From an optimization exercise on the open Yosys and OpenROAD flow, aimed at small area and a short achievable clock period; shortcuts taken in it are not production practice.
RTL that was checked went through simulation tests only; none was proved equivalent to the original.
The series may have gaps, and a smaller design here may also do less where the tests do not look.
For runs 2 to 5, only the layout was checked, not whether the RTL still works.
Power figures rest on the tool's default switching activity, not on a simulated workload.

[config.mk]
export PLATFORM = sky130hd
export DESIGN_NAME = ahblite_interconnect
export DESIGN_NICKNAME = ahblite_interconnect
export VERILOG_FILES = /design/flow/design.v
export SDC_FILE = /design/flow/constraint.sdc
export NUM_CORES = 4
export LEC_CHECK = 0
export CAP_MARGIN = 20
export CORE_MARGIN = 2
export CORE_UTILIZATION = 30
export SLEW_MARGIN = 20
[constraint.sdc]
create_clock -name core_clock -period 5.5 [get_ports {clk}]
set_input_delay 1.1000 -clock core_clock [delete_from_list [all_inputs] [get_ports {clk}]]
set_output_delay 1.1000 -clock core_clock [all_outputs]
set_load 0.01 [all_outputs]
[design.v]
module dff_rst
    (
    clk,
    rst,
    din,
    dout
    );
parameter DW = 1'b1;
parameter RST_VL = {DW{1'b0}};
input               clk;
input               rst;
input [DW-1:0]	    din;
output [DW-1:0]	    dout;
reg  [DW-1:0]	    dout;
always @(posedge clk)
    begin
    if(rst)
        dout <= RST_VL;
    else
        dout <= din;
    end
endmodule 
module mux4
    (
    sel0,
    in0,
    sel1,
    in1,
    sel2,
    in2,
    sel3,
    in3,
    out
    );
parameter DW = 1'b1;
input               sel0;
input [DW-1:0]	    in0;
input               sel1;
input [DW-1:0]	    in1;
input               sel2;
input [DW-1:0]	    in2;
input               sel3;
input [DW-1:0]	    in3;
output [DW-1:0]	    out;
assign out = ({DW{sel0}} & in0) |
             ({DW{sel1}} & in1) |
             ({DW{sel2}} & in2) |
             ({DW{sel3}} & in3);
endmodule 
module mux8
    (
    sel0,
    in0,
    sel1,
    in1,
    sel2,
    in2,
    sel3,
    in3,
    sel4,
    in4,
    sel5,
    in5,
    sel6,
    in6,
    sel7,
    in7,
    out
    );
parameter DW = 1'b1;
input               sel0;
input [DW-1:0]	    in0;
input               sel1;
input [DW-1:0]	    in1;
input               sel2;
input [DW-1:0]	    in2;
input               sel3;
input [DW-1:0]	    in3;
input               sel4;
input [DW-1:0]	    in4;
input               sel5;
input [DW-1:0]	    in5;
input               sel6;
input [DW-1:0]	    in6;
input               sel7;
input [DW-1:0]	    in7;
output [DW-1:0]	    out;
wire [DW-1:0]       out03;
wire [DW-1:0]       out47;
mux4   #(.DW(DW))   mux4_0 
    (
    .sel0  (sel0),
    .in0   (in0),
    .sel1  (sel1),
    .in1   (in1),
    .sel2  (sel2),
    .in2   (in2),
    .sel3  (sel3),
    .in3   (in3),
    .out   (out03)
    );
mux4   #(.DW(DW))   mux4_1 
    (
    .sel0  (sel4),
    .in0   (in4),
    .sel1  (sel5),
    .in1   (in5),
    .sel2  (sel6),
    .in2   (in6),
    .sel3  (sel7),
    .in3   (in7),
    .out   (out47)
    );
assign out = out03 | out47;
endmodule 
module ahblite_m_port
    (
    clk          ,
    rst          , 
    haddr_i      ,
    hwrite_i     ,
    htrans_i     ,
    hsize_i      ,
    hburst_i     ,
    hwdata_i     ,
    hmastlock_i  ,
    hprot_i      ,
    hreadyout_o  ,
    hresp_o      ,
    hrdata_o     ,
    s_grant_i    , 
    s_req_o      , 
    s_addr_base_i, 
    s_haddr_o    ,
    s_hwrite_o   ,
    s_htrans_o   ,
    s_hsize_o    ,
    s_hburst_o   ,
    s_hwdata_o   ,
    s_hready_i   , 
    s_hreadyout_o, 
    s_hmastlock_o,
    s_hprot_o    ,
    s_hresp_i    ,
    s_hrdata_i   
    );
parameter AHB_AW  = 32;
parameter AHB_DW  = 32;
parameter SLV_NUM = 8; 
input logic                              clk;
input logic                              rst;
input logic [AHB_AW-1:0]                 haddr_i;
input logic                              hwrite_i;
input logic [1:0]                        htrans_i;
input logic [2:0]                        hsize_i;
input logic [2:0]                        hburst_i;
input logic [3:0]                        hprot_i;
input logic [AHB_DW-1:0]                 hwdata_i;
input logic                              hmastlock_i;
output logic                             hreadyout_o;
output logic                             hresp_o;
output logic [AHB_DW-1:0]                hrdata_o;
input logic [SLV_NUM-1:0]                s_grant_i; 
output logic [SLV_NUM-1:0]               s_req_o; 
input  logic [SLV_NUM-1:0][AHB_AW-1:0]   s_addr_base_i; 
output logic [AHB_AW-1:0]                s_haddr_o;
output logic                             s_hwrite_o;
output logic [1:0]                       s_htrans_o;
output logic [2:0]                       s_hsize_o;
output logic [2:0]                       s_hburst_o;
output logic [AHB_DW-1:0]                s_hwdata_o;
input logic  [SLV_NUM-1:0]               s_hready_i; 
output logic                             s_hreadyout_o; 
output logic                             s_hmastlock_o;
output logic [3:0]                       s_hprot_o;
input logic  [SLV_NUM-1:0]               s_hresp_i;
input logic [SLV_NUM-1:0][AHB_DW-1:0]    s_hrdata_i;
logic                                    s0_addr_dec; 
logic                                    s1_addr_dec; 
logic                                    s2_addr_dec; 
logic                                    s3_addr_dec; 
logic                                    s4_addr_dec; 
logic                                    s5_addr_dec; 
logic                                    s6_addr_dec; 
logic                                    s7_addr_dec;
logic                                    non_seq;
logic [SLV_NUM-1:0]                      s_req;
logic [1:0]                              nxt_trans;
logic [2:0]                              nxt_size;
logic                                    nxt_write;
logic [2:0]                              nxt_burst;
logic                                    clr_vld;
logic [SLV_NUM-1:0]                      nxt_req;
logic [SLV_NUM-1:0]                      req;
logic [AHB_AW-1:0]                       nxt_haddr;
logic                                    nxt_hwrite;
logic [1:0]                              nxt_htrans;
logic [2:0]                              nxt_hsize;
logic [2:0]                              nxt_hburst;
logic                                    nxt_hmastlock;
logic [3:0]                              nxt_hprot;
logic [AHB_DW-1:0]                       nxt_hwdata;
assign s0_addr_dec = (haddr_i[31:16] == s_addr_base_i[0][31:16]); 
assign s1_addr_dec = (haddr_i[31:16] == s_addr_base_i[1][31:16]); 
assign s2_addr_dec = (haddr_i[31:16] == s_addr_base_i[2][31:16]); 
assign s3_addr_dec = (haddr_i[31:16] == s_addr_base_i[3][31:16]); 
assign s4_addr_dec = (haddr_i[31:16] == s_addr_base_i[4][31:16]); 
assign s5_addr_dec = (haddr_i[31:16] == s_addr_base_i[5][31:16]); 
assign s6_addr_dec = (haddr_i[31:16] == s_addr_base_i[6][31:16]); 
assign s7_addr_dec = (haddr_i[31:16] == s_addr_base_i[7][31:16]);
assign non_seq = (htrans_i == 2'b10) & hreadyout_o;  
assign s_req[0] = s0_addr_dec & non_seq;
assign s_req[1] = s1_addr_dec & non_seq;
assign s_req[2] = s2_addr_dec & non_seq;
assign s_req[3] = s3_addr_dec & non_seq;
assign s_req[4] = s4_addr_dec & non_seq;
assign s_req[5] = s5_addr_dec & non_seq;
assign s_req[6] = s6_addr_dec & non_seq;
assign s_req[7] = s7_addr_dec & non_seq;
assign nxt_req[0] = s_grant_i[0] ? 1'b0 : 
                    s_req[0]     ? 1'b1 : req[0];
assign nxt_req[1] = s_grant_i[1] ? 1'b0 : 
                    s_req[1]     ? 1'b1 : req[1];
assign nxt_req[2] = s_grant_i[2] ? 1'b0 : 
                    s_req[2]     ? 1'b1 : req[2];
assign nxt_req[3] = s_grant_i[3] ? 1'b0 : 
                    s_req[3]     ? 1'b1 : req[3];
assign nxt_req[4] = s_grant_i[4] ? 1'b0 : 
                    s_req[4]     ? 1'b1 : req[4];
assign nxt_req[5] = s_grant_i[5] ? 1'b0 : 
                    s_req[5]     ? 1'b1 : req[5];
assign nxt_req[6] = s_grant_i[6] ? 1'b0 : 
                    s_req[6]     ? 1'b1 : req[6];
assign nxt_req[7] = s_grant_i[7] ? 1'b0 : 
                    s_req[7]     ? 1'b1 : req[7];
dff_rst  #(8)  dff_req  (clk,rst,nxt_req,req);
assign s_req_o = req | s_req;
mux8  #(.DW(1))  mux8_hresp
    (
    .in0(s_hresp_i[0]), .sel0(s_grant_i[0]),
    .in1(s_hresp_i[1]), .sel1(s_grant_i[1]),
    .in2(s_hresp_i[2]), .sel2(s_grant_i[2]),
    .in3(s_hresp_i[3]), .sel3(s_grant_i[3]),
    .in4(s_hresp_i[4]), .sel4(s_grant_i[4]),
    .in5(s_hresp_i[5]), .sel5(s_grant_i[5]),
    .in6(s_hresp_i[6]), .sel6(s_grant_i[6]),
    .in7(s_hresp_i[7]), .sel7(s_grant_i[7]),
    .out(hresp_o)
    );
assign hreadyout_o =  
                     s_grant_i[0] ? s_hready_i[0] :
                     s_grant_i[1] ? s_hready_i[1] :
                     s_grant_i[2] ? s_hready_i[2] :
                     s_grant_i[3] ? s_hready_i[3] :
                     s_grant_i[4] ? s_hready_i[4] :
                     s_grant_i[5] ? s_hready_i[5] :
                     s_grant_i[6] ? s_hready_i[6] :
                     s_grant_i[7] ? s_hready_i[7] : 
                     (|req)       ? 1'b0          : 1'b1;
mux8  #(.DW(32))  mux8_hrdata
    (
    .in0(s_hrdata_i[0]), .sel0(s_grant_i[0]),
    .in1(s_hrdata_i[1]), .sel1(s_grant_i[1]),
    .in2(s_hrdata_i[2]), .sel2(s_grant_i[2]),
    .in3(s_hrdata_i[3]), .sel3(s_grant_i[3]),
    .in4(s_hrdata_i[4]), .sel4(s_grant_i[4]),
    .in5(s_hrdata_i[5]), .sel5(s_grant_i[5]),
    .in6(s_hrdata_i[6]), .sel6(s_grant_i[6]),
    .in7(s_hrdata_i[7]), .sel7(s_grant_i[7]),
    .out(hrdata_o)
    );
assign nxt_haddr = hreadyout_o ? haddr_i : s_haddr_o;
dff_rst  #(32)  dff_haddr (clk,rst,nxt_haddr,s_haddr_o);
assign nxt_hwrite = hreadyout_o ? hwrite_i : s_hwrite_o;
dff_rst  #(1)  dff_hwrite (clk,rst,nxt_hwrite,s_hwrite_o);
assign nxt_htrans = hreadyout_o ? htrans_i : s_htrans_o;
dff_rst  #(2) dff_htrans (clk,rst,nxt_htrans,s_htrans_o);
assign nxt_hsize = hreadyout_o ? hsize_i : s_hsize_o;
dff_rst  #(3) dff_hsize (clk,rst,nxt_hsize,s_hsize_o);
assign nxt_hburst = hreadyout_o ? hburst_i : s_hburst_o;
dff_rst  #(3) dff_hburst (clk,rst,nxt_hburst,s_hburst_o);
assign nxt_hmastlock = hreadyout_o ? hmastlock_i : s_hmastlock_o;
dff_rst  #(1) dff_hmastlock (clk,rst,nxt_hmastlock,s_hmastlock_o);
assign nxt_hprot = hreadyout_o ? hprot_i : s_hprot_o;
dff_rst  #(4) dff_hprot (clk,rst,nxt_hprot,s_hprot_o);
assign nxt_hwdata = hreadyout_o ? hwdata_i : s_hwdata_o;
dff_rst  #(32) dff_hwdata (clk,rst,nxt_hwdata,s_hwdata_o);
assign s_hreadyout_o = hreadyout_o;
endmodule 
module ahblite_s_port
    (
    clk          ,
    rst          , 
    hsel_o       ,
    haddr_o      ,
    hwrite_o     ,
    htrans_o     ,
    hsize_o      ,
    hburst_o     ,
    hwdata_o     ,
    hready_o     ,
    hmastlock_o  ,
    hprot_o      ,
    hreadyout_i  ,
    hresp_i      ,
    hrdata_i     ,
    s_grant_o    , 
    s_req_i      , 
    s_haddr_i    ,
    s_hwrite_i   ,
    s_htrans_i   ,
    s_hsize_i    ,
    s_hburst_i   ,
    s_hwdata_i   ,
    s_hready_o   , 
    s_hreadyout_i,
    s_hmastlock_i,
    s_hprot_i    ,
    s_hresp_o    ,
    s_hrdata_o   
    );
parameter AHB_AW  = 32;
parameter AHB_DW  = 32;
parameter MST_NUM = 4; 
parameter IDLE    = 2'b00;
parameter ARB     = 2'b01;
parameter ACCESS  = 2'b10;
input logic                              clk;
input logic                              rst;
output logic                             hsel_o;
output logic [AHB_AW-1:0]                haddr_o;
output logic                             hwrite_o;
output logic [1:0]                       htrans_o;
output logic [2:0]                       hsize_o;
output logic [2:0]                       hburst_o;
output logic [3:0]                       hprot_o;
output logic [AHB_DW-1:0]                hwdata_o;
output logic                             hready_o;
output logic                             hmastlock_o;
input logic                              hreadyout_i;
input logic                              hresp_i;
input logic [AHB_DW-1:0]                 hrdata_i;
output logic [MST_NUM-1:0]               s_grant_o; 
input logic [MST_NUM-1:0]                s_req_i; 
input logic [MST_NUM-1:0][AHB_AW-1:0]    s_haddr_i;
input logic [MST_NUM-1:0]                s_hwrite_i;
input logic [MST_NUM-1:0][1:0]           s_htrans_i;
input logic [MST_NUM-1:0][2:0]           s_hsize_i;
input logic [MST_NUM-1:0][2:0]           s_hburst_i;
input logic [MST_NUM-1:0][AHB_DW-1:0]    s_hwdata_i;
output logic                             s_hready_o; 
input logic [MST_NUM-1:0]                s_hreadyout_i; 
input logic [MST_NUM-1:0]                s_hmastlock_i;
input logic [MST_NUM-1:0][3:0]           s_hprot_i;
output logic                             s_hresp_o;
output logic [AHB_DW-1:0]                s_hrdata_o;  
logic [MST_NUM-1:0]                      grant;
logic [2:0]                              burst_type;
logic                                    single;
logic                                    wrap4;
logic                                    incr4;
logic                                    incr8;
logic                                    wrap8;
logic                                    incr16;
logic                                    wrap16;
logic [4:0]                              burst_len;
logic                                    clr_burst_cnt;
logic [4:0]                              nxt_burst_cnt;
logic [4:0]                              burst_cnt;
logic                                    has_req;
logic                                    idle_to_arb;
logic                                    access_to_idle;
logic                                    access_to_arb;
logic                                    st_idle;
logic                                    st_access;
logic                                    st_arb;
logic                                    en_arb;
logic [1:0]                              cur_mst_tmp;
logic [1:0]                              cur_mst;
logic [1:0]                              nxt_cur_mst;
logic                                    nxt_gen_hready;
logic                                    burst_cnt_eq_len;
logic [1:0]                              nxt_state;
logic [1:0]                              state;
logic                                    slv_hready;
logic [1:0]                              mux_htrans;
logic [2:0]                              mux_hsize;
logic                                    mux_hwrite;
logic                                    mux_latch_hwrite;
logic [AHB_AW-1:0]                       mux_haddr;
mux4  #(.DW(3))  mux4_burst_type
    (
    .in0(s_hburst_i[0]), .sel0(grant[0]),
    .in1(s_hburst_i[1]), .sel1(grant[1]),
    .in2(s_hburst_i[2]), .sel2(grant[2]),
    .in3(s_hburst_i[3]), .sel3(grant[3]),
    .out (burst_type)
    );
assign single = (burst_type == 3'b000);
assign wrap4  = (burst_type == 3'b010);
assign incr4  = (burst_type == 3'b011);
assign wrap8  = (burst_type == 3'b100);
assign incr8  = (burst_type == 3'b101);
assign wrap16 = (burst_type == 3'b110);
assign incr16 = (burst_type == 3'b111);
mux4  #(.DW(5))  mux4_burst_len
    (
    .in0(5'd1) , .sel0(single)         ,
    .in1(5'd4) , .sel1(wrap4 | incr4)  ,
    .in2(5'd8) , .sel2(wrap8 | incr8)  ,
    .in3(5'd16), .sel3(wrap16 | incr16),
    .out (burst_len)
    );
assign clr_burst_cnt = burst_cnt_eq_len & slv_hready;
assign nxt_burst_cnt = clr_burst_cnt ? 5'd0 :
                       (slv_hready & st_access) ? (burst_cnt + 1'b1) : burst_cnt; 
dff_rst  #(5)  dff_burst_cnt  (clk,rst,nxt_burst_cnt,burst_cnt);
assign burst_cnt_eq_len = (burst_cnt == burst_len);
assign has_req = |s_req_i;
assign idle_to_arb = has_req & st_idle;
assign access_to_idle = clr_burst_cnt & (~has_req) & st_access;
assign access_to_arb = clr_burst_cnt & has_req & st_access; 
always_comb
    begin
    case (state)
    	IDLE :
            begin
    	    nxt_state = idle_to_arb ? ARB : IDLE;
    	    end	
    	ARB :
    	    begin
    	    nxt_state = ACCESS;
    	    end
    	ACCESS :
    	    begin
    	    nxt_state = access_to_idle ? IDLE : 
                        access_to_arb  ? ARB  : ACCESS;
    	    end	
    	default :
    	    begin
    	    nxt_state = IDLE;
    	    end	
    endcase
    end
dff_rst  #(2)  dff_arb_state  (clk,rst,nxt_state,state);
assign st_idle   = (state == IDLE);
assign st_access = (state == ACCESS);
assign st_arb    = (state == ARB);
assign en_arb = st_arb;
always_comb
    begin
    case (cur_mst)
    	2'd0 :
            begin
    	    cur_mst_tmp = s_req_i[1] ? 2'd1 :
                          s_req_i[2] ? 2'd2 :
                          s_req_i[3] ? 2'd3 : 2'd0;
    	    end	
    	2'd1 :
            begin
    	    cur_mst_tmp = s_req_i[2] ? 2'd2 :
                          s_req_i[3] ? 2'd3 :
                          s_req_i[0] ? 2'd0 : 2'd1;
    	    end	
    	2'd2 :
            begin
    	    cur_mst_tmp = s_req_i[3] ? 2'd3 :
                          s_req_i[0] ? 2'd0 :
                          s_req_i[1] ? 2'd1 : 2'd2;
    	    end	
    	2'd3 :
            begin
    	    cur_mst_tmp = s_req_i[0] ? 2'd0 :
                          s_req_i[1] ? 2'd1 :
                          s_req_i[2] ? 2'd2 : 2'd3;
    	    end	
    	default :
    	    begin
    	    cur_mst_tmp = 2'd0;
    	    end	
    endcase
    end
assign nxt_cur_mst = en_arb ? cur_mst_tmp : cur_mst;  
dff_rst  #(2)  dff_cur_master  (clk,rst,nxt_cur_mst,cur_mst);
assign grant[0] = (cur_mst == 2'd0) & st_access;
assign grant[1] = (cur_mst == 2'd1) & st_access;
assign grant[2] = (cur_mst == 2'd2) & st_access;
assign grant[3] = (cur_mst == 2'd3) & st_access;
logic    st_arb_1;
dff_rst  #(1)  dff_st_arb_1 (clk,rst,st_arb,st_arb_1);
logic [31:0]    nxt_gen_haddr;
logic [31:0]    gen_haddr;
logic [31:0]    gen_haddr1;
assign nxt_gen_haddr = (~hready_o) ? 32'd0          :
                       hready_o    ? (gen_haddr1 + 32'd4) : gen_haddr1;
dff_rst #(32) dff_gen_haddr (clk,rst,nxt_gen_haddr,gen_haddr);
assign gen_haddr1 = st_arb_1 ? mux_haddr : gen_haddr;
logic hready_1;
assign hready_o = hreadyout_i & st_access; 
dff_rst #(1) dff_s_hready (clk,rst,hready_o,hready_1);
assign s_hready_o = mux_hwrite ? hready_o : (hready_o & (~st_arb_1));
mux4  #(.DW(AHB_AW))  mux4_haddr
    (
    .in0(s_haddr_i[0]), .sel0(grant[0]),
    .in1(s_haddr_i[1]), .sel1(grant[1]),
    .in2(s_haddr_i[2]), .sel2(grant[2]),
    .in3(s_haddr_i[3]), .sel3(grant[3]),
    .out(mux_haddr)
    );
assign haddr_o = gen_haddr1;
mux4  #(.DW(1))  mux4_hwrite
    (
    .in0(s_hwrite_i[0]), .sel0(grant[0]),
    .in1(s_hwrite_i[1]), .sel1(grant[1]),
    .in2(s_hwrite_i[2]), .sel2(grant[2]),
    .in3(s_hwrite_i[3]), .sel3(grant[3]),
    .out(mux_hwrite)
    );
assign hwrite_o = mux_hwrite;
mux4  #(.DW(2))  mux4_htrans
    (
    .in0(s_htrans_i[0]), .sel0(grant[0]),
    .in1(s_htrans_i[1]), .sel1(grant[1]),
    .in2(s_htrans_i[2]), .sel2(grant[2]),
    .in3(s_htrans_i[3]), .sel3(grant[3]),
    .out(mux_htrans)
    );
assign htrans_o = mux_htrans;
mux4  #(.DW(3))  mux4_hsize
    (
    .in0(s_hsize_i[0]), .sel0(grant[0]),
    .in1(s_hsize_i[1]), .sel1(grant[1]),
    .in2(s_hsize_i[2]), .sel2(grant[2]),
    .in3(s_hsize_i[3]), .sel3(grant[3]),
    .out(mux_hsize)
    );
assign hsize_o = mux_hsize;
assign hburst_o = burst_type;
mux4  #(.DW(AHB_DW))  mux4_hwdata
    (
    .in0(s_hwdata_i[0]), .sel0(grant[0]),
    .in1(s_hwdata_i[1]), .sel1(grant[1]),
    .in2(s_hwdata_i[2]), .sel2(grant[2]),
    .in3(s_hwdata_i[3]), .sel3(grant[3]),
    .out(hwdata_o)
    );
mux4  #(.DW(1))  mux4_hready
    (
    .in0(s_hreadyout_i[0]), .sel0(grant[0]),
    .in1(s_hreadyout_i[1]), .sel1(grant[1]),
    .in2(s_hreadyout_i[2]), .sel2(grant[2]),
    .in3(s_hreadyout_i[3]), .sel3(grant[3]),
    .out(slv_hready)
    );
mux4  #(.DW(1))  mux4_hmastlock
    (
    .in0(s_hmastlock_i[0]), .sel0(grant[0]),
    .in1(s_hmastlock_i[1]), .sel1(grant[1]),
    .in2(s_hmastlock_i[2]), .sel2(grant[2]),
    .in3(s_hmastlock_i[3]), .sel3(grant[3]),
    .out(hmastlock_o)
    );
mux4  #(.DW(4))  mux4_hprot
    (
    .in0(s_hprot_i[0]), .sel0(grant[0]),
    .in1(s_hprot_i[1]), .sel1(grant[1]),
    .in2(s_hprot_i[2]), .sel2(grant[2]),
    .in3(s_hprot_i[3]), .sel3(grant[3]),
    .out(hprot_o)
    );
assign s_grant_o  = grant;
assign s_hresp_o  = hresp_i;
assign s_hrdata_o = hrdata_i;  
assign hsel_o = st_arb | st_access;
endmodule 
module ahblite_interconnect
    (
    clk        ,
    rst        , 
    haddr_i    ,
    hwrite_i   ,
    htrans_i   ,
    hsize_i    ,
    hburst_i   ,
    hwdata_i   ,
    hmastlock_i,
    hprot_i    ,
    hreadyout_o,
    hresp_o    ,
    hrdata_o   ,
    hsel_o     ,
    haddr_o    ,
    hwrite_o   ,
    htrans_o   ,
    hsize_o    ,
    hburst_o   ,
    hwdata_o   ,
    hready_o   ,
    hmastlock_o,
    hprot_o    ,
    hreadyout_i,
    hresp_i    ,
    hrdata_i
    );
parameter AHB_AW  = 32;
parameter AHB_DW  = 32;
parameter SLV_NUM = 8; 
parameter MST_NUM = 4; 
parameter OFFSET_7 = 32'h0007_0000;
parameter OFFSET_6 = 32'h0006_0000;
parameter OFFSET_5 = 32'h0005_0000;
parameter OFFSET_4 = 32'h0004_0000;
parameter OFFSET_3 = 32'h0003_0000;
parameter OFFSET_2 = 32'h0002_0000;
parameter OFFSET_1 = 32'h0001_0000;
parameter OFFSET_0 = 32'h0000_0000;
input logic                              clk;
input logic                              rst;
input logic [MST_NUM-1:0][AHB_AW-1:0]    haddr_i;
input logic [MST_NUM-1:0]                hwrite_i;
input logic [MST_NUM-1:0][1:0]           htrans_i;
input logic [MST_NUM-1:0][2:0]           hsize_i;
input logic [MST_NUM-1:0][2:0]           hburst_i;
input logic [MST_NUM-1:0][3:0]           hprot_i;
input logic [MST_NUM-1:0][AHB_DW-1:0]    hwdata_i;
input logic [MST_NUM-1:0]                hmastlock_i;
output logic [MST_NUM-1:0]               hreadyout_o;
output logic [MST_NUM-1:0]               hresp_o;
output logic [MST_NUM-1:0][AHB_DW-1:0]   hrdata_o;
output logic [SLV_NUM-1:0]               hsel_o;
output logic [SLV_NUM-1:0][AHB_AW-1:0]   haddr_o;
output logic [SLV_NUM-1:0]               hwrite_o;
output logic [SLV_NUM-1:0][1:0]          htrans_o;
output logic [SLV_NUM-1:0][2:0]          hsize_o;
output logic [SLV_NUM-1:0][2:0]          hburst_o;
output logic [SLV_NUM-1:0][3:0]          hprot_o;
output logic [SLV_NUM-1:0][AHB_DW-1:0]   hwdata_o;
output logic [SLV_NUM-1:0]               hready_o;
output logic [SLV_NUM-1:0]               hmastlock_o;
input logic [SLV_NUM-1:0]                hreadyout_i;
input logic [SLV_NUM-1:0]                hresp_i;
input logic [SLV_NUM-1:0][AHB_DW-1:0]    hrdata_i;
logic [MST_NUM-1:0][SLV_NUM-1:0]                m_grant;
logic [MST_NUM-1:0][SLV_NUM-1:0]                m_req;
logic [MST_NUM-1:0][AHB_AW-1:0]                 m_haddr;
logic [MST_NUM-1:0]                             m_hwrite;
logic [MST_NUM-1:0][1:0]                        m_htrans;
logic [MST_NUM-1:0][2:0]                        m_hsize;
logic [MST_NUM-1:0][2:0]                        m_hburst;
logic [MST_NUM-1:0][AHB_AW-1:0]                 m_hwdata;
logic [MST_NUM-1:0][SLV_NUM-1:0]                m_hready;
logic [MST_NUM-1:0]                             m_hreadyout;
logic [MST_NUM-1:0]                             m_hmastlock;
logic [MST_NUM-1:0][3:0]                        m_hprot;
logic [MST_NUM-1:0][SLV_NUM-1:0]                m_hresp;
logic [MST_NUM-1:0][SLV_NUM-1:0][AHB_AW-1:0]    m_hrdata;
wire  [SLV_NUM-1:0][AHB_AW-1:0]                 m_addr_base; 
logic [SLV_NUM-1:0][MST_NUM-1:0]                s_grant;
logic [SLV_NUM-1:0][MST_NUM-1:0]                s_req;
logic [SLV_NUM-1:0][MST_NUM-1:0][AHB_AW-1:0]    s_haddr;
logic [SLV_NUM-1:0][MST_NUM-1:0]                s_hwrite;
logic [SLV_NUM-1:0][MST_NUM-1:0][1:0]           s_htrans;
logic [SLV_NUM-1:0][MST_NUM-1:0][2:0]           s_hsize;
logic [SLV_NUM-1:0][MST_NUM-1:0][2:0]           s_hburst;
logic [SLV_NUM-1:0][MST_NUM-1:0][AHB_DW-1:0]    s_hwdata;
logic [SLV_NUM-1:0]                             s_hready;
logic [SLV_NUM-1:0][MST_NUM-1:0]                s_hreadyout;
logic [SLV_NUM-1:0][MST_NUM-1:0]                s_hmastlock;
logic [SLV_NUM-1:0]                             s_hresp;
logic [SLV_NUM-1:0][AHB_DW-1:0]                 s_hrdata;
logic [SLV_NUM-1:0][MST_NUM-1:0][3:0]           s_hprot;
assign m_addr_base = {OFFSET_7,
                      OFFSET_6,
                      OFFSET_5,
                      OFFSET_4,
                      OFFSET_3,
                      OFFSET_2,
                      OFFSET_1,
                      OFFSET_0};
genvar k;
generate
    for(k=0; k<MST_NUM; k=k+1)
        begin : ahblite_m_port_label
        ahblite_m_port   #(.AHB_AW(AHB_AW),
                           .AHB_DW(AHB_DW),
                           .SLV_NUM(SLV_NUM))   ahblite_m_port_inst
            (
            .clk           (clk)           ,
            .rst           (rst)           , 
            .haddr_i       (haddr_i[k])    ,
            .hwrite_i      (hwrite_i[k])   ,
            .htrans_i      (htrans_i[k])   ,
            .hsize_i       (hsize_i[k])    ,
            .hburst_i      (hburst_i[k])   ,
            .hwdata_i      (hwdata_i[k])   ,
            .hmastlock_i   (hmastlock_i[k]),
            .hprot_i       (hprot_i[k])    ,
            .hreadyout_o   (hreadyout_o[k]),
            .hresp_o       (hresp_o[k])    ,
            .hrdata_o      (hrdata_o[k])   ,
            .s_grant_i     (m_grant[k])    , 
            .s_req_o       (m_req[k])      , 
            .s_addr_base_i (m_addr_base)   , 
            .s_haddr_o     (m_haddr[k])    ,
            .s_hwrite_o    (m_hwrite[k])   ,
            .s_htrans_o    (m_htrans[k])   ,
            .s_hsize_o     (m_hsize[k])    ,
            .s_hburst_o    (m_hburst[k])   ,
            .s_hwdata_o    (m_hwdata[k])   ,
            .s_hready_i    (m_hready[k])   , 
            .s_hreadyout_o (m_hreadyout[k]), 
            .s_hmastlock_o (m_hmastlock[k]),
            .s_hprot_o     (m_hprot[k])    ,
            .s_hresp_i     (m_hresp[k])    ,
            .s_hrdata_i    (m_hrdata[k])   
            );
        assign m_grant[k] = {s_grant[7][k],s_grant[6][k],s_grant[5][k],s_grant[4][k],
                             s_grant[3][k],s_grant[2][k],s_grant[1][k],s_grant[0][k]};
        assign m_hready[k] = {s_hready[7],s_hready[6],s_hready[5],s_hready[4],
                              s_hready[3],s_hready[2],s_hready[1],s_hready[0]};   
        assign m_hresp[k] = {s_hresp[7],s_hresp[6],s_hresp[5],s_hresp[4],
                             s_hresp[3],s_hresp[2],s_hresp[1],s_hresp[0]};
        assign m_hrdata[k] = {s_hrdata[7],s_hrdata[6],s_hrdata[5],s_hrdata[4],
                              s_hrdata[3],s_hrdata[2],s_hrdata[1],s_hrdata[0]};
        end
endgenerate
genvar k1;
generate
    for(k1=0; k1<SLV_NUM; k1=k1+1)
        begin : ahblite_s_port_label
        ahblite_s_port   #(.AHB_AW(AHB_AW),
                           .AHB_DW(AHB_DW),
                           .MST_NUM(MST_NUM))   ahblite_s_port_inst
            (
            .clk           (clk)            ,
            .rst           (rst)            , 
            .hsel_o        (hsel_o[k1])     ,
            .haddr_o       (haddr_o[k1])    ,
            .hwrite_o      (hwrite_o[k1])   ,
            .htrans_o      (htrans_o[k1])   ,
            .hsize_o       (hsize_o[k1])    ,
            .hburst_o      (hburst_o[k1])   ,
            .hwdata_o      (hwdata_o[k1])   ,
            .hready_o      (hready_o[k1])   ,
            .hmastlock_o   (hmastlock_o[k1]), 
            .hprot_o       (hprot_o[k1])    ,
            .hreadyout_i   (hreadyout_i[k1]),
            .hresp_i       (hresp_i[k1])    ,
            .hrdata_i      (hrdata_i[k1])   ,
            .s_grant_o     (s_grant[k1])    , 
            .s_req_i       (s_req[k1])      , 
            .s_haddr_i     (s_haddr[k1])    ,
            .s_hwrite_i    (s_hwrite[k1])   ,
            .s_htrans_i    (s_htrans[k1])   ,
            .s_hsize_i     (s_hsize[k1])    ,
            .s_hburst_i    (s_hburst[k1])   ,
            .s_hwdata_i    (s_hwdata[k1])   ,
            .s_hready_o    (s_hready[k1])   , 
            .s_hreadyout_i (s_hreadyout[k1]),
            .s_hmastlock_i (s_hmastlock[k1]),
            .s_hprot_i     (s_hprot[k1])    ,
            .s_hresp_o     (s_hresp[k1])    , 
            .s_hrdata_o    (s_hrdata[k1])
            );
        assign s_req[k1]    = {m_req[3][k1],m_req[2][k1],m_req[1][k1],m_req[0][k1]};
        assign s_haddr[k1]  = {m_haddr[3],m_haddr[2],m_haddr[1],m_haddr[0]};
        assign s_hwrite[k1] = {m_hwrite[3],m_hwrite[2],m_hwrite[1],m_hwrite[0]};
        assign s_htrans[k1] = {m_htrans[3],m_htrans[2],m_htrans[1],m_htrans[0]};
        assign s_hsize[k1]  = {m_hsize[3],m_hsize[2],m_hsize[1],m_hsize[0]};
        assign s_hburst[k1] = {m_hburst[3],m_hburst[2],m_hburst[1],m_hburst[0]};
        assign s_hwdata[k1] = {m_hwdata[3],m_hwdata[2],m_hwdata[1],m_hwdata[0]};
        assign s_hreadyout[k1] = {m_hreadyout[3],m_hreadyout[2],m_hreadyout[1],
                                 m_hreadyout[0]};
        assign s_hmastlock[k1] = {m_hmastlock[3],m_hmastlock[2],m_hmastlock[1],
                                 m_hmastlock[0]};
        assign s_hprot[k1] = {m_hprot[3],m_hprot[2],m_hprot[1],m_hprot[0]};
        end
endgenerate
endmodule 
[run.sh]
#!/bin/bash
# synth_recipe.tcl (not shown) runs the flow's synth.tcl, then flattens the netlist and writes it again
# the make line also repeats each setting of config.mk as NAME=value (left out here)
make -C /OpenROAD-flow-scripts/flow DESIGN_CONFIG=/design/flow/config.mk WORK_HOME=/design/flow/orfs CLKGATE_MAP_FILE= SYNTH_SCRIPT=/design/flow/synth_recipe.tcl finish
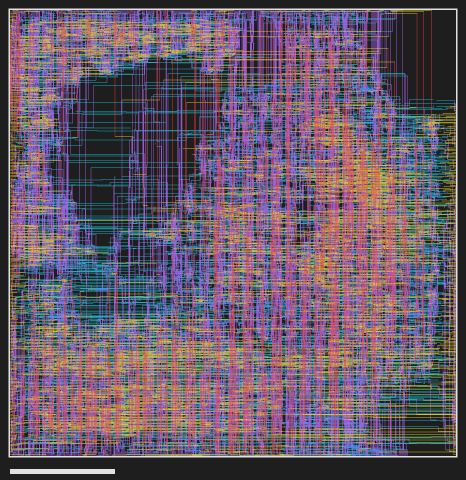
*Routed metal, one colour a layer, run 1*
Scale bar: 100 um.
[blue] met5 | wire length: 150 um
[red] met4 | wire length: 41.8 mm
[cyan] met1 | wire length: 138 mm
[purple] met2 | wire length: 167 mm
[yellow] met3 | wire length: 55.9 mm
gr usage total: 42.4%
WL final: 403 mm
via total after detailed routing: 67300
WL/cell: 40.8 um

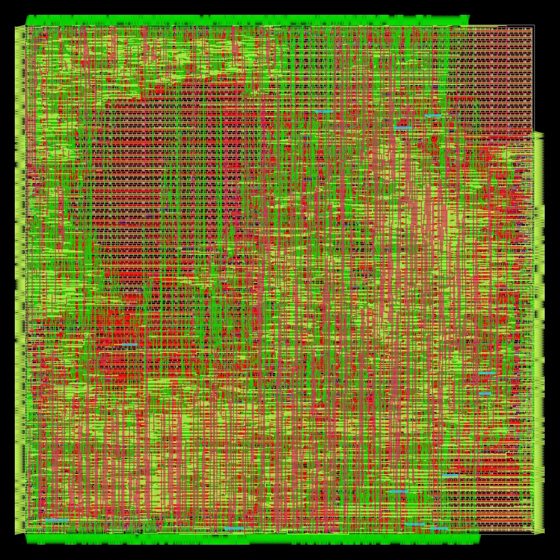
*Signal routing as the flow saved it, run 1*
met3 routed WL: 55.9 mm
DR top layer: met5
WL met1: 138 mm

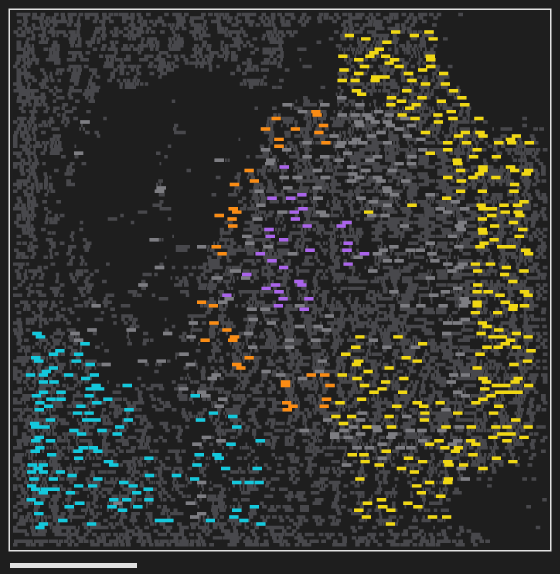
*Register map, names as in the netlist, run 1*
Scale bar: 100 um.
[yellow] ahblite_s_port_label.ahblite_s_port_inst.dff_gen_haddr.dout | flops: 256
[orange] ahblite_s_port_label.ahblite_s_port_inst.dff_burst_cnt.dout | flops: 40
[purple] ahblite_m_port_label.ahblite_m_port_inst.dff_req.dout | flops: 32 | where: centre
[cyan] ahblite_m_port_label.ahblite_m_port_inst.dff_hwdata.dout | flops: 128 | where: lower left
FF+latch area: 13600 um^2
Seq group: 5600 uW
register share of the cell area: 19.1%
Finished Core Util: 40.6%

==> impl_metrics.yaml, run 1 <==
yosys:
  synthMuxAreaShare_pct: 12.1
  synth_top_area_cell: "dfxtp_1"
  yosys_warnings: 8
  synth_common_cells: "nand2_1, dfxtp_1, a22oi_1, clkbuf_1, a21oi_1"
  synth_top_area_share_pct: 25.7
  ys_seq_elements: 680
  synth_flop_cell: "dfxtp_1"
  yosysMostFrequentCell: "nand2_1"
  yosys.area_share.xor_xnor_pct: 2.75
  synth.avg_cell_area_um2: 8.03
  syn_area_um2: 52900
  synth_edf_count: 0
  synth_top_family_by_area: "compound AO/OA/AOI/OAI gates"
  synth.distinct_cells: 91
run:
  maxCapViolCount: 0
global_routing:
  grt_pass1_vias: 61400
  grt_pass1_wl_mm: 536
  grt.overflow.total: 0
  antenna_found_initial: 59
  grt_max_degree: 185
cts:
  cts_tree: "done"
  htree_levels: 3
  clkLatencyLatePin_ns: 0.75
  post_cts_buffers: 0
  path_clk_slew_ns: 0.06
  clockBufferDepth: 3
  cts_made_buffers: 87
  cts-resized-gates: 0
  hold_buffers: 0
finish:
  synthToLayoutAreaGrowth_pct: 34.9
  final_cell_area_um2: 71400
  final_cells: 9871
  n_fill_cell: 17600
  fin_nets: 8055
power:
  seqPwrFrac_pct: 42.8
  internal-power_uw: 9130
  p_leak_uw: 0.0255
  finalPower_uw: 13100
  power_switching_uw: 3940
sta:
  finalSetupTns_ns: 0
  fmax_mhz: 185
  worst_slew_margin_rel_pct: 4.14
  clock_skew_ns: 0.0744
  tightest_slew_ns: 1.44
  post-route-period-util_pct: 98.5
  finalMaxSlewViolations: 0
run_status:
  outcome: "complete, no violations"
placement:
  numPortBuffers: 1361
die:
  die_w_um: 424
  core-area_um2: 176000
hold_path:
  hp-class: "flop to flop"
worst_setup_path:
  cp_max_fo: 78
  cp.arrival_ns: 4.32
  start_kind: "flop"
  cp.required_ns: 4.40
routing:
  drc: 0
  via_per_inst: 6.81
[run 1: path summary, 6_finish.rpt]
kind	startpoint	to	slack, ns	cells after the start
min reg2reg	flop	flop	0.46	2
min	flop	flop	0.46	2
max	flop	hwdata_o[221]	0.08	7
max reg2reg	flop	flop	0.91	11
[run 1: worst max-delay path: stages (launching register included)]
cell and delay [ns]:
dfxtp_1 0.35, inv_1 0.12, ha_1 0.37, buf_4 0.24
nor3b_2 0.28, buf_12 0.32, a221o_1 0.45, clkdlybuf4s50_1 0.92
[run 1: registers in the layout, summed over array words and instances, names as in the netlist]
register,flops
ahblite_m_port_label.ahblite_m_port_inst.dff_haddr.dout,128
ahblite_m_port_label.ahblite_m_port_inst.dff_hwdata.dout,128
ahblite_s_port_label.ahblite_s_port_inst.dff_st_arb_1.dout,8
ahblite_s_port_label.ahblite_s_port_inst.dff_cur_master.dout,16
ahblite_m_port_label.ahblite_m_port_inst.dff_htrans.dout,8
ahblite_m_port_label.ahblite_m_port_inst.dff_hsize.dout,12
ahblite_s_port_label.ahblite_s_port_inst.dff_gen_haddr.dout,256
ahblite_m_port_label.ahblite_m_port_inst.dff_hprot.dout,16
ahblite_s_port_label.ahblite_s_port_inst.dff_burst_cnt.dout,40
ahblite_m_port_label.ahblite_m_port_inst.dff_req.dout,32
ahblite_m_port_label.ahblite_m_port_inst.dff_hwrite.dout,4
ahblite_m_port_label.ahblite_m_port_inst.dff_hburst.dout,12
ahblite_m_port_label.ahblite_m_port_inst.dff_hmastlock.dout,4
ahblite_s_port_label.ahblite_s_port_inst.dff_arb_state.dout,16
[run 1: logic make-up (layout without fill, tap and decap cells)]
group / Yosys count / count (layout)
xor+xnor: 166 / 166
flops: 680 / 680
other cells: 0 / 42
buf+inv: 1026 / 1927
compound gates: 2210 / 2210
fa+ha+maj: 49 / 49
mux: 330 / 330
simple gates: 2127 / 2127
[run 1: cell type report]
type                    instances  share of cell area, %
repair buffers               1566                   21.9
diodes                         42                  0.147
multi-input cells            4882                   49.5
inverters                     203                   1.08
flip-flops and latches        680                   19.1
clock inverters                37                  0.615
well taps                    2340                   4.10
clock buffers                 121                   3.56
[run 1: placed cells by master (no fill, tap or decap), types with 172 or more instances in the layout]
cell type	instances
clkdlybuf4s50_1	1352
nand2_1	929
dfxtp_1	666
a22oi_1	623
a21oi_1	477
a22o_1	430
nor2_1	357
a221o_1	253
mux4_2	227
inv_1	195
buf_4	172
[run 1: through the flow]
stage	hold slack [ns]	worst slack [ns]	util, %
finish	0.461	0.0821	40.6
global route	0.477	0.179	40.6
CTS	0.459	0.304	40.5
detailed placement	0.452	0.536	38.8
global placement	0.457	0.594	38.8
floorplan	0.461	1.32	-
[run 1: per-layer routing]
| layer | track usage [%] | routed length, um |
|---|---|---|
| met3 | 16.4 | 55900 |
| met4 | 35.5 | 41800 |
| met1 | 48.9 | 138000 |
| met5 | 0.403 | 149 |
| met2 | 61.6 | 167000 |
[run 1: power groups by stage]
stage | clock, uW | sequential (uW) | combinational (uW)
5_1_grt | 6310 | 5570 | 1320
3_5_place_dp | 0 | 5650 | 1240
3_3_place_gp | 0 | 5640 | 1240
2_1_floorplan | 0 | 5250 | 535
4_1_cts | 6130 | 5540 | 1250
6_report | 6150 | 5600 | 1320
--- run 2 (changed files replaced; the others as in run 1) ---
removed: run.sh
==> design.v <==
module ahblite_interconnect
    (
    clk        ,
    rst        ,
    haddr_i    ,
    hwrite_i   ,
    htrans_i   ,
    hsize_i    ,
    hburst_i   ,
    hwdata_i   ,
    hmastlock_i,
    hprot_i    ,
    hreadyout_o,
    hresp_o    ,
    hrdata_o   ,
    hsel_o     ,
    haddr_o    ,
    hwrite_o   ,
    htrans_o   ,
    hsize_o    ,
    hburst_o   ,
    hwdata_o   ,
    hready_o   ,
    hmastlock_o,
    hprot_o    ,
    hreadyout_i,
    hresp_i    ,
    hrdata_i
    );
parameter AHB_AW  = 32;
parameter AHB_DW  = 32;
parameter SLV_NUM = 8;
parameter MST_NUM = 4;
input logic                              clk;
input logic                              rst;
input logic [MST_NUM-1:0][AHB_AW-1:0]    haddr_i;
input logic [MST_NUM-1:0]                hwrite_i;
input logic [MST_NUM-1:0][1:0]           htrans_i;
input logic [MST_NUM-1:0][2:0]           hsize_i;
input logic [MST_NUM-1:0][2:0]           hburst_i;
input logic [MST_NUM-1:0][3:0]           hprot_i;
input logic [MST_NUM-1:0][AHB_DW-1:0]    hwdata_i;
input logic [MST_NUM-1:0]                hmastlock_i;
output logic [MST_NUM-1:0]               hreadyout_o;
output logic [MST_NUM-1:0]               hresp_o;
output logic [MST_NUM-1:0][AHB_DW-1:0]   hrdata_o;
output logic [SLV_NUM-1:0]               hsel_o;
output logic [SLV_NUM-1:0][AHB_AW-1:0]   haddr_o;
output logic [SLV_NUM-1:0]               hwrite_o;
output logic [SLV_NUM-1:0][1:0]          htrans_o;
output logic [SLV_NUM-1:0][2:0]          hsize_o;
output logic [SLV_NUM-1:0][2:0]          hburst_o;
output logic [SLV_NUM-1:0][3:0]          hprot_o;
output logic [SLV_NUM-1:0][AHB_DW-1:0]   hwdata_o;
output logic [SLV_NUM-1:0]               hready_o;
output logic [SLV_NUM-1:0]               hmastlock_o;
input logic [SLV_NUM-1:0]                hreadyout_i;
input logic [SLV_NUM-1:0]                hresp_i;
input logic [SLV_NUM-1:0][AHB_DW-1:0]    hrdata_i;
logic [MST_NUM-1:0][AHB_AW-1:0]          m_addr;
logic [MST_NUM-1:0][AHB_DW-1:0]          m_wdata;
logic [MST_NUM-1:0]                      m_write;
logic [MST_NUM-1:0]                      m_lock;
logic [MST_NUM-1:0][1:0]                 m_trans;
logic [MST_NUM-1:0][2:0]                 m_size;
logic [MST_NUM-1:0][2:0]                 m_burst;
logic [MST_NUM-1:0][3:0]                 m_prot;
logic [MST_NUM-1:0][SLV_NUM-1:0]         req;        
logic [SLV_NUM-1:0]                      st_arb;     
logic [SLV_NUM-1:0]                      st_acc;     
logic [SLV_NUM-1:0]                      st_arb_1;   
logic [SLV_NUM-1:0][1:0]                 cur_mst;
logic [SLV_NUM-1:0][4:0]                 burst_cnt;
logic [SLV_NUM-1:0][AHB_AW-1:0]          gen_haddr;
logic [SLV_NUM-1:0][MST_NUM-1:0]         grant;      
logic [MST_NUM-1:0][SLV_NUM-1:0]         s_req;      
logic [MST_NUM-1:0]                      non_seq;
logic [SLV_NUM-1:0]                      slv_hready;
logic [SLV_NUM-1:0]                      clr_cnt;
genvar m, s;
generate
for (m = 0; m < MST_NUM; m = m + 1) begin : g_mst
    logic [SLV_NUM-1:0] gm;         
    logic [SLV_NUM-1:0] first;      
    logic [SLV_NUM-1:0] rdy_term;
    logic [AHB_DW-1:0]  rdata;
    logic               resp;
    for (s = 0; s < SLV_NUM; s = s + 1) begin : g_gm
        assign gm[s] = grant[s][m];
        if (s == 0) begin : g_f0
            assign first[s] = gm[s];
        end else begin : g_fn
            assign first[s] = gm[s] & ~(|gm[s-1:0]);
        end
        assign rdy_term[s] = first[s] & hreadyout_i[s] & (m_write[m] | ~st_arb_1[s]);
        assign s_req[m][s] = req[m][s] |
                             ((haddr_i[m][31:16] == s) & non_seq[m]);
    end
    assign hreadyout_o[m] = (|rdy_term) | ~((|gm) | (|req[m]));
    assign non_seq[m]     = (htrans_i[m] == 2'b10) & hreadyout_o[m];
    always_comb begin
        rdata = '0;
        resp  = 1'b0;
        for (int i = 0; i < SLV_NUM; i++) begin
            rdata = rdata | ({AHB_DW{gm[i]}} & hrdata_i[i]);
            resp  = resp  | (gm[i] & hresp_i[i]);
        end
    end
    assign hrdata_o[m] = rdata;
    assign hresp_o[m]  = resp;
    always_ff @(posedge clk) begin
        if (rst)
            req[m] <= '0;
        else
            req[m] <= s_req[m] & ~gm;
    end
    always_ff @(posedge clk) begin
        if (hreadyout_o[m]) begin
            m_addr[m]  <= haddr_i[m];
            m_wdata[m] <= hwdata_i[m];
            m_write[m] <= hwrite_i[m];
            m_lock[m]  <= hmastlock_i[m];
            m_trans[m] <= htrans_i[m];
            m_size[m]  <= hsize_i[m];
            m_burst[m] <= hburst_i[m];
            m_prot[m]  <= hprot_i[m];
        end
    end
end
endgenerate
generate
for (s = 0; s < SLV_NUM; s = s + 1) begin : g_slv
    logic [MST_NUM-1:0] gs;
    logic [MST_NUM-1:0] r;
    logic [1:0]         rr_mst;
    logic [2:0]         btype;
    logic               cnt_eq;
    logic               has_req;
    logic [AHB_AW-1:0]  maddr;
    logic               hwr;
    logic [1:0]         htr;
    logic [2:0]         hsz;
    logic               hml;
    logic [3:0]         hpr;
    logic [AHB_DW-1:0]  hwd;
    logic [AHB_AW-1:0]  addr;
    for (m = 0; m < MST_NUM; m = m + 1) begin : g_gs
        assign gs[m] = st_acc[s] & (cur_mst[s] == m);
        assign grant[s][m] = gs[m];
        assign r[m] = s_req[m][s];
    end
    always_comb begin
        maddr = '0; hwr = 1'b0; htr = '0; hsz = '0; hml = 1'b0; hpr = '0;
        hwd = '0; btype = '0;
        for (int i = 0; i < MST_NUM; i++) begin
            maddr = maddr | ({AHB_AW{gs[i]}} & m_addr[i]);
            hwd   = hwd   | ({AHB_DW{gs[i]}} & m_wdata[i]);
            hwr   = hwr   | (gs[i] & m_write[i]);
            hml   = hml   | (gs[i] & m_lock[i]);
            htr   = htr   | ({2{gs[i]}} & m_trans[i]);
            hsz   = hsz   | ({3{gs[i]}} & m_size[i]);
            btype = btype | ({3{gs[i]}} & m_burst[i]);
            hpr   = hpr   | ({4{gs[i]}} & m_prot[i]);
        end
    end
    always_comb begin
        case (cur_mst[s])
        2'd0:    rr_mst = r[1] ? 2'd1 : r[2] ? 2'd2 : r[3] ? 2'd3 : 2'd0;
        2'd1:    rr_mst = r[2] ? 2'd2 : r[3] ? 2'd3 : r[0] ? 2'd0 : 2'd1;
        2'd2:    rr_mst = r[3] ? 2'd3 : r[0] ? 2'd0 : r[1] ? 2'd1 : 2'd2;
        default: rr_mst = r[0] ? 2'd0 : r[1] ? 2'd1 : r[2] ? 2'd2 : 2'd3;
        endcase
    end
    always_comb begin
        case (btype)
        3'b000:         cnt_eq = (burst_cnt[s] == 5'd1);
        3'b001:         cnt_eq = (burst_cnt[s] == 5'd0);
        3'b010, 3'b011: cnt_eq = (burst_cnt[s] == 5'd4);
        3'b100, 3'b101: cnt_eq = (burst_cnt[s] == 5'd8);
        default:        cnt_eq = (burst_cnt[s] == 5'd16);
        endcase
    end
    assign has_req       = |r;
    assign slv_hready[s] = |(gs & hreadyout_o);
    assign clr_cnt[s]    = cnt_eq & slv_hready[s];
    assign addr = st_arb_1[s] ? maddr : gen_haddr[s];
    always_ff @(posedge clk) begin
        if (rst) begin
            st_arb[s]    <= 1'b0;
            st_acc[s]    <= 1'b0;
            st_arb_1[s]  <= 1'b0;
            cur_mst[s]   <= 2'd0;
            burst_cnt[s] <= 5'd0;
        end else begin
            st_arb[s]   <= has_req & ((~st_arb[s] & ~st_acc[s]) | (st_acc[s] & clr_cnt[s]));
            st_acc[s]   <= st_arb[s] | (st_acc[s] & ~clr_cnt[s]);
            st_arb_1[s] <= st_arb[s];
            if (st_arb[s])
                cur_mst[s] <= rr_mst;
            if (clr_cnt[s])
                burst_cnt[s] <= 5'd0;
            else if (slv_hready[s])
                burst_cnt[s] <= burst_cnt[s] + 5'd1;
        end
    end
    always_ff @(posedge clk) begin
        if (rst | ~hready_o[s])
            gen_haddr[s] <= '0;
        else
            gen_haddr[s] <= addr + 32'd4;
    end
    assign hsel_o[s]      = st_arb[s] | st_acc[s];
    assign hready_o[s]    = hreadyout_i[s] & st_acc[s];
    assign haddr_o[s]     = addr;
    assign hwrite_o[s]    = hwr;
    assign htrans_o[s]    = htr;
    assign hsize_o[s]     = hsz;
    assign hburst_o[s]    = btype;
    assign hwdata_o[s]    = hwd;
    assign hmastlock_o[s] = hml;
    assign hprot_o[s]     = hpr;
end
endgenerate
endmodule
==> flow/run.sh <==
#!/bin/bash
set -euo pipefail
bash standard.sh "BUFFER_PORTS_ARGS=-buffer_cell sky130_fd_sc_hd__buf_1" finish > flow_make.log 2>&1
==> standard.sh <==
#!/bin/bash
# synth_recipe.tcl (not shown) runs the flow's synth.tcl, then flattens the netlist and writes it again
# the make line also repeats each setting of config.mk as NAME=value (left out here)
make -C /OpenROAD-flow-scripts/flow DESIGN_CONFIG=/design/flow/config.mk WORK_HOME=/design/flow/orfs CLKGATE_MAP_FILE= SYNTH_SCRIPT=/design/flow/synth_recipe.tcl "${@:-finish}"
==> config.mk <==
export PLATFORM = sky130hd
export DESIGN_NAME = ahblite_interconnect
export DESIGN_NICKNAME = ahblite_interconnect
export VERILOG_FILES = /design/flow/design.v
export SDC_FILE = /design/flow/constraint.sdc
export NUM_CORES = 4
export LEC_CHECK = 0
export ABC_CLOCK_PERIOD_IN_PS = 3000
export CAP_MARGIN = 20
export CORE_MARGIN = 2
export CORE_UTILIZATION = 50
export SETUP_SLACK_MARGIN = 2.5
export SLEW_MARGIN = 20
==> impl_metrics.yaml, run 2 <==
run_status:
  outcome: "did not finish"
  lastStage: "I/O pin placement"
  error_line: "[ERROR PPL-0024] Number of IO pins (1362) exceeds maximum number of available positions (1172). Increase the die perimeter from 1299.12um to 1852.32um."
yosys:
  synth.distinct_cells: 104
  yosysMostFrequentCell: "a22oi_1"
  synth_top_area_cell: "edfxtp_1"
  synth_flop_cell: "dfxtp_1"
  ys_seq_elements: 680
  yosys_warnings: 1
  syn_inst: 5536
  synth.avg_cell_area_um2: 9.29
  synth_area_leaders: "edfxtp_1, dfxtp_1, a22oi_1, mux4_2, a22o_1"
  seq_area_frac_synth_pct: 32.5
  synth_common_cells: "a22oi_1, clkbuf_1, nand2_1, dfxtp_1, nor2_1"
  synth_fp_nets: 6146
  synth_edf_count: 312
  syn_area_um2: 51500
  synth_top_area_share_pct: 18.2
  async_flop_share_pct: 0
die:
  start_util_pct: 50.5
  row_count: 117
  die_w_um: 325
  die_h_um: 325
[run 2: logic make-up after synthesis]
group	synth area share (%)
AO/OA/AOI/OAI	28.8
AND/OR/NAND/NOR	15.9
buffers and inverters	7.08
flip-flops	32.5
multiplexers	12.0
XOR/XNOR	3.08
adder cells (fa/ha/maj)	0.584
==> run 2 -> run 3 <==
==> run.sh (new file) <==
#!/bin/bash
# synth_recipe.tcl (not shown) runs the flow's synth.tcl, then flattens the netlist and writes it again
# the make line also repeats each setting of config.mk as NAME=value (left out here)
make -C /OpenROAD-flow-scripts/flow DESIGN_CONFIG=/design/flow/config.mk WORK_HOME=/design/flow/orfs CLKGATE_MAP_FILE= SYNTH_SCRIPT=/design/flow/synth_recipe.tcl finish
removed: flow/run.sh
removed: standard.sh
==> impl_metrics.yaml, run 3 <==
die:
  start_util_pct: 50.5
  row_count: 117
  die_w_um: 325
  die_h_um: 325
yosys:
  synth_common_cells: "a22oi_1, clkbuf_1, nand2_1, dfxtp_1, nor2_1"
  seq_area_frac_synth_pct: 32.5
  synth_edf_count: 312
  synth_area_leaders: "edfxtp_1, dfxtp_1, a22oi_1, mux4_2, a22o_1"
  syn_area_um2: 51500
  async_flop_share_pct: 0
  yosysMostFrequentCell: "a22oi_1"
  synth.distinct_cells: 104
  synth-simple-area-share_pct: 15.9
  synth_fp_nets: 6146
  synth_compound_area_share_pct: 28.8
  ys_seq_elements: 680
  synth.avg_cell_area_um2: 9.29
  yosys_warnings: 1
  syn_inst: 5536
  synth_top_area_cell: "edfxtp_1"
  synth_top_area_share_pct: 18.2
  synth_flop_cell: "dfxtp_1"
  yosys.area_share.xor_xnor_pct: 3.08
  synthMuxAreaShare_pct: 12.0
  synthAdderAreaFrac_pct: 0.584
  synth_top_family_by_area: "compound AO/OA/AOI/OAI gates"
run_status:
  outcome: "did not finish"
  lastStage: "I/O pin placement"
  error_line: "[ERROR PPL-0024] Number of IO pins (1362) exceeds maximum number of available positions (1172). Increase the die perimeter from 1299.12um to 1852.32um."
## run 3: cell counts after synthesis
Identical to the previous run, type by type.
## run 3: kinds of logic after synthesis
kind of cell               after synthesis
AOI/OAI and AO/OA                     1901
and+or+nand+nor                       1582
buffers and inverters                  877
DFF                                    680
muxes                                  291
xor gates and xnor gates               181
adders and majority gates               24
==> run 3 -> run 4 <==
--- a/config.mk
+++ b/config.mk
@@ -8,6 +8,6 @@
 export ABC_CLOCK_PERIOD_IN_PS = 3000
 export CAP_MARGIN = 20
-export CORE_MARGIN = 2
-export CORE_UTILIZATION = 50
+export CORE_AREA = 5 5 385 385
+export DIE_AREA = 0 0 390 390
 export SETUP_SLACK_MARGIN = 2.5
 export SLEW_MARGIN = 20
==> impl_metrics.yaml, run 4 <==
run_status:
  lastStage: "global routing"
  outcome: "did not finish"
  error_line: "[ERROR GRT-0232] Routing congestion too high. Check the congestion heatmap in the GUI."
yosys:
  synth_top_area_share_pct: 18.2
  yosys_warnings: 1
  async_flop_share_pct: 0
  synth_edf_count: 312
  ys_seq_elements: 680
  syn_area_um2: 51500
  synth_fp_nets: 6146
  synth_top_area_cell: "edfxtp_1"
  synth.avg_cell_area_um2: 9.29
  synth.distinct_cells: 104
  seq_area_frac_synth_pct: 32.5
  synth_flop_cell: "dfxtp_1"
  syn_inst: 5536
  synth_common_cells: "a22oi_1, clkbuf_1, nand2_1, dfxtp_1, nor2_1"
  synth_area_leaders: "edfxtp_1, dfxtp_1, a22oi_1, mux4_2, a22o_1"
  yosysMostFrequentCell: "a22oi_1"
cts:
  hold_buffers: 0
  clock-root-buffer: "clkbuf_16"
  htree_levels: 3
  clockBufferDepth: 3
  cts_sinks: 680
  cts_made_buffers: 86
placement:
  numPortBuffers: 1361
  gp_congestion: 1.07
  dp_hpwl_mm: 324
  pre_cts_ws_ns: 0.719
global_routing:
  grt.overflow.total: 1
  grt_max_degree: 54
  grt_usage_pct: 74.3
die:
  ios: 1362
  start_util_pct: 35.9
  die_w_um: 390
  die_h_um: 390
  row_count: 139
-- run 4: layer usage --
| metal | GRT usage [%] | overflow |
|---|---|---|
| met4 | 73.0 | 0 |
| met5 | 30.1 | 0 |
| met3 | 61.4 | 0 |
| met2 | 90.4 | 1 |
| met1 | 73.4 | 0 |
-- run 4: stage by stage --
| step | utilization [%] | power, uW | cells | hold slack (ns) | area [um^2] |
|---|---|---|---|---|---|
| after floorplan | - | 5950 | 5536 | 0.462 | 51900 |
| after global placement | 46.6 | 7010 | 8327 | 0.491 | 66900 |
| after detailed placement | 46.7 | 7010 | 8328 | 0.487 | 66900 |
| after CTS | 64.3 | 13500 | 9929 | 0.496 | 92200 |
-- run 4: logic make-up after synthesis --
kind of cell,share of synthesized area (%)
mux,12.0
buf+inv,7.08
xor+xnor,3.08
fa+ha+maj,0.584
flops,32.5
compound gates,28.8
simple gates,15.9
-- run 4: timing repair --
| item | CTS |
|---|---|
| gates cloned | 171 |
| pin swaps | 667 |
| gates resized for setup | 5317 |
| endpoints found under the setup margin | 1366 |
| buffers inserted | 1268 |
-- run 4: how the worst max path moves through the flow --
stage,start,to,cells past startpoint
4_1_cts,cur_mst[4],hreadyout_o[2],6
3_5_place_dp,hreadyout_i[6],hreadyout_o[0],6
3_3_place_gp,hreadyout_i[4],hreadyout_o[1],6
2_1_floorplan,hreadyout_i[3],hreadyout_o[2],6
-- run 4: power by group through the flow --
| stage | logic (uW) | registers, uW | clock network (uW) |
|---|---|---|---|
| after floorplan | 352 | 5600 | 0 |
| after global placement | 954 | 6060 | 0 |
| after detailed placement | 946 | 6060 | 0 |
| after CTS | 1190 | 5860 | 6450 |
==> run 4 -> run 5 <==
==> flow/run.sh (new file) <==
#!/bin/bash
set -euo pipefail
bash standard.sh "BUFFER_PORTS_ARGS=-buffer_cell sky130_fd_sc_hd__buf_1" finish > flow_make.log 2>&1
==> standard.sh (new file) <==
#!/bin/bash
# synth_recipe.tcl (not shown) runs the flow's synth.tcl, then flattens the netlist and writes it again
# the make line also repeats each setting of config.mk as NAME=value (left out here)
make -C /OpenROAD-flow-scripts/flow DESIGN_CONFIG=/design/flow/config.mk WORK_HOME=/design/flow/orfs CLKGATE_MAP_FILE= SYNTH_SCRIPT=/design/flow/synth_recipe.tcl "${@:-finish}"
removed: run.sh
==> impl_metrics.yaml, run 5 <==
run_status:
  error_line: "[ERROR GRT-0232] Routing congestion too high. Check the congestion heatmap in the GUI."
  lastStage: "global routing"
  outcome: "did not finish"
die:
  ios: 1362
  row_count: 139
  start_util_pct: 35.9
  die_h_um: 390
  die_w_um: 390
yosys:
  seq_area_frac_synth_pct: 32.5
  async_flop_share_pct: 0
  syn_inst: 5536
  yosys_warnings: 1
  synth_edf_count: 312
  yosysMostFrequentCell: "a22oi_1"
  ys_seq_elements: 680
  syn_area_um2: 51500
  synth.distinct_cells: 104
  synth_fp_nets: 6146
  synth_flop_cell: "dfxtp_1"
  synth_top_area_share_pct: 18.2
  synth_top_area_cell: "edfxtp_1"
  synth_area_leaders: "edfxtp_1, dfxtp_1, a22oi_1, mux4_2, a22o_1"
  synth_common_cells: "a22oi_1, clkbuf_1, nand2_1, dfxtp_1, nor2_1"
  synth.avg_cell_area_um2: 9.29
placement:
  numPortBuffers: 1361
  gp_congestion: 1.09
  dp_hpwl_mm: 313
cts:
  clockBufferDepth: 3
  hold_buffers: 0
  clock-root-buffer: "clkbuf_16"
  cts_made_buffers: 83
  cts_sinks: 680
  htree_levels: 3
global_routing:
  grt_max_degree: 57
  grt.overflow.total: 31
  grt_usage_pct: 76.7
==> run 5: per-layer routing <==
metal,track usage [%],overflow
met5,35.8,0
met4,77.3,13
met3,65.4,0
met2,91.1,18
met1,74.9,0
==> run 5: how the worst min path moves through the flow <==
stage / start / slack, ns / cells after the start / to
floorplan: burst_cnt[11] / 0.46 / 2 / burst_cnt[11]
global placement: burst_cnt[11] / 0.47 / 2 / burst_cnt[11]
detailed placement: burst_cnt[11] / 0.49 / 2 / burst_cnt[11]
CTS: burst_cnt[11] / 0.50 / 2 / burst_cnt[11]
==> run 5: stage by stage <==
stage,util (%),worst slack (ns),power [uW],instances,cell area [um^2]
floorplan,-,2.15,5950,5536,51900
global placement,40.4,1.03,6740,8278,58000
detailed placement,40.5,1.16,6730,8281,58100
CTS,62.3,1.60,12600,9879,89400
==> run 5: kinds of logic after synthesis <==
logic type,after synthesis,share of synthesized area (%)
compound gates,1901,28.8
buf+inv,877,7.08
xor+xnor,181,3.08
flops,680,32.5
fa+ha+maj,24,0.584
mux,291,12.0
simple gates,1582,15.9
==> run 5: what timing repair did <==
action / 4_1_cts
cloned: 244
endpoints found under the setup margin: 1358
pin swaps: 808
buffers inserted: 1200
resized for setup: 3297
==> run 5: power groups by stage <==
stage          combinational [uW]  sequential, uW  clock, uW
4_1_cts                       955            5840       5800
3_5_place_dp                  676            6050          0
3_3_place_gp                  684            6050          0
2_1_floorplan                 352            5600          0
==> run 5 -> run 6 <==
--- a/design.v
+++ b/design.v
@@ -71,7 +71,7 @@
 logic [SLV_NUM-1:0]                      st_arb_1;   
 logic [SLV_NUM-1:0][1:0]                 cur_mst;
+logic [SLV_NUM-1:0][MST_NUM-1:0]         grant;      
 logic [SLV_NUM-1:0][4:0]                 burst_cnt;
 logic [SLV_NUM-1:0][AHB_AW-1:0]          gen_haddr;
-logic [SLV_NUM-1:0][MST_NUM-1:0]         grant;      
 logic [MST_NUM-1:0][SLV_NUM-1:0]         s_req;      
 logic [MST_NUM-1:0]                      non_seq;
@@ -145,14 +145,15 @@
     logic [AHB_DW-1:0]  hwd;
     logic [AHB_AW-1:0]  addr;
+    logic [MST_NUM-1:0] gs1;        
     for (m = 0; m < MST_NUM; m = m + 1) begin : g_gs
-        assign gs[m] = st_acc[s] & (cur_mst[s] == m);
-        assign grant[s][m] = gs[m];
         assign r[m] = s_req[m][s];
     end
+    assign gs  = grant[s];
+    assign gs1 = gs & {MST_NUM{st_arb_1[s]}};
     always_comb begin
         maddr = '0; hwr = 1'b0; htr = '0; hsz = '0; hml = 1'b0; hpr = '0;
         hwd = '0; btype = '0;
         for (int i = 0; i < MST_NUM; i++) begin
-            maddr = maddr | ({AHB_AW{gs[i]}} & m_addr[i]);
+            maddr = maddr | ({AHB_AW{gs1[i]}} & m_addr[i]);
             hwd   = hwd   | ({AHB_DW{gs[i]}} & m_wdata[i]);
             hwr   = hwr   | (gs[i] & m_write[i]);
@@ -184,5 +185,5 @@
     assign slv_hready[s] = |(gs & hreadyout_o);
     assign clr_cnt[s]    = cnt_eq & slv_hready[s];
-    assign addr = st_arb_1[s] ? maddr : gen_haddr[s];
+    assign addr = maddr | gen_haddr[s];
     always_ff @(posedge clk) begin
         if (rst) begin
@@ -191,4 +192,5 @@
             st_arb_1[s]  <= 1'b0;
             cur_mst[s]   <= 2'd0;
+            grant[s]     <= '0;
             burst_cnt[s] <= 5'd0;
         end else begin
@@ -198,4 +200,8 @@
             if (st_arb[s])
                 cur_mst[s] <= rr_mst;
+            if (st_arb[s])
+                grant[s] <= 4'b0001 << rr_mst;
+            else if (clr_cnt[s])
+                grant[s] <= '0;
             if (clr_cnt[s])
                 burst_cnt[s] <= 5'd0;
--- a/config.mk
+++ b/config.mk
@@ -6,8 +6,9 @@
 export NUM_CORES = 4
 export LEC_CHECK = 0
-export ABC_CLOCK_PERIOD_IN_PS = 3000
+export ABC_CLOCK_PERIOD_IN_PS = 3500
 export CAP_MARGIN = 20
-export CORE_AREA = 5 5 385 385
-export DIE_AREA = 0 0 390 390
-export SETUP_SLACK_MARGIN = 2.5
+export CORE_AREA = 5 5 415 415
+export DIE_AREA = 0 0 420 420
+export SETUP_SLACK_MARGIN = 1.2
 export SLEW_MARGIN = 20
+export TNS_END_PERCENT = 5
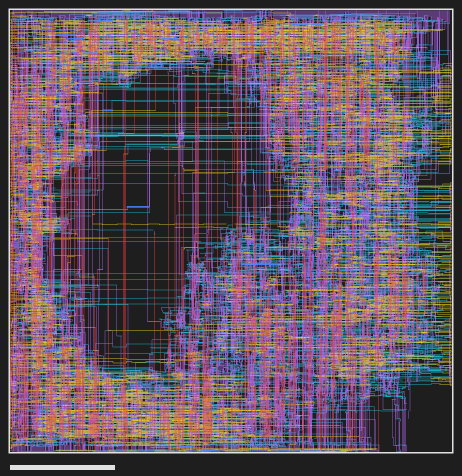
*Routed metal, one colour a layer, run 6*
Scale bar: 100 um.
[yellow] met3 | wire length: 53.2 mm
[red] met4 | wire length: 42.1 mm
[cyan] met1 | wire length: 124 mm
[purple] met2 | wire length: 150 mm
[blue] met5 | wire length: 275 um

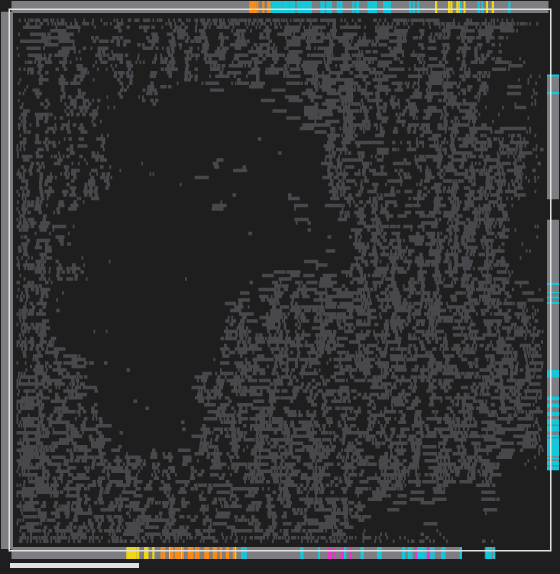
*Pin map, run 6*
Scale bar: 100 um. Pins as bars across the die edge, other pins in grey.
[magenta] hreadyout_i | pins: 8 | direction: input | edge: bottom
[orange] hprot_o | pins: 32 | direction: output | edge: 24 bottom, 8 top
[yellow] hsize_o | pins: 24 | direction: output | edge: 16 bottom, 8 top
[cyan] haddr_i | pins: 128 | direction: input | edge: 59 top, 38 right, 31 bottom
all pins by edge: 453 top, 388 bottom, 307 left, 214 right
I/O Buffers: 1361
Die Ht: 420 um
die width: 420 um

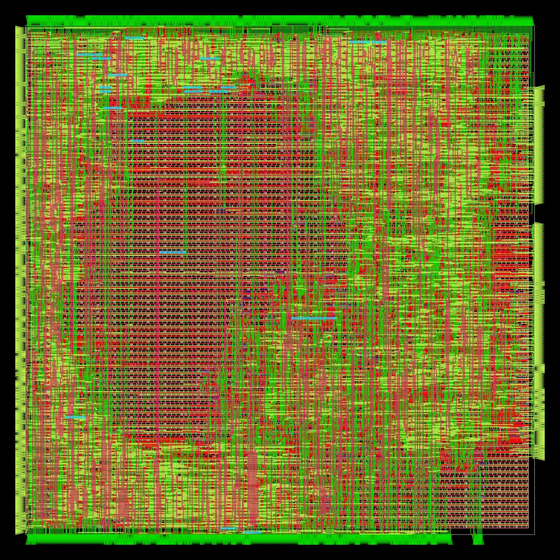
*Signal routing as the flow saved it, run 6*
WL final: 369 mm
WL/cell: 40.2 um
WL met1: 124 mm
met2 wire length: 150 mm

==> impl_metrics.yaml, run 6 <==
yosys:
  synthMuxAreaShare_pct: 0.393
  synth_edf_count: 312
  synth_compound_area_share_pct: 34.9
  yosys.area_share.xor_xnor_pct: 3.38
  synth.avg_cell_area_um2: 8.14
  synth_top_family_by_area: "compound AO/OA/AOI/OAI gates"
  synth_common_cells: "a22oi_1, nand2_1, clkbuf_1, dfxtp_1, nor2_1"
  synth_area_leaders: "a22oi_1, edfxtp_1, dfxtp_1, nand2_1, clkbuf_1"
  synth_top_area_share_pct: 21.7
  async_flop_share_pct: 0
  synth_fp_nets: 6721
  synthAdderAreaFrac_pct: 0.604
  synth_flop_cell: "dfxtp_1"
  syn_area_um2: 49700
  synth_top_area_cell: "a22oi_1"
  synth-simple-area-share_pct: 17.6
  synth.distinct_cells: 96
  ys_seq_elements: 712
die:
  row_count: 150
  start_util_pct: 29.7
  core-area_um2: 167000
  ios: 1362
finish:
  synthToLayoutAreaGrowth_pct: 18.4
  fin_nets: 7481
  reg_top3: "gen_haddr (256), m_addr (128), m_wdata (128)"
  final_common_cell: "a22oi_1"
  final_cell_mix: "a22oi_1, buf_1, nand2_1"
  max_flop_register: "gen_haddr"
  largest_register_ffs: 256
global_routing:
  top_usage_layer: "met2"
  grt_usage_pct: 39.0
  met1_usage_pct: 44.7
  grt.overflow.total: 0
  grt_pass1_vias: 57900
  grt_pass1_wl_mm: 487
  antenna_found_initial: 78
  use_met3_pct: 15.2
  grt_max_degree: 85
hold_path:
  hold_path_depth: 2
  min_from: "st_acc[0]"
power:
  finalPower_uw: 12900
  powerDensity_nw_per_um2: 219
  p_leak_uw: 0.0203
sta:
  fmax_mhz: 219
  finalSetupTns_ns: 0
  setup_viol: 0
  worst_slew_margin_rel_pct: 22.9
  tightest_slew_ns: 1.15
  finalMaxSlewViolations: 0
worst_setup_path:
  r2r_start: "grant[4]"
  r2r_cells: 11
  cp.arrival_ns: 3.47
  cp.required_ns: 4.40
  cp_max_fo: 41
  startpoint: "grant[6]"
  start_kind: "flop"
run:
  maxCapViolCount: 0
cts:
  clkLatencyLatePin_ns: 0.75
  cts_sinks: 712
  clock-root-buffer: "clkbuf_16"
  clockBufferDepth: 3
  htree_levels: 3
  path_clk_slew_ns: 0.06
  cts_made_buffers: 89
placement:
  gp_congestion: 1.00
  placed_cell_area_um2: 55600
  dp_hpwl_mm: 268
routing:
  via_count: 63500
  drc: 0
  via_per_inst: 6.91
run_status:
  outcome: "complete, no violations"
[run 6: cell count changes after synthesis, sizes merged, moves of 38 or more]
cell,change
a21oi,+50
buf,+122
a221o,-105
nand4,+43
a22o,-117
a31oi,+38
mux4,-260
a22oi,+510
nand2,+298
[run 6: final timing paths]
kind | endpoint | slack, ns
hold / removal | st_arb[0] | 0.48
hold reg to reg | st_arb[0] | 0.48
setup / recovery | hwdata_o[41] | 0.93
setup reg to reg | gen_haddr[58] | 1.24
[run 6: cell type report]
cell class	count	area [um^2]
Fill cell	17800	108000
Multi-Input combinational cell	4379	28400
Sequential cell	712	17500
Timing Repair Buffer	1501	6420
Tap cell	2204	2760
Clock buffer	117	2430
Inverter	188	706
Clock inverter	49	599
Antenna cell	41	103
[run 6: kinds of logic after synthesis]
group | Yosys count
adders and majority gates | 24
xor gates and xnor gates | 192
and+or+nand+nor | 1822
AOI/OAI and AO/OA | 2320
muxes | 19
buffers and inverters | 1022
DFF | 712
[run 6: timing repair]
item | CTS | global route
setup endpoints to repair | 69 | 59
hold endpoints to repair | 0 | 0
gates resized for setup | 8 | 10
pin swaps | 2 | 0
cloned | 2 | 0
buffers inserted | 3 | 2
[run 6: stage by stage]
| stage | hold slack (ns) | std cells | worst slack, ns |
|---|---|---|---|
| after floorplan | 0.433 | 6111 | 1.18 |
| after global placement | 0.459 | 8977 | 1.05 |
| after detailed placement | 0.459 | 8977 | 0.987 |
| after CTS | 0.464 | 9148 | 0.990 |
| after global routing | 0.497 | 9182 | 1.00 |
| final | 0.482 | 9191 | 0.927 |
[run 6: power by group]
group / switching, uW / internal, uW
registers: 470 / 5630
clock network: 2750 / 3570
logic: 331 / 127
[run 6: layer usage]
| layer | routed length (um) | up-vias |
|---|---|---|
| met5 | 274 | - |
| met4 | 42100 | 40 |
| met3 | 53200 | 1833 |
| met2 | 150000 | 6378 |
| met1 | 124000 | 30400 |
| li1 | - | 24800 |
[run 6: worst max-delay path, stage by stage (launching register included)]
cell     delay (ns)
dfxtp_4        0.35
buf_4          0.40
buf_4          0.64
a22oi_1        0.19
nand2_1        0.24
buf_1          0.81
### Register map, names as in the netlist, run 6

Scale bar: 100 um.
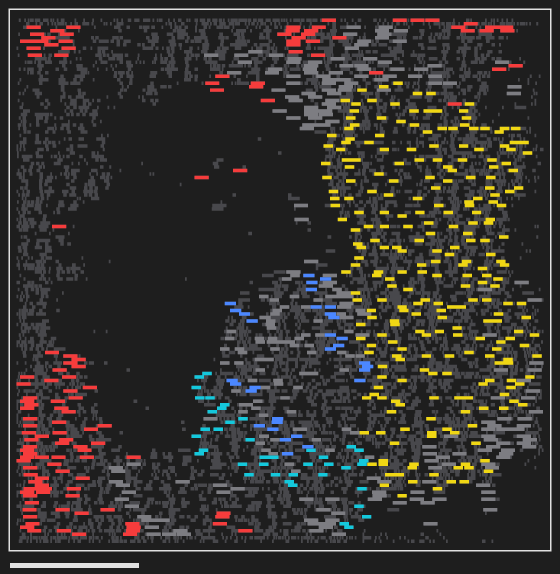

==> run 6 -> run 7 <==
--- a/config.mk
+++ b/config.mk
@@ -10,5 +10,4 @@
 export CORE_AREA = 5 5 415 415
 export DIE_AREA = 0 0 420 420
-export SETUP_SLACK_MARGIN = 1.2
+export SETUP_SLACK_MARGIN = 1.8
 export SLEW_MARGIN = 20
-export TNS_END_PERCENT = 5
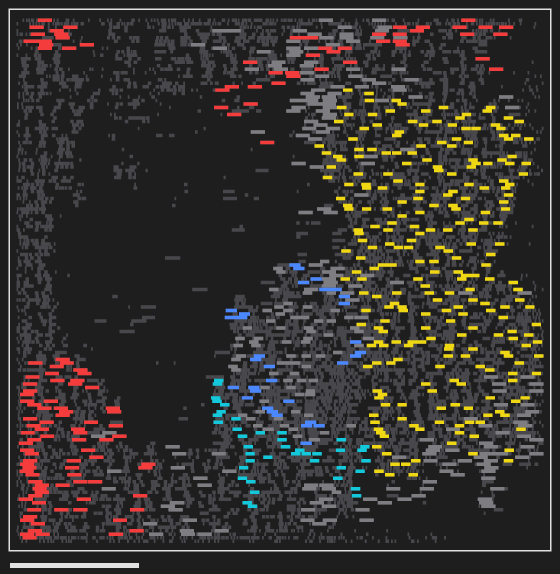
*Register map, names as in the netlist, run 7*
Scale bar: 100 um.
[red] m_wdata | flops: 128 | where: all over the die
[cyan] burst_cnt | flops: 40 | where: bottom centre
[blue] grant | flops: 32
[yellow] gen_haddr | flops: 256
not coloured: 256

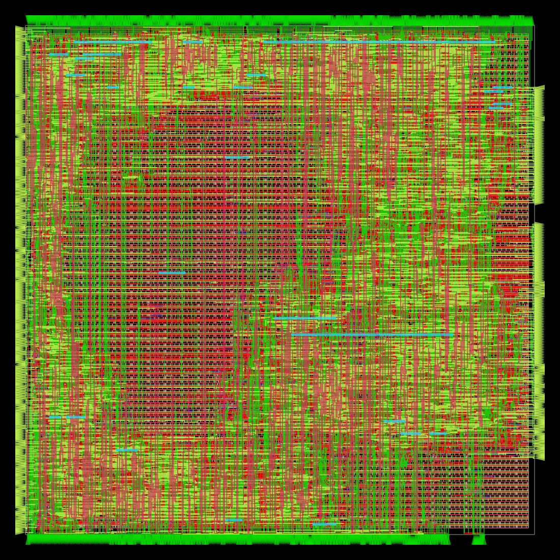
*Signal routing as the flow saved it, run 7*
gr usage total: 41.2%
WL final: 387 mm

==> impl_metrics.yaml, run 7 <==
worst_setup_path:
  worst_path_largest_cell_delay_ns: 0.55
  slowest_stage: "inv_1"
  r2r_start: "grant[19]"
  cp.arrival_ns: 2.72
  cp_top_family: "buffers and inverters"
  r2r_cells: 10
  cp_max_fo: 12
  start_kind: "flop"
power:
  finalPower_uw: 12900
  p_leak_uw: 0.0216
die:
  die_w_um: 420
  die_h_um: 420
  start_util_pct: 29.7
  row_count: 150
placement:
  gp_congestion: 1.03
  numPortBuffers: 1361
cts:
  cts_tree: "done"
  clkLatencyLatePin_ns: 0.75
  clock-root-buffer: "clkbuf_16"
  cts_sinks: 712
finish:
  reg_top3: "gen_haddr (256), m_addr (128), m_wdata (128)"
  fin_nets: 7606
  max_flop_register: "gen_haddr"
  synthToLayoutAreaGrowth_pct: 23.4
yosys:
  synth_top_area_share_pct: 21.7
  syn_inst: 6111
  yosysMostFrequentCell: "a22oi_1"
  synth_edf_count: 312
  synth_flop_cell: "dfxtp_1"
  synth_area_leaders: "a22oi_1, edfxtp_1, dfxtp_1, nand2_1, clkbuf_1"
  synth.distinct_cells: 96
  synth_common_cells: "a22oi_1, nand2_1, clkbuf_1, dfxtp_1, nor2_1"
  yosys_warnings: 1
  synth.avg_cell_area_um2: 8.14
global_routing:
  grt_pass1_wl_mm: 509
  grt_pass1_vias: 58900
  antenna_found_initial: 88
  grt.overflow.total: 0
run_status:
  outcome: "complete, no violations"
sta:
  fmax_mhz: 262
  post-route-period-util_pct: 69.5
  clock_skew_ns: 0.0681
  setup_viol: 0
hold_path:
  min_from: "burst_cnt[36]"
routing:
  drc: 0
  via_count: 64900
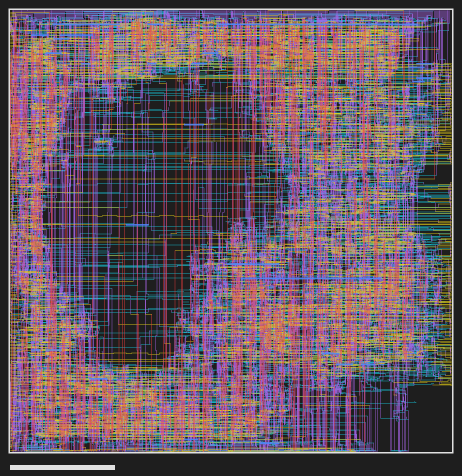
*Routed metal, one colour a layer, run 7*
Scale bar: 100 um.
[blue] met5 | wire length: 757 um
[red] met4 | wire length: 44.5 mm
[purple] met2 | wire length: 156 mm
[cyan] met1 | wire length: 126 mm
[yellow] met3 | wire length: 59.9 mm

[run 7: where the power goes]
group	internal [uW]	switching (uW)	total, uW
clock network	3610	2720	6320
logic	146	357	503
registers	5630	435	6060
total	9380	3510	12900
[run 7: cells by family after synthesis]
group | count (synthesis) | share of synthesized area (%)
muxes | 19 | 0.393
AOI/OAI and AO/OA | 2320 | 34.9
adders and majority gates | 24 | 0.604
xor gates and xnor gates | 192 | 3.38
and+or+nand+nor | 1822 | 17.6
buffers and inverters | 1022 | 8.16
DFF | 712 | 34.9
[run 7: per-layer routing]
layer	up-vias	share of wire (%)	track usage [%]
met5	-	0.20	1.78
met4	54	11	34.7
met3	2004	15	18.7
met2	6929	40	59.3
met1	30800	33	46.1
li1	25100	-	-
[run 7: worst min-delay path: stages, from the launching register on]
cell	delay, ns
dfxtp_1	0.33
nand3_1	0.07
a21oi_1	0.05
[run 7: layout make-up]
cell class / instances / area [um^2]
Timing Repair Buffer: 1625 / 8530
Clock buffer: 113 / 2420
Fill cell: 17500 / 106000
Clock inverter: 51 / 613
Tap cell: 2204 / 2760
Multi-Input combinational cell: 4380 / 28700
Sequential cell: 712 / 17500
Antenna cell: 57 / 143
Inverter: 188 / 708
[run 7: repair_timing]
item                       CTS  global route
gates cloned                11             2
pin swaps                   16            16
setup buffers               86            37
gates resized for setup    257            81
setup endpoints to repair  805           142
[run 7: worst max-delay path by stage]
stage / from / end / depth (start not counted)
finish: st_arb_1[7] / hreadyout_o[3] / 5
global route: grant[2] / hreadyout_o[2] / 5
CTS: st_arb_1[7] / hreadyout_o[2] / 5
detailed placement: hreadyout_i[2] / hreadyout_o[3] / 6
global placement: hreadyout_i[2] / hreadyout_o[3] / 6
floorplan: hreadyout_i[3] / hreadyout_o[3] / 5
[run 7: stage by stage]
step	instances	worst slack, ns	util (%)	hold WS, ns
3_5_place_dp	8973	0.963	33.2	0.493
5_1_grt	9308	1.66	36.7	0.506
3_3_place_gp	8973	1.05	33.2	0.484
4_1_cts	9234	1.57	36.2	0.475
2_1_floorplan	6111	1.84	-	0.433
6_report	9330	1.68	36.7	0.506
### Pin map, run 7

Scale bar: 100 um. Pins as bars across the die edge, other pins in grey.
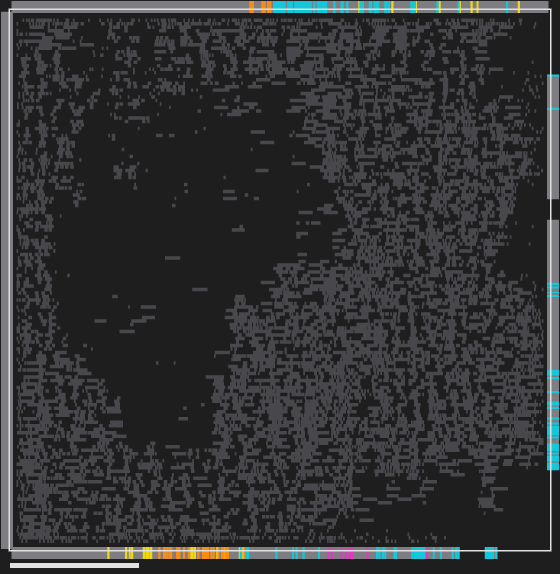

==> run 7 -> run 8 <==
--- a/design.v
+++ b/design.v
@@ -67,9 +67,10 @@
 logic [MST_NUM-1:0][3:0]                 m_prot;
 logic [MST_NUM-1:0][SLV_NUM-1:0]         req;        
+logic [MST_NUM-1:0][SLV_NUM-1:0]         rdy_sel;
 logic [SLV_NUM-1:0]                      st_arb;     
 logic [SLV_NUM-1:0]                      st_acc;     
-logic [SLV_NUM-1:0]                      st_arb_1;   
 logic [SLV_NUM-1:0][1:0]                 cur_mst;
 logic [SLV_NUM-1:0][MST_NUM-1:0]         grant;      
+logic [SLV_NUM-1:0][MST_NUM-1:0]         grant1;     
 logic [SLV_NUM-1:0][4:0]                 burst_cnt;
 logic [SLV_NUM-1:0][AHB_AW-1:0]          gen_haddr;
@@ -78,25 +79,31 @@
 logic [SLV_NUM-1:0]                      slv_hready;
 logic [SLV_NUM-1:0]                      clr_cnt;
+logic [SLV_NUM-1:0][MST_NUM-1:0]         nxt_grant;
+logic [SLV_NUM-1:0][MST_NUM-1:0]         nxt_grant1;
 genvar m, s;
 generate
 for (m = 0; m < MST_NUM; m = m + 1) begin : g_mst
     logic [SLV_NUM-1:0] gm;         
-    logic [SLV_NUM-1:0] first;      
-    logic [SLV_NUM-1:0] rdy_term;
+    logic [SLV_NUM-1:0] ngm;        
+    logic [SLV_NUM-1:0] nfirst;     
+    logic [SLV_NUM-1:0] nxt_req;
+    logic               nxt_write;
     logic [AHB_DW-1:0]  rdata;
     logic               resp;
     for (s = 0; s < SLV_NUM; s = s + 1) begin : g_gm
-        assign gm[s] = grant[s][m];
+        assign gm[s]  = grant[s][m];
+        assign ngm[s] = nxt_grant[s][m];
         if (s == 0) begin : g_f0
-            assign first[s] = gm[s];
+            assign nfirst[s] = ngm[s];
         end else begin : g_fn
-            assign first[s] = gm[s] & ~(|gm[s-1:0]);
-        end
-        assign rdy_term[s] = first[s] & hreadyout_i[s] & (m_write[m] | ~st_arb_1[s]);
+            assign nfirst[s] = ngm[s] & ~(|ngm[s-1:0]);
+        end
         assign s_req[m][s] = req[m][s] |
                              ((haddr_i[m][31:16] == s) & non_seq[m]);
     end
-    assign hreadyout_o[m] = (|rdy_term) | ~((|gm) | (|req[m]));
+    assign hreadyout_o[m] = (|(rdy_sel[m] & hreadyout_i)) | ~((|gm) | (|req[m]));
     assign non_seq[m]     = (htrans_i[m] == 2'b10) & hreadyout_o[m];
+    assign nxt_req        = s_req[m] & ~gm;
+    assign nxt_write      = hreadyout_o[m] ? hwrite_i[m] : m_write[m];
     always_comb begin
         rdata = '0;
@@ -110,8 +117,11 @@
     assign hresp_o[m]  = resp;
     always_ff @(posedge clk) begin
-        if (rst)
-            req[m] <= '0;
-        else
-            req[m] <= s_req[m] & ~gm;
+        if (rst) begin
+            req[m]      <= '0;
+            rdy_sel[m]  <= '0;
+        end else begin
+            req[m]      <= nxt_req;
+            rdy_sel[m]  <= nfirst & ({SLV_NUM{nxt_write}} | ~st_arb);
+        end
     end
     always_ff @(posedge clk) begin
@@ -134,4 +144,5 @@
     logic [MST_NUM-1:0] r;
     logic [1:0]         rr_mst;
+    logic [MST_NUM-1:0] rr_dec;
     logic [2:0]         btype;
     logic               cnt_eq;
@@ -145,15 +156,13 @@
     logic [AHB_DW-1:0]  hwd;
     logic [AHB_AW-1:0]  addr;
-    logic [MST_NUM-1:0] gs1;        
     for (m = 0; m < MST_NUM; m = m + 1) begin : g_gs
         assign r[m] = s_req[m][s];
     end
-    assign gs  = grant[s];
-    assign gs1 = gs & {MST_NUM{st_arb_1[s]}};
+    assign gs = grant[s];
     always_comb begin
         maddr = '0; hwr = 1'b0; htr = '0; hsz = '0; hml = 1'b0; hpr = '0;
         hwd = '0; btype = '0;
         for (int i = 0; i < MST_NUM; i++) begin
-            maddr = maddr | ({AHB_AW{gs1[i]}} & m_addr[i]);
+            maddr = maddr | ({AHB_AW{grant1[s][i]}} & m_addr[i]);
             hwd   = hwd   | ({AHB_DW{gs[i]}} & m_wdata[i]);
             hwr   = hwr   | (gs[i] & m_write[i]);
@@ -173,4 +182,5 @@
         endcase
     end
+    assign rr_dec = 4'b0001 << rr_mst;
     always_comb begin
         case (btype)
@@ -185,23 +195,22 @@
     assign slv_hready[s] = |(gs & hreadyout_o);
     assign clr_cnt[s]    = cnt_eq & slv_hready[s];
+    assign nxt_grant[s]  = rst        ? '0 :
+                           st_arb[s]  ? rr_dec :
+                           clr_cnt[s] ? '0 : gs;
+    assign nxt_grant1[s] = (rst | ~st_arb[s]) ? '0 : rr_dec;
     assign addr = maddr | gen_haddr[s];
     always_ff @(posedge clk) begin
+        grant[s]  <= nxt_grant[s];
+        grant1[s] <= nxt_grant1[s];
         if (rst) begin
             st_arb[s]    <= 1'b0;
             st_acc[s]    <= 1'b0;
-            st_arb_1[s]  <= 1'b0;
             cur_mst[s]   <= 2'd0;
-            grant[s]     <= '0;
             burst_cnt[s] <= 5'd0;
         end else begin
             st_arb[s]   <= has_req & ((~st_arb[s] & ~st_acc[s]) | (st_acc[s] & clr_cnt[s]));
             st_acc[s]   <= st_arb[s] | (st_acc[s] & ~clr_cnt[s]);
-            st_arb_1[s] <= st_arb[s];
             if (st_arb[s])
                 cur_mst[s] <= rr_mst;
-            if (st_arb[s])
-                grant[s] <= 4'b0001 << rr_mst;
-            else if (clr_cnt[s])
-                grant[s] <= '0;
             if (clr_cnt[s])
                 burst_cnt[s] <= 5'd0;
--- a/config.mk
+++ b/config.mk
@@ -9,4 +9,6 @@
 export CAP_MARGIN = 20
 export CORE_AREA = 5 5 415 415
+export CTS_CLUSTER_DIAMETER = 150
+export CTS_CLUSTER_SIZE = 20
 export DIE_AREA = 0 0 420 420
 export SETUP_SLACK_MARGIN = 1.8
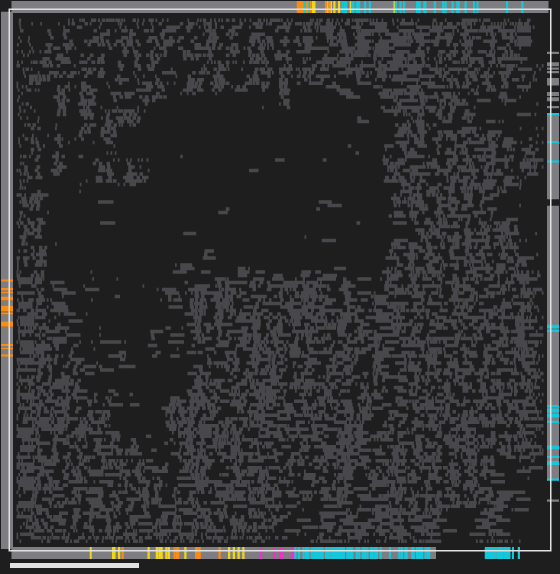
*Pin map, run 8*
Scale bar: 100 um. Pins as bars across the die edge, other pins in grey.
[yellow] hsize_o | pins: 24 | direction: output | edge: 16 bottom, 8 top
[magenta] hreadyout_i | pins: 8 | direction: input | edge: bottom
[cyan] haddr_i | pins: 128 | direction: input | edge: 77 bottom, 33 top, 18 right
[orange] hprot_o | pins: 32 | direction: output | edge: 15 left, 9 bottom, 8 top

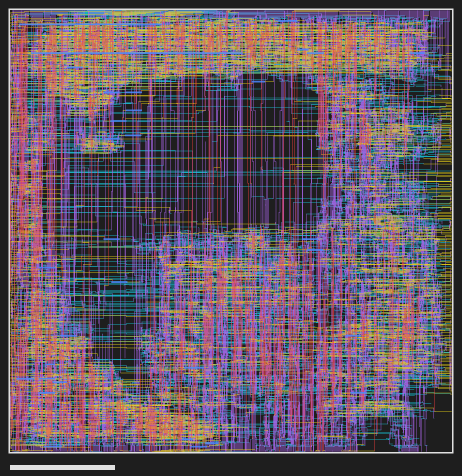
*Routed metal, one colour a layer, run 8*
Scale bar: 100 um.
[blue] met5 | wire length: 731 um
[red] met4 | wire length: 39.6 mm
[cyan] met1 | wire length: 127 mm
[yellow] met3 | wire length: 56.8 mm
[purple] met2 | wire length: 159 mm

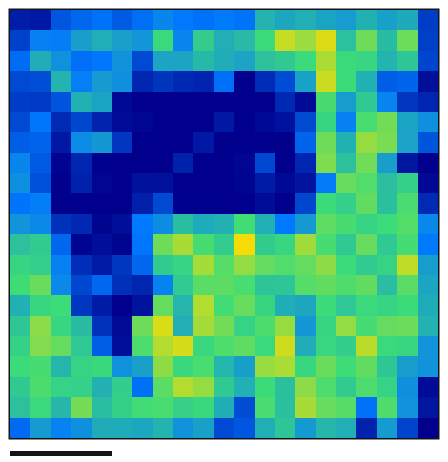
*Placement density heat map, run 8*
Scale bar: 100 um. 21 x 21 tiles, from dark blue (low) to red (high), 0 to 100% covered.
emptiest ninth of the die: middle left
nearly empty tiles: 13%
densest ninth of the die: bottom centre
fullest tile: 74%
mean over tiles: 33%
Starting Density: 29.6%
Core ar.: 167000 um^2
Finished Core Util: 36.0%

==> impl_metrics.yaml, run 8 <==
routing:
  via_per_inst: 6.98
  drc: 0
  drt_wl_total_mm: 383
  via_count: 64500
  wire_per_inst_um: 41.5
global_routing:
  antenna_found_initial: 150
  grt_max_degree: 60
  grt_pass1_vias: 57800
  grt_usage_pct: 40.4
  grt_pass1_wl_mm: 500
yosys:
  synth_top_area_share_pct: 19.3
  syn_area_um2: 49400
  yosysMostFrequentCell: "a22oi_1"
  synth_edf_count: 308
  async_flop_share_pct: 0
  synth_top_area_cell: "a22oi_1"
  ys_seq_elements: 768
  seq_area_frac_synth_pct: 37.3
  synth_flop_cell: "dfxtp_1"
  yosys_warnings: 1
  syn_inst: 5932
run:
  maxCapViolCount: 0
sta:
  layout_setup_ws_ns: 1.67
  post-route-period-util_pct: 69.6
  setup_viol: 0
  tightest_slew_ns: 0.830
  finalMaxSlewViolations: 0
  finalSetupTns_ns: 0
  fmax_mhz: 261
  clock_skew_ns: 0.105
run_status:
  outcome: "complete, no violations"
finish:
  max_flop_register: "gen_haddr"
  final_cell_area_um2: 60300
  final_cell_mix: "buf_1, a22oi_1, nand2_1"
  largest_register_ffs: 256
  n_fill_cell: 17500
  fin_nets: 7500
worst_setup_path:
  cp.arrival_ns: 2.73
  startpoint: "grant[20]"
  reg2reg_slack_ns: 1.90
  cp.required_ns: 4.40
  rr_endpoint: "gen_haddr[254]"
  cp_max_fo: 41
  start_kind: "flop"
  r2r_start: "grant1[30]"
  cp-endpoint: "hrdata_o[29]"
cts:
  cts_made_buffers: 46
  hold_buffers: 0
  path_clk_slew_ns: 0.10
  cts_sinks: 768
  cts_tree: "done"
  clkLatencyLatePin_ns: 0.74
  clock-root-buffer: "clkbuf_16"
power:
  powerDensity_nw_per_um2: 181
hold_path:
  hp-class: "flop to flop"
die:
  die_w_um: 420
  row_count: 150
  die_h_um: 420
  ios: 1362
placement:
  gp_congestion: 1.06
  numPortBuffers: 1361
  pre_cts_ws_ns: 0.338
  placed_cell_area_um2: 55900
==> run 8: how the worst min path moves through the flow <==
stage / from / end / slack [ns] / depth (start not counted)
after floorplan: st_acc[2] / st_acc[2] / 0.46 / 2
after global placement: gen_haddr[128] / gen_haddr[128] / 0.49 / 2
after detailed placement: gen_haddr[224] / gen_haddr[224] / 0.49 / 2
after CTS: hwdata_i[72] / m_wdata[72] / 0.50 / 1
after global routing: hwdata_i[81] / m_wdata[81] / 0.52 / 1
final: gen_haddr[128] / gen_haddr[128] / 0.51 / 2
==> run 8: layout make-up <==
cell class	instances	area, um^2	share of cell area (%)
repair inverters	1	8.76	0.0145
inverters	101	392	0.650
clock inverters	8	126	0.210
well taps	2204	2760	4.57
clock buffers	76	1260	2.10
flip-flops and latches	768	18600	30.8
multi-input cells	4287	28100	46.6
diodes	106	265	0.440
repair buffers	1685	8770	14.6
==> run 8: worst max-delay path, stage by stage, from the launching register on <==
cell and delay (ns):
dfxtp_4 0.42, buf_8 0.22, a22oi_1 0.26, nand4_1 0.61, buf_2 0.38
==> run 8: cells by family (layout without fill, tap and decap cells) <==
logic type                 after synthesis  after routing  share of synthesized area (%)
other                                    0            106                              0
AOI/OAI and AO/OA                     2272           2272                           34.1
muxes                                    8              8                          0.167
xor gates and xnor gates               176            176                           3.12
DFF                                    768            768                           37.3
adders and majority gates               24             24                          0.608
and+or+nand+nor                       1806           1807                           17.7
buffers and inverters                  878           1871                           6.96
==> run 8: per-layer routing <==
layer / global-route usage [%] / wire [um]
met5: 4.11 / 731
met4: 31.7 / 39600
met3: 16.7 / 56800
met2: 59.9 / 159000
met1: 45.7 / 127000
==> run 8: where the power goes <==
group | switching [uW] | total [uW] | internal (uW)
logic | 335 | 485 | 150
registers | 427 | 6450 | 6020
clock network | 2340 | 3970 | 1630
==> run 8: metrics by stage <==
stage | total power (uW) | instances | hold WS (ns) | util (%)
global placement | 6960 | 8899 | 0.486 | 33.4
floorplan | 6470 | 5932 | 0.462 | -
CTS | 10800 | 9086 | 0.503 | 35.4
finish | 10900 | 9236 | 0.513 | 36.0
detailed placement | 6970 | 8899 | 0.493 | 33.4
global route | 11100 | 9208 | 0.517 | 36.0
==> run 8: repair_timing <==
action                                  CTS  global route
cloned                                    8             1
resized for setup                       184            77
pin swaps                                11            21
buffers inserted                         95            43
endpoints found under the setup margin  431            57
### Register map, names as in the netlist, run 8

Scale bar: 100 um.
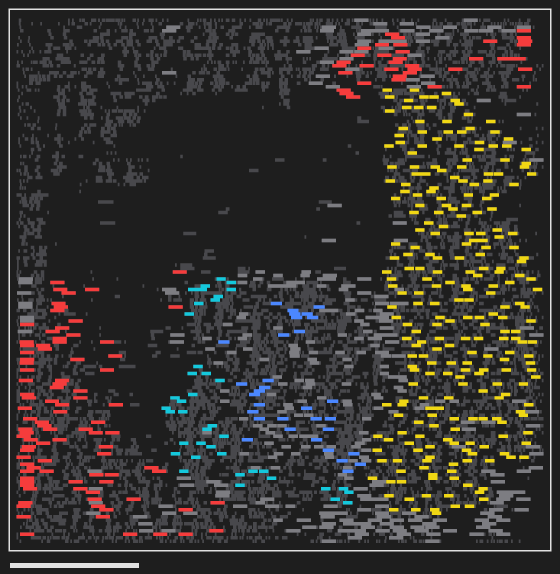

==> run 8 -> run 9 <==
--- a/config.mk
+++ b/config.mk
@@ -12,4 +12,4 @@
 export CTS_CLUSTER_SIZE = 20
 export DIE_AREA = 0 0 420 420
-export SETUP_SLACK_MARGIN = 1.8
+export SETUP_SLACK_MARGIN = 1.95
 export SLEW_MARGIN = 20
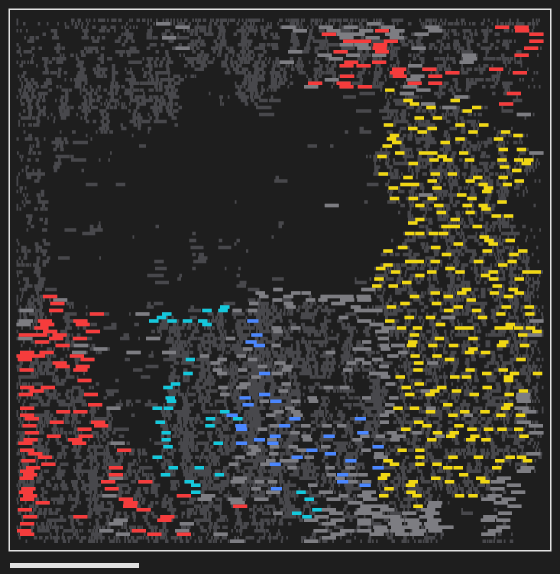
*Register map, names as in the netlist, run 9*
Scale bar: 100 um.
[red] m_wdata | flops: 128 | where: all over the die
[yellow] gen_haddr | flops: 256
[blue] grant | flops: 32 | where: bottom centre
[cyan] burst_cnt | flops: 40
FF+latch area: 18600 um^2
register share of the cell area: 29.2%
Seq group: 6410 uW
Finished Core Util: 38.1%

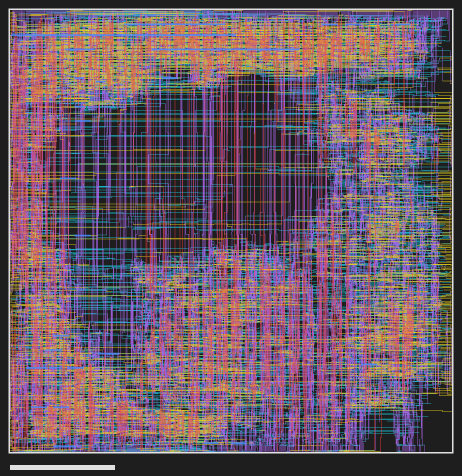
*Routed metal, one colour a layer, run 9*
Scale bar: 100 um.
[yellow] met3 | wire length: 62.7 mm
[purple] met2 | wire length: 168 mm
[cyan] met1 | wire length: 132 mm
[red] met4 | wire length: 47.0 mm
[blue] met5 | wire length: 763 um
gr usage total: 42.8%
via total after detailed routing: 67000

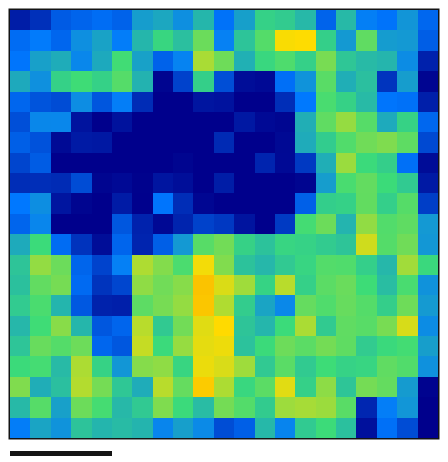
*Placement density heat map, run 9*
Scale bar: 100 um. 21 x 21 tiles, from dark blue (low) to red (high), 0 to 100% covered.
fullest tile: 78%
mean over tiles: 34%
densest ninth of the die: bottom centre
tiles over 75% full: 0.90%

==> impl_metrics.yaml, run 9 <==
finish:
  final_common_cell: "buf_1"
  n_fill_cell: 17300
  largest_register_ffs: 256
  synthToLayoutAreaGrowth_pct: 28.9
  reg_top3: "gen_haddr (256), m_addr (128), m_wdata (128)"
  layout-drive-gt1-share_pct: 12.7
  max_flop_register: "gen_haddr"
  fin_nets: 7713
  final_cells: 9468
  final_cell_mix: "buf_1, a22oi_1, nand2_1"
routing:
  first_pass_iters: 20
  drt_iter0_drc: 15800
  via_per_inst: 7.08
  ant_nets: 0
  drc: 0
  drt_wl_total_mm: 410
  wire_per_inst_um: 43.3
worst_setup_path:
  critPathCaptureType: "output port"
  path_class: "flop to output port"
  start_kind: "flop"
  reg2reg_slack_ns: 1.95
  cp_max_fo: 55
  cp.arrival_ns: 2.73
  r2r_start: "m_burst[9]"
  cp.required_ns: 4.40
  r2r_cells: 9
  rr_endpoint: "rdy_sel[7]"
cts:
  cts_tree: "done"
  cts_made_buffers: 46
  clock-root-buffer: "clkbuf_16"
  htree_levels: 2
  clockBufferDepth: 3
  path_clk_slew_ns: 0.11
  clkLatencyLatePin_ns: 0.76
  hold_buffers: 0
  cts_sinks: 768
global_routing:
  grt.overflow.total: 0
  grt_max_degree: 56
  antenna_found_initial: 128
  grt_pass1_vias: 59000
  grt_pass1_wl_mm: 524
sta:
  hold_viol: 0
  clock_skew_ns: 0.0793
  tightest_slew_ns: 1.04
  finalMaxSlewViolations: 0
  setup_viol: 0
  finalSetupTns_ns: 0
  fmax_mhz: 261
  rsz0062_at_grt: "true"
  worst_slew_margin_rel_pct: 30.5
  post-route-period-util_pct: 69.6
  min_period_ns: 3.83
yosys:
  synth.avg_cell_area_um2: 8.33
  seq_area_frac_synth_pct: 37.3
  async_flop_share_pct: 0
  synth_common_cells: "a22oi_1, nand2_1, clkbuf_1, dfxtp_1, a21oi_1"
  synth_edf_count: 308
  synth_top_area_cell: "a22oi_1"
  syn_area_um2: 49400
  synth_area_leaders: "a22oi_1, edfxtp_1, dfxtp_1, nand2_1, a222oi_1"
  ys_seq_elements: 768
  synth_top_area_share_pct: 19.3
  yosysMostFrequentCell: "a22oi_1"
  synth.distinct_cells: 98
  yosys_warnings: 1
  syn_inst: 5932
  synth_flop_cell: "dfxtp_1"
  synth_fp_nets: 6542
placement:
  dp_hpwl_mm: 273
  dp.cells: 8877
  gp_congestion: 1.04
  numPortBuffers: 1361
hold_path:
  hold_end: "m_burst[7]"
  hold_path_depth: 1
  min_from: "hburst_i[7]"
  hp-class: "input port to flop"
die:
  core-area_um2: 167000
  start_util_pct: 29.6
  die_h_um: 420
  die_w_um: 420
  fp.dieArea_um2: 176000
  row_count: 150
  ios: 1362
power:
  powerDensity_nw_per_um2: 172
  vdd_drop_max_mv: 0.261
  p_leak_uw: 0.0233
  finalPower_uw: 11000
run:
  maxCapViolCount: 0
run_status:
  outcome: "complete, no violations"
run 9: cell count changes in the layout (fill, tap and decap cells not counted), moves of 15 or more:
cell / previous run / this run
buf_4: 226 / 355
a22oi_1: 1261 / 1220
a22oi_2: 17 / 58
buf_12: 35 / 72
buf_1: 1329 / 1296
diode_2: 106 / 126
buf_16: 16 / 35
buf_6: 22 / 40
bufbuf_16: 6 / 22
buf_2: 19 / 34
run 9: metal layers:
layer | up-vias | track usage, % | wire length, um
li1 | 25600 | - | -
met1 | 31900 | 47.1 | 132000
met2 | 7241 | 62.6 | 168000
met3 | 2195 | 19.1 | 62700
met4 | 52 | 35.7 | 47000
met5 | - | 4.75 | 762
run 9: area by class of cell:
class / count / area, um^2 / area share (%)
well taps: 2204 / 2760 / 4.33
repair inverters: 1 / 8.76 / 0.0137
multi-input cells: 4289 / 28400 / 44.6
clock buffers: 76 / 1260 / 1.98
repair buffers: 1896 / 11800 / 18.6
inverters: 101 / 392 / 0.615
flip-flops and latches: 768 / 18600 / 29.2
clock inverters: 7 / 105 / 0.165
diodes: 126 / 315 / 0.495
run 9: worst max-delay path by stage:
stage | start | endpoint | slack, ns | cells past startpoint
after floorplan | hreadyout_i[0] | rdy_sel[7] | 1.95 | 10
after global placement | haddr_i[59] | rdy_sel[28] | 0.49 | 11
after detailed placement | haddr_i[59] | rdy_sel[29] | 0.49 | 11
after CTS | grant[27] | hreadyout_o[3] | 1.70 | 7
after global routing | hreadyout_i[5] | rdy_sel[7] | 1.80 | 12
final | grant[16] | hrdata_o[17] | 1.67 | 4
run 9: worst max-delay path, stage by stage (launching register included):
cell and delay, ns:
dfxtp_4 0.43, buf_12 0.20, a22oi_1 0.31, nand4_1 0.48, buf_6 0.35
run 9: timing repair:
action                                  4_1_cts  5_1_grt
endpoints found under the setup margin      649      129
gates resized for setup                     286      190
buffers inserted                            223      121
cloned                                       28       10
pin swaps                                    31       56
run 9: stage by stage:
step | hold slack (ns) | utilization [%] | setup slack [ns] | area [um^2]
after CTS | 0.490 | 36.7 | 1.70 | 61400
after floorplan | 0.462 | - | 1.95 | 49500
final | 0.506 | 38.1 | 1.67 | 63700
after global routing | 0.491 | 38.0 | 1.80 | 63600
after global placement | 0.485 | 33.3 | 0.486 | 55700
after detailed placement | 0.493 | 33.3 | 0.492 | 55700
run 9: cell families (layout without fill, tap and decap cells):
group,after synthesis,in the layout,synth area share (%)
mux,8,8,0.167
xor+xnor,176,176,3.12
compound gates,2272,2272,34.1
fa+ha+maj,24,24,0.608
simple gates,1806,1809,17.7
buf+inv,878,2081,6.96
flops,768,768,37.3
other cells,0,126,0
run 9: report_power, final:
group | switching, uW | internal, uW | leakage, uW | total, uW
combinational | 393 | 174 | 0.0156 | 567
sequential | 397 | 6020 | 0.00700 | 6410
clock | 2380 | 1620 | 0.000650 | 4000
### Signal routing as the flow saved it, run 9

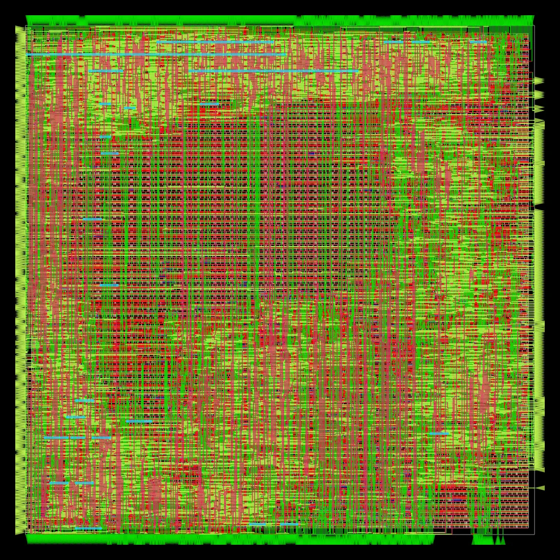

==> run 9 -> run 10 <==
--- a/config.mk
+++ b/config.mk
@@ -8,8 +8,8 @@
 export ABC_CLOCK_PERIOD_IN_PS = 3500
 export CAP_MARGIN = 20
-export CORE_AREA = 5 5 415 415
+export CORE_AREA = 5 5 385 385
 export CTS_CLUSTER_DIAMETER = 150
 export CTS_CLUSTER_SIZE = 20
-export DIE_AREA = 0 0 420 420
-export SETUP_SLACK_MARGIN = 1.95
+export DIE_AREA = 0 0 390 390
+export SETUP_SLACK_MARGIN = 1.8
 export SLEW_MARGIN = 20
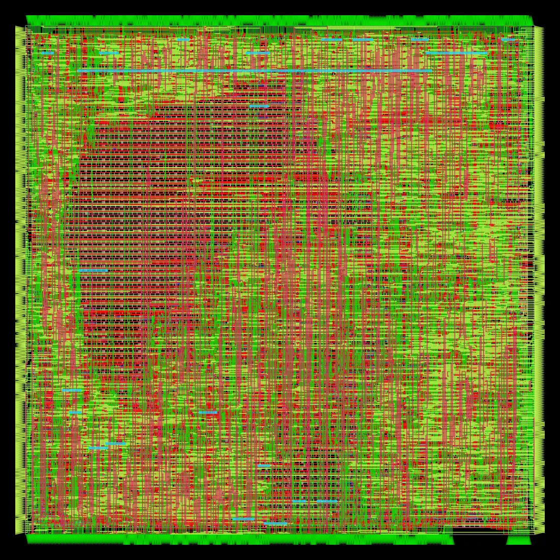
*Signal routing as the flow saved it, run 10*
met3 routed WL: 61.5 mm
gr usage total: 44.9%
WL/cell: 41.9 um

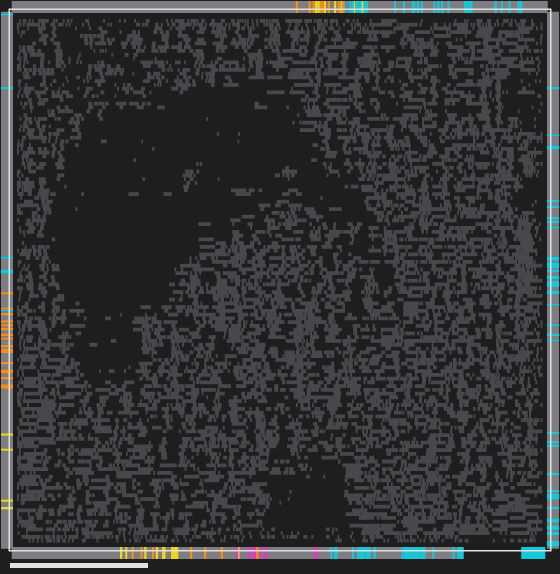
*Pin map, run 10*
Scale bar: 100 um. Pins as bars across the die edge, other pins in grey.
[magenta] hreadyout_i | pins: 8 | direction: input | edge: bottom
[yellow] hsize_o | pins: 24 | direction: output | edge: 12 bottom, 8 top, 4 left
[orange] hprot_o | pins: 32 | direction: output | edge: 17 left, 8 top, 7 bottom
[cyan] haddr_i | pins: 128 | direction: input | edge: 50 bottom, 44 right, 28 top, 6 left
all pins by edge: 420 top, 372 bottom, 285 left, 285 right
Die Ht: 390 um
die width: 390 um

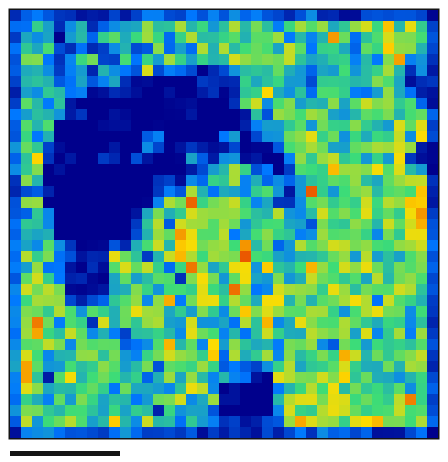
*Placement density heat map, run 10*
Scale bar: 100 um. 39 x 39 tiles, from dark blue (low) to red (high), 0 to 100% covered.
nearly empty tiles: 11%
fullest tile: 90%
emptiest ninth of the die: middle left
mean over tiles: 37%
tiles over 75% full: 2.5%
Core ar.: 143000 um^2
Starting Density: 34.5%
Finished Core Util: 40.8%

==> impl_metrics.yaml, run 10 <==
sta:
  worst_slew_margin_rel_pct: 34.6
  finalSetupTns_ns: 0
  hold_viol: 0
  layout_setup_ws_ns: 1.70
  post-route-period-util_pct: 69.2
  finalMaxSlewViolations: 0
worst_setup_path:
  reg2reg_slack_ns: 1.86
  critPathCaptureType: "output port"
  cp_top_family: "buffers and inverters"
  path_class: "flop to output port"
  cp_max_fo: 40
  cp.arrival_ns: 2.70
finish:
  n_fill_cell: 14900
  max_flop_register: "gen_haddr"
  regArea_um2: 18600
  reg_top3: "gen_haddr (256), m_addr (128), m_wdata (128)"
  synthToLayoutAreaGrowth_pct: 18.5
routing:
  first_pass_iters: 17
  ant_nets: 0
  drt_wl_total_mm: 369
  drt_iter0_drc: 13500
  wl_met2_mm: 146
yosys:
  yosysMostFrequentCell: "a22oi_1"
  async_flop_share_pct: 0
  synth_flop_cell: "dfxtp_1"
  synth_common_cells: "a22oi_1, nand2_1, clkbuf_1, dfxtp_1, a21oi_1"
  ys_seq_elements: 768
  syn_area_um2: 49400
  synth_top_area_share_pct: 19.3
die:
  row_count: 139
  fp.dieArea_um2: 152000
  ios: 1362
run_status:
  outcome: "complete, no violations"
cts:
  htree_levels: 2
  hold_buffers: 0
global_routing:
  grt.overflow.total: 0
  antenna_found_initial: 73
power:
  p_leak_uw: 0.0210
hold_path:
  hp-class: "flop to flop"
run:
  maxCapViolCount: 0
placement:
  pre_cts_ws_ns: 0.376
-- run 10: cell counts after synthesis --
Identical to the previous run, type by type.
-- run 10: path summary, 6_finish.rpt --
kind | from | end | cells past startpoint
worst max-delay path | grant[14] | hwdata_o[98] | 4
worst min-delay path | st_acc[1] | st_acc[1] | 2
worst max register to register | grant1[6] | gen_haddr[62] | 11
worst min register to register | st_acc[1] | st_acc[1] | 2
-- run 10: kinds of logic (layout without fill, tap and decap cells) --
group           count (synthesis)  count (layout)  synth area share [%]
compound gates               2272            2272                  34.1
xor+xnor                      176             176                  3.12
fa+ha+maj                      24              24                 0.608
buf+inv                       878            1805                  6.96
flops                         768             768                  37.3
mux                             8               8                 0.167
other cells                     0              37                     0
simple gates                 1806            1808                  17.7
-- run 10: timing repair --
action | 4_1_cts | 5_1_grt
pin swaps | 11 | 9
resized for setup | 156 | 59
setup buffers | 50 | 30
cloned | 2 | 0
endpoints found under the setup margin | 442 | 60
-- run 10: power by group --
group	internal [uW]	switching, uW
combinational	139	333
clock	1580	2280
sequential	6020	421
-- run 10: worst min-delay path: cells and delay by family, from the launching register on --
family / cells / cell delay, ns
flip-flops: 1 / 0.32
AO/OA/AOI/OAI: 1 / 0.08
buffers and inverters: 1 / 0.06
-- run 10: layout make-up --
cell class | count | area share (%)
Inverter | 101 | 0.656
Antenna cell | 37 | 0.158
Clock buffer | 77 | 2.15
Timing Repair Buffer | 1623 | 13.4
Clock inverter | 4 | 0.103
Sequential cell | 768 | 31.8
Tap cell | 1903 | 4.07
Multi-Input combinational cell | 4288 | 47.7
-- run 10: routing by layer --
| layer | track usage [%] | up-vias |
|---|---|---|
| met3 | 20.0 | 1740 |
| li1 | - | 24900 |
| met5 | 1.50 | - |
| met4 | 35.4 | 44 |
| met1 | 52.4 | 30300 |
| met2 | 63.6 | 6783 |
-- run 10: stage by stage --
stage          cells  total power [uW]  utilization, %  instance area, um^2  hold WS, ns
2_1_floorplan   5932              6470               -                49500        0.462
3_3_place_gp    8601              6950            38.6                55400        0.483
3_5_place_dp    8601              6960            38.6                55400        0.488
4_1_cts         8734             10700            40.4                57900        0.509
5_1_grt         8786             10900            40.8                58500        0.539
6_report        8801             10800            40.8                58600        0.511
### Register map, names as in the netlist, run 10

Scale bar: 100 um.
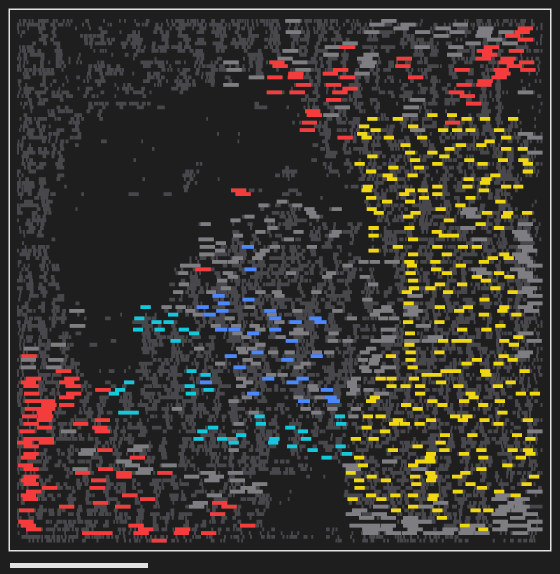

==> run 10 -> run 11 <==
--- a/config.mk
+++ b/config.mk
@@ -12,4 +12,4 @@
 export CTS_CLUSTER_SIZE = 20
 export DIE_AREA = 0 0 390 390
-export SETUP_SLACK_MARGIN = 1.8
+export SETUP_SLACK_MARGIN = 1.7
 export SLEW_MARGIN = 20
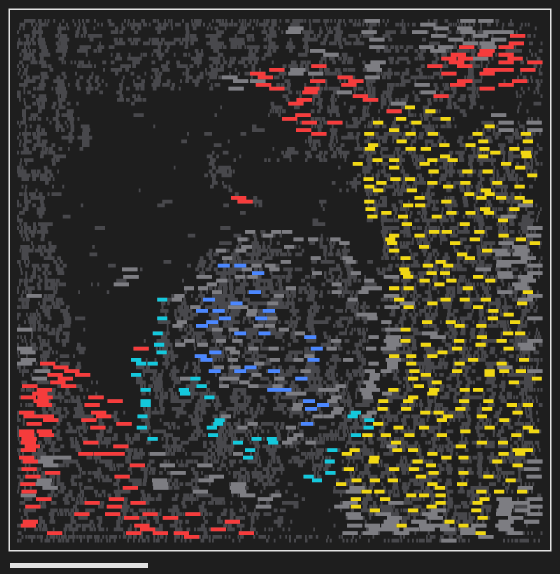
*Register map, names as in the netlist, run 11*
Scale bar: 100 um.
[blue] grant | flops: 32 | where: centre
[cyan] burst_cnt | flops: 40
[red] m_wdata | flops: 128 | where: all over the die
[yellow] gen_haddr | flops: 256
not coloured: 312
FF+latch area: 18600 um^2
register share of the cell area: 31.8%
Seq group: 6450 uW
Finished Core Util: 40.7%

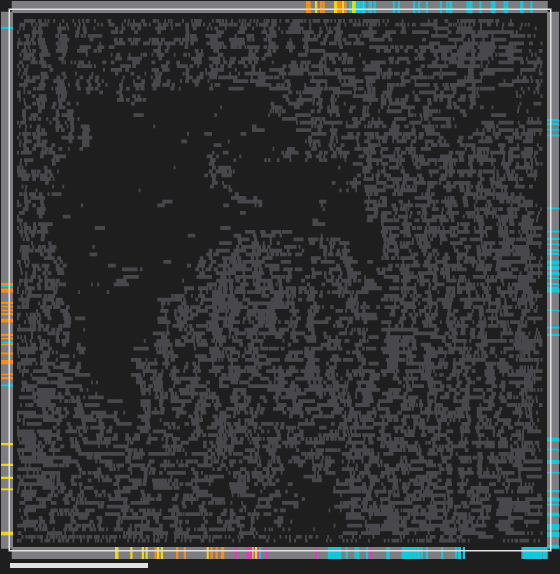
*Pin map, run 11*
Scale bar: 100 um. Pins as bars across the die edge, other pins in grey.
[cyan] haddr_i | pins: 128 | direction: input | edge: 50 bottom, 44 right, 30 top, 4 left
[yellow] hsize_o | pins: 24 | direction: output | edge: 10 bottom, 8 top, 6 left
[magenta] hreadyout_i | pins: 8 | direction: input | edge: bottom
[orange] hprot_o | pins: 32 | direction: output | edge: 17 left, 8 top, 7 bottom
all pins by edge: 420 top, 372 bottom, 285 left, 285 right

==> impl_metrics.yaml, run 11 <==
yosys:
  synth_top_family_by_area: "compound AO/OA/AOI/OAI gates"
  synth-simple-area-share_pct: 17.7
  synth_edf_count: 308
  synth_compound_area_share_pct: 34.1
  yosysMostFrequentCell: "a22oi_1"
  synthAdderAreaFrac_pct: 0.608
  yosys_warnings: 1
  synth_fp_nets: 6542
  ys_seq_elements: 768
  synth_area_leaders: "a22oi_1, edfxtp_1, dfxtp_1, nand2_1, a222oi_1"
  syn_inst: 5932
  seq_area_frac_synth_pct: 37.3
  synth.avg_cell_area_um2: 8.33
  syn_area_um2: 49400
  synth_top_area_share_pct: 19.3
  synth_top_area_cell: "a22oi_1"
sta:
  tightest_slew_ns: 1.25
  rsz0062_at_grt: "true"
  clock_skew_ns: 0.0624
  worst_slew_margin_rel_pct: 17.1
  fmax_mhz: 256
  holdWs_ns: 0.503
  hold_viol: 0
  min_period_ns: 3.91
global_routing:
  antenna_found_initial: 66
  grt_pass1_vias: 57000
  grt_pass1_wl_mm: 486
  grt.overflow.total: 0
placement:
  numPortBuffers: 1361
  dp_hpwl_mm: 264
  gp_congestion: 1.05
finish:
  layout-drive-gt1-share_pct: 7.24
  final_cell_mix: "buf_1, a22oi_1, nand2_1"
  synthToLayoutAreaGrowth_pct: 18.2
  final_cells: 8778
  max_flop_register: "gen_haddr"
  reg_top3: "gen_haddr (256), m_addr (128), m_wdata (128)"
cts:
  clockBufferDepth: 3
  cts_made_buffers: 45
  cts_sinks: 768
  clkLatencyLatePin_ns: 0.72
  clock-root-buffer: "clkbuf_16"
  cts_tree: "done"
die:
  ios: 1362
  die_h_um: 390
  die_w_um: 390
  core-area_um2: 143000
  fp.dieArea_um2: 152000
worst_setup_path:
  critPathCaptureType: "output port"
  rr_endpoint: "gen_haddr[60]"
  start_kind: "flop"
  r2r_cells: 11
  cp.arrival_ns: 2.81
  cp.required_ns: 4.40
  path_class: "flop to output port"
run_status:
  outcome: "complete, no violations"
routing:
  first_pass_iters: 17
  drc: 0
  via_per_inst: 7.24
  drt_iter0_drc: 13600
  drt_wl_total_mm: 369
  ant_nets: 0
power:
  powerDensity_nw_per_um2: 185
hold_path:
  hp-class: "flop to flop"
  min_from: "burst_cnt[20]"
  hold_path_depth: 2
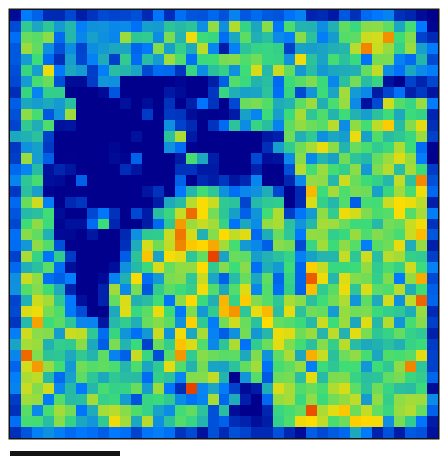
*Placement density heat map, run 11*
Scale bar: 100 um. 39 x 39 tiles, from dark blue (low) to red (high), 0 to 100% covered.
emptiest ninth of the die: middle left
nearly empty tiles: 11%
fullest tile: 93%
tiles over 75% full: 2.7%
mean over tiles: 37%

## run 11: cells by family (layout without fill, tap and decap cells)
kind of cell,count (synthesis),in the layout
adders and majority gates,24,24
muxes,8,8
other,0,39
buffers and inverters,878,1781
DFF,768,768
xor gates and xnor gates,176,176
AOI/OAI and AO/OA,2272,2272
and+or+nand+nor,1806,1807
## run 11: power breakdown
part / leakage [uW] / total (uW) / switching, uW / internal [uW]
Combinational: 0.0133 / 451 / 316 / 135
Sequential: 0.00700 / 6450 / 433 / 6020
Clock: 0.000639 / 3880 / 2270 / 1610
## run 11: area by class of cell
cell class,instances,area [um^2]
Fill cell,14700,85100
Multi-Input combinational cell,4287,27900
Sequential cell,768,18600
Timing Repair Buffer,1598,7730
Tap cell,1903,2380
Clock buffer,77,1270
Inverter,101,387
Antenna cell,39,97.6
Clock inverter,5,82.6
## run 11: timing repair
action	CTS	global route
setup buffers	39	26
hold buffers	0	0
endpoints found under the hold margin	0	0
pin swaps	9	9
setup endpoints to repair	400	48
gates resized for setup	162	47
gates cloned	2	0
## run 11: how the worst max path moves through the flow
stage / from / end / slack [ns] / depth (start not counted)
floorplan: hreadyout_i[5] / rdy_sel[6] / 1.73 / 9
global placement: haddr_i[123] / rdy_sel[6] / 0.52 / 11
detailed placement: haddr_i[123] / rdy_sel[6] / 0.54 / 11
CTS: hreadyout_i[0] / hreadyout_o[0] / 1.45 / 6
global route: haddr_i[60] / rdy_sel[20] / 1.58 / 11
finish: grant[15] / hrdata_o[99] / 1.59 / 5
## run 11: stage by stage
stage,area [um^2],total power [uW],worst slack [ns]
after floorplan,49500,6470,1.73
after global placement,55300,6950,0.520
after detailed placement,55300,6950,0.543
after CTS,57900,10700,1.45
after global routing,58400,11000,1.58
final,58400,10800,1.59
## run 11: routing by layer
metal / GRT usage (%) / vias up / routed length (um)
li1: - / 24900 / -
met5: 0 / - / 298
met1: 53.2 / 30300 / 123000
met2: 63.5 / 6784 / 148000
met4: 36.4 / 41 / 39400
met3: 18.5 / 1614 / 58400
## run 11: worst max-delay path: stages (launching register included)
cell     delay (ns)
dfxtp_4        0.61
buf_8          0.37
buf_8          0.36
a22oi_1        0.14
nand4_1        0.31
buf_1          0.22
### Signal routing as the flow saved it, run 11

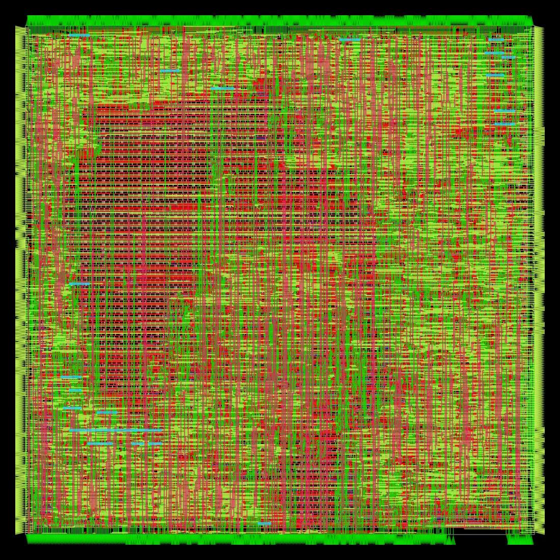

==> run 11 -> run 12 <==
--- a/config.mk
+++ b/config.mk
@@ -8,8 +8,8 @@
 export ABC_CLOCK_PERIOD_IN_PS = 3500
 export CAP_MARGIN = 20
-export CORE_AREA = 5 5 385 385
+export CORE_AREA = 5 5 377 377
 export CTS_CLUSTER_DIAMETER = 150
 export CTS_CLUSTER_SIZE = 20
-export DIE_AREA = 0 0 390 390
-export SETUP_SLACK_MARGIN = 1.7
+export DIE_AREA = 0 0 382 382
+export SETUP_SLACK_MARGIN = 1.8
 export SLEW_MARGIN = 20
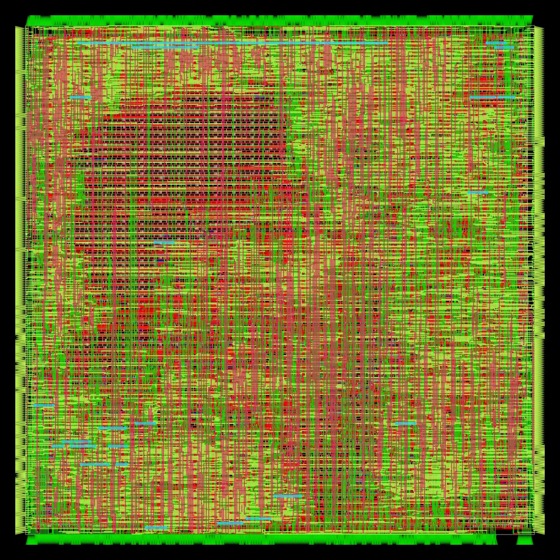
*Signal routing as the flow saved it, run 12*
WL met1: 124 mm
WL final: 385 mm
WL/cell: 44.1 um
via total after detailed routing: 64600

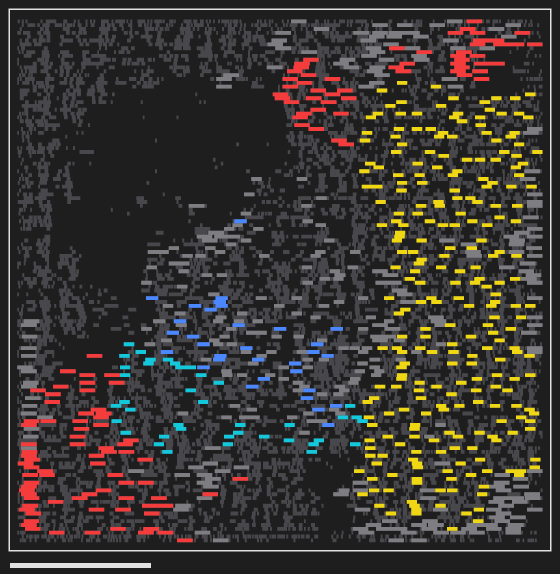
*Register map, names as in the netlist, run 12*
Scale bar: 100 um.
[yellow] gen_haddr | flops: 256 | where: a column on the right
[cyan] burst_cnt | flops: 40
[red] m_wdata | flops: 128 | where: all over the die
[blue] grant | flops: 32
not coloured: 312

==> impl_metrics.yaml, run 12 <==
global_routing:
  grt.overflow.total: 0
  grt_usage_pct: 49.0
  grt_pass1_wl_mm: 504
  grt_pass1_vias: 57800
yosys:
  synth.distinct_cells: 98
  synth_edf_count: 308
  async_flop_share_pct: 0
  syn_inst: 5932
  yosysMostFrequentCell: "a22oi_1"
  synth_common_cells: "a22oi_1, nand2_1, clkbuf_1, dfxtp_1, a21oi_1"
  seq_area_frac_synth_pct: 37.3
  synth_flop_cell: "dfxtp_1"
  synth_area_leaders: "a22oi_1, edfxtp_1, dfxtp_1, nand2_1, a222oi_1"
placement:
  dp.cells: 8497
  gp_congestion: 1.11
sta:
  rsz0062_at_grt: "true"
  min_period_ns: 3.86
  finalSetupTns_ns: 0
  tightest_slew_ns: 1.10
  fmax_mhz: 259
  post-route-period-util_pct: 70.2
  clock_skew_ns: 0.119
hold_path:
  hp-class: "input port to flop"
power:
  seqPwrFrac_pct: 59.7
  p_leak_uw: 0.0215
  vdd_drop_max_mv: 0.279
  comb_power_share_pct: 4.3
  clockPowerShare_pct: 36.0
  powerDensity_nw_per_um2: 184
  power_switching_uw: 3110
worst_setup_path:
  r2r_cells: 12
  path_class: "flop to output port"
  cp.required_ns: 4.40
  start_kind: "flop"
  slowest_stage: "nand4_1"
  rr_endpoint: "gen_haddr[58]"
  r2r_start: "grant1[5]"
  cp_max_fo: 81
  worst_path_largest_cell_delay_ns: 0.53
finish:
  regArea_um2: 18600
  n_fill_cell: 14100
  fin_nets: 7461
  reg_top3: "gen_haddr (256), m_addr (128), m_wdata (128)"
  final_cell_mix: "buf_1, a22oi_1, nand2_1"
routing:
  via_per_inst: 7.40
  drc: 0
  first_pass_iters: 14
cts:
  path_clk_slew_ns: 0.10
  clock-root-buffer: "clkbuf_16"
  clockBufferDepth: 3
  htree_levels: 2
die:
  row_count: 136
  ios: 1362
run_status:
  outcome: "complete, no violations"
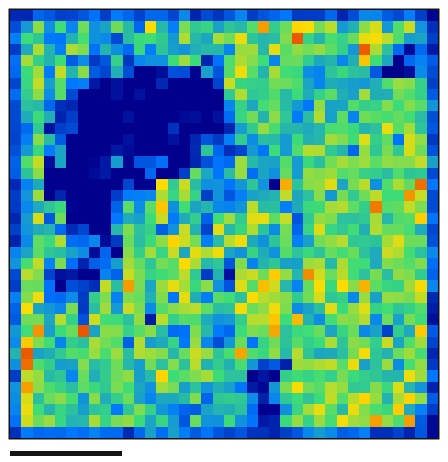
*Placement density heat map, run 12*
Scale bar: 100 um. 38 x 38 tiles, from dark blue (low) to red (high), 0 to 100% covered.
mean over tiles: 39%
tiles over 75% full: 2.6%
nearly empty tiles: 8.9%
fullest tile: 90%
densest ninth of the die: middle right
Core ar.: 137000 um^2
Starting Density: 36.0%
Finished Core Util: 43.0%

==> run 12: cell count changes in the layout (fill, tap and decap cells not counted), sizes merged <==
cell | previous run | this run
buf | 1590 | 1631
diode | 39 | 48
clkbuf | 81 | 87
clkdlybuf4s15 | 2 | 5
inv | 103 | 105
bufinv | 0 | 1
clkdlybuf4s18 | 1 | 0
clkinv | 3 | 2
==> run 12: cell families (layout without fill, tap and decap cells) <==
family          after synthesis  count (layout)  share of synthesized area (%)
compound gates             2272            2272                           34.1
simple gates               1806            1807                           17.7
buf+inv                     878            1832                           6.96
flops                       768             768                           37.3
xor+xnor                    176             176                           3.12
fa+ha+maj                    24              24                          0.608
mux                           8               8                          0.167
other cells                   0              48                              0
==> run 12: worst min path at each step <==
| stage | from | end | slack (ns) | cells past startpoint |
|---|---|---|---|---|
| 4_1_cts | hwdata_i[11] | m_wdata[11] | 0.51 | 1 |
| 6_report | hwdata_i[68] | m_wdata[68] | 0.51 | 1 |
| 3_3_place_gp | gen_haddr[224] | gen_haddr[224] | 0.49 | 2 |
| 5_1_grt | hwdata_i[103] | m_wdata[103] | 0.52 | 1 |
| 3_5_place_dp | gen_haddr[97] | gen_haddr[97] | 0.50 | 2 |
| 2_1_floorplan | st_acc[2] | st_acc[2] | 0.46 | 2 |
==> run 12: layer usage <==
metal	routed length, um	GRT usage (%)
met1	124000	55.5
met3	66300	24.2
met2	149000	68.3
met5	591	2.22
met4	45000	41.1
==> run 12: timing repair <==
item,4_1_cts,5_1_grt
pin swaps,6,10
setup buffers,51,47
gates cloned,2,1
gates resized for setup,204,97
hold buffers,0,0
setup endpoints to repair,427,83
==> run 12: final cells by class <==
| class | instances | share of cell area (%) |
|---|---|---|
| Tap cell | 1794 | 3.79 |
| Clock buffer | 76 | 2.10 |
| Clock inverter | 7 | 0.190 |
| Sequential cell | 768 | 31.4 |
| Inverter | 101 | 0.653 |
| Timing Repair Buffer | 1648 | 14.1 |
| Multi-Input combinational cell | 4287 | 47.5 |
| Antenna cell | 48 | 0.203 |
==> run 12: critical path: cells and delay by family (launching register included) <==
kind                   cells  cell delay (ns)
DFF                        1             0.39
buffers and inverters      2             0.52
and+or+nand+nor            1             0.53
AOI/OAI and AO/OA          1             0.34
==> run 12: per-stage QoR <==
step | setup WS (ns) | cell area, um^2 | util, % | hold slack, ns | power [uW]
floorplan | 1.82 | 49500 | - | 0.462 | 6470
global placement | 0.0992 | 55400 | 40.3 | 0.486 | 6990
detailed placement | 0.661 | 55400 | 40.3 | 0.495 | 6990
CTS | 1.63 | 58100 | 42.3 | 0.505 | 10800
global route | 1.79 | 59100 | 43.0 | 0.521 | 11000
finish | 1.64 | 59200 | 43.0 | 0.515 | 10900
==> run 12: power groups by stage <==
stage	Clock, uW	Sequential, uW	Combinational, uW
floorplan	0	6180	297
global placement	0	6580	406
detailed placement	0	6580	410
CTS	3890	6450	417
global route	4080	6480	475
finish	3910	6500	469

-- afterwards: timing with drivers on the ports --
In the flow no input, the clock included, has a driving cell. The finished layouts below were timed again as built, in two steps. Step 1 (the two cells are an assumption about what drives the block):
set clk [get_ports {clk}]
set_driving_cell -lib_cell sky130_fd_sc_hd__clkbuf_16 $clk
set_driving_cell -lib_cell sky130_fd_sc_hd__buf_2 [delete_from_list [all_inputs] $clk]
Step 2 also shifts input and output timing later by t, the mid clock arrival at the registers, as if the neighbouring blocks saw the same clock. Three values: ideal ports, drivers, drivers and shift; two values: the first two.
run | t (ns) | setup WS [ns] | clock arrival spread, ns | slew at the worst register clock pin (ns) | worst slew at a driven data input, ns
run 1 | 0.790 | 0.082 / 0.005 / 0.238 | 0.080 / 0.080 | 0.07 / 0.07 | 0.27
run 6 | 0.804 | 0.927 / 0.840 / 0.885 | 0.075 / 0.074 | 0.08 / 0.08 | 0.40
run 7 | 0.801 | 1.679 / 1.594 / 1.102 | 0.068 / 0.068 | 0.07 / 0.07 | 0.37
run 8 | 0.773 | 1.672 / 1.582 / 1.106 | 0.105 / 0.105 | 0.11 / 0.11 | 0.41
run 9 | 0.807 | 1.674 / 1.582 / 0.973 | 0.079 / 0.079 | 0.11 / 0.11 | 0.42
run 10 | 0.775 | 1.696 / 1.610 / 1.139 | 0.083 / 0.083 | 0.11 / 0.11 | 0.28
run 11 | 0.770 | 1.594 / 1.508 / 0.973 | 0.065 / 0.066 | 0.11 / 0.11 | 0.45
run 12 | 0.774 | 1.638 / 1.549 / 1.129 | 0.119 / 0.119 | 0.11 / 0.11 | 0.46
After both steps every run listed still meets setup and hold. The setup slack of run 9, which loses most, moves by -0.092 ns with the drivers and by -0.701 ns with both steps.
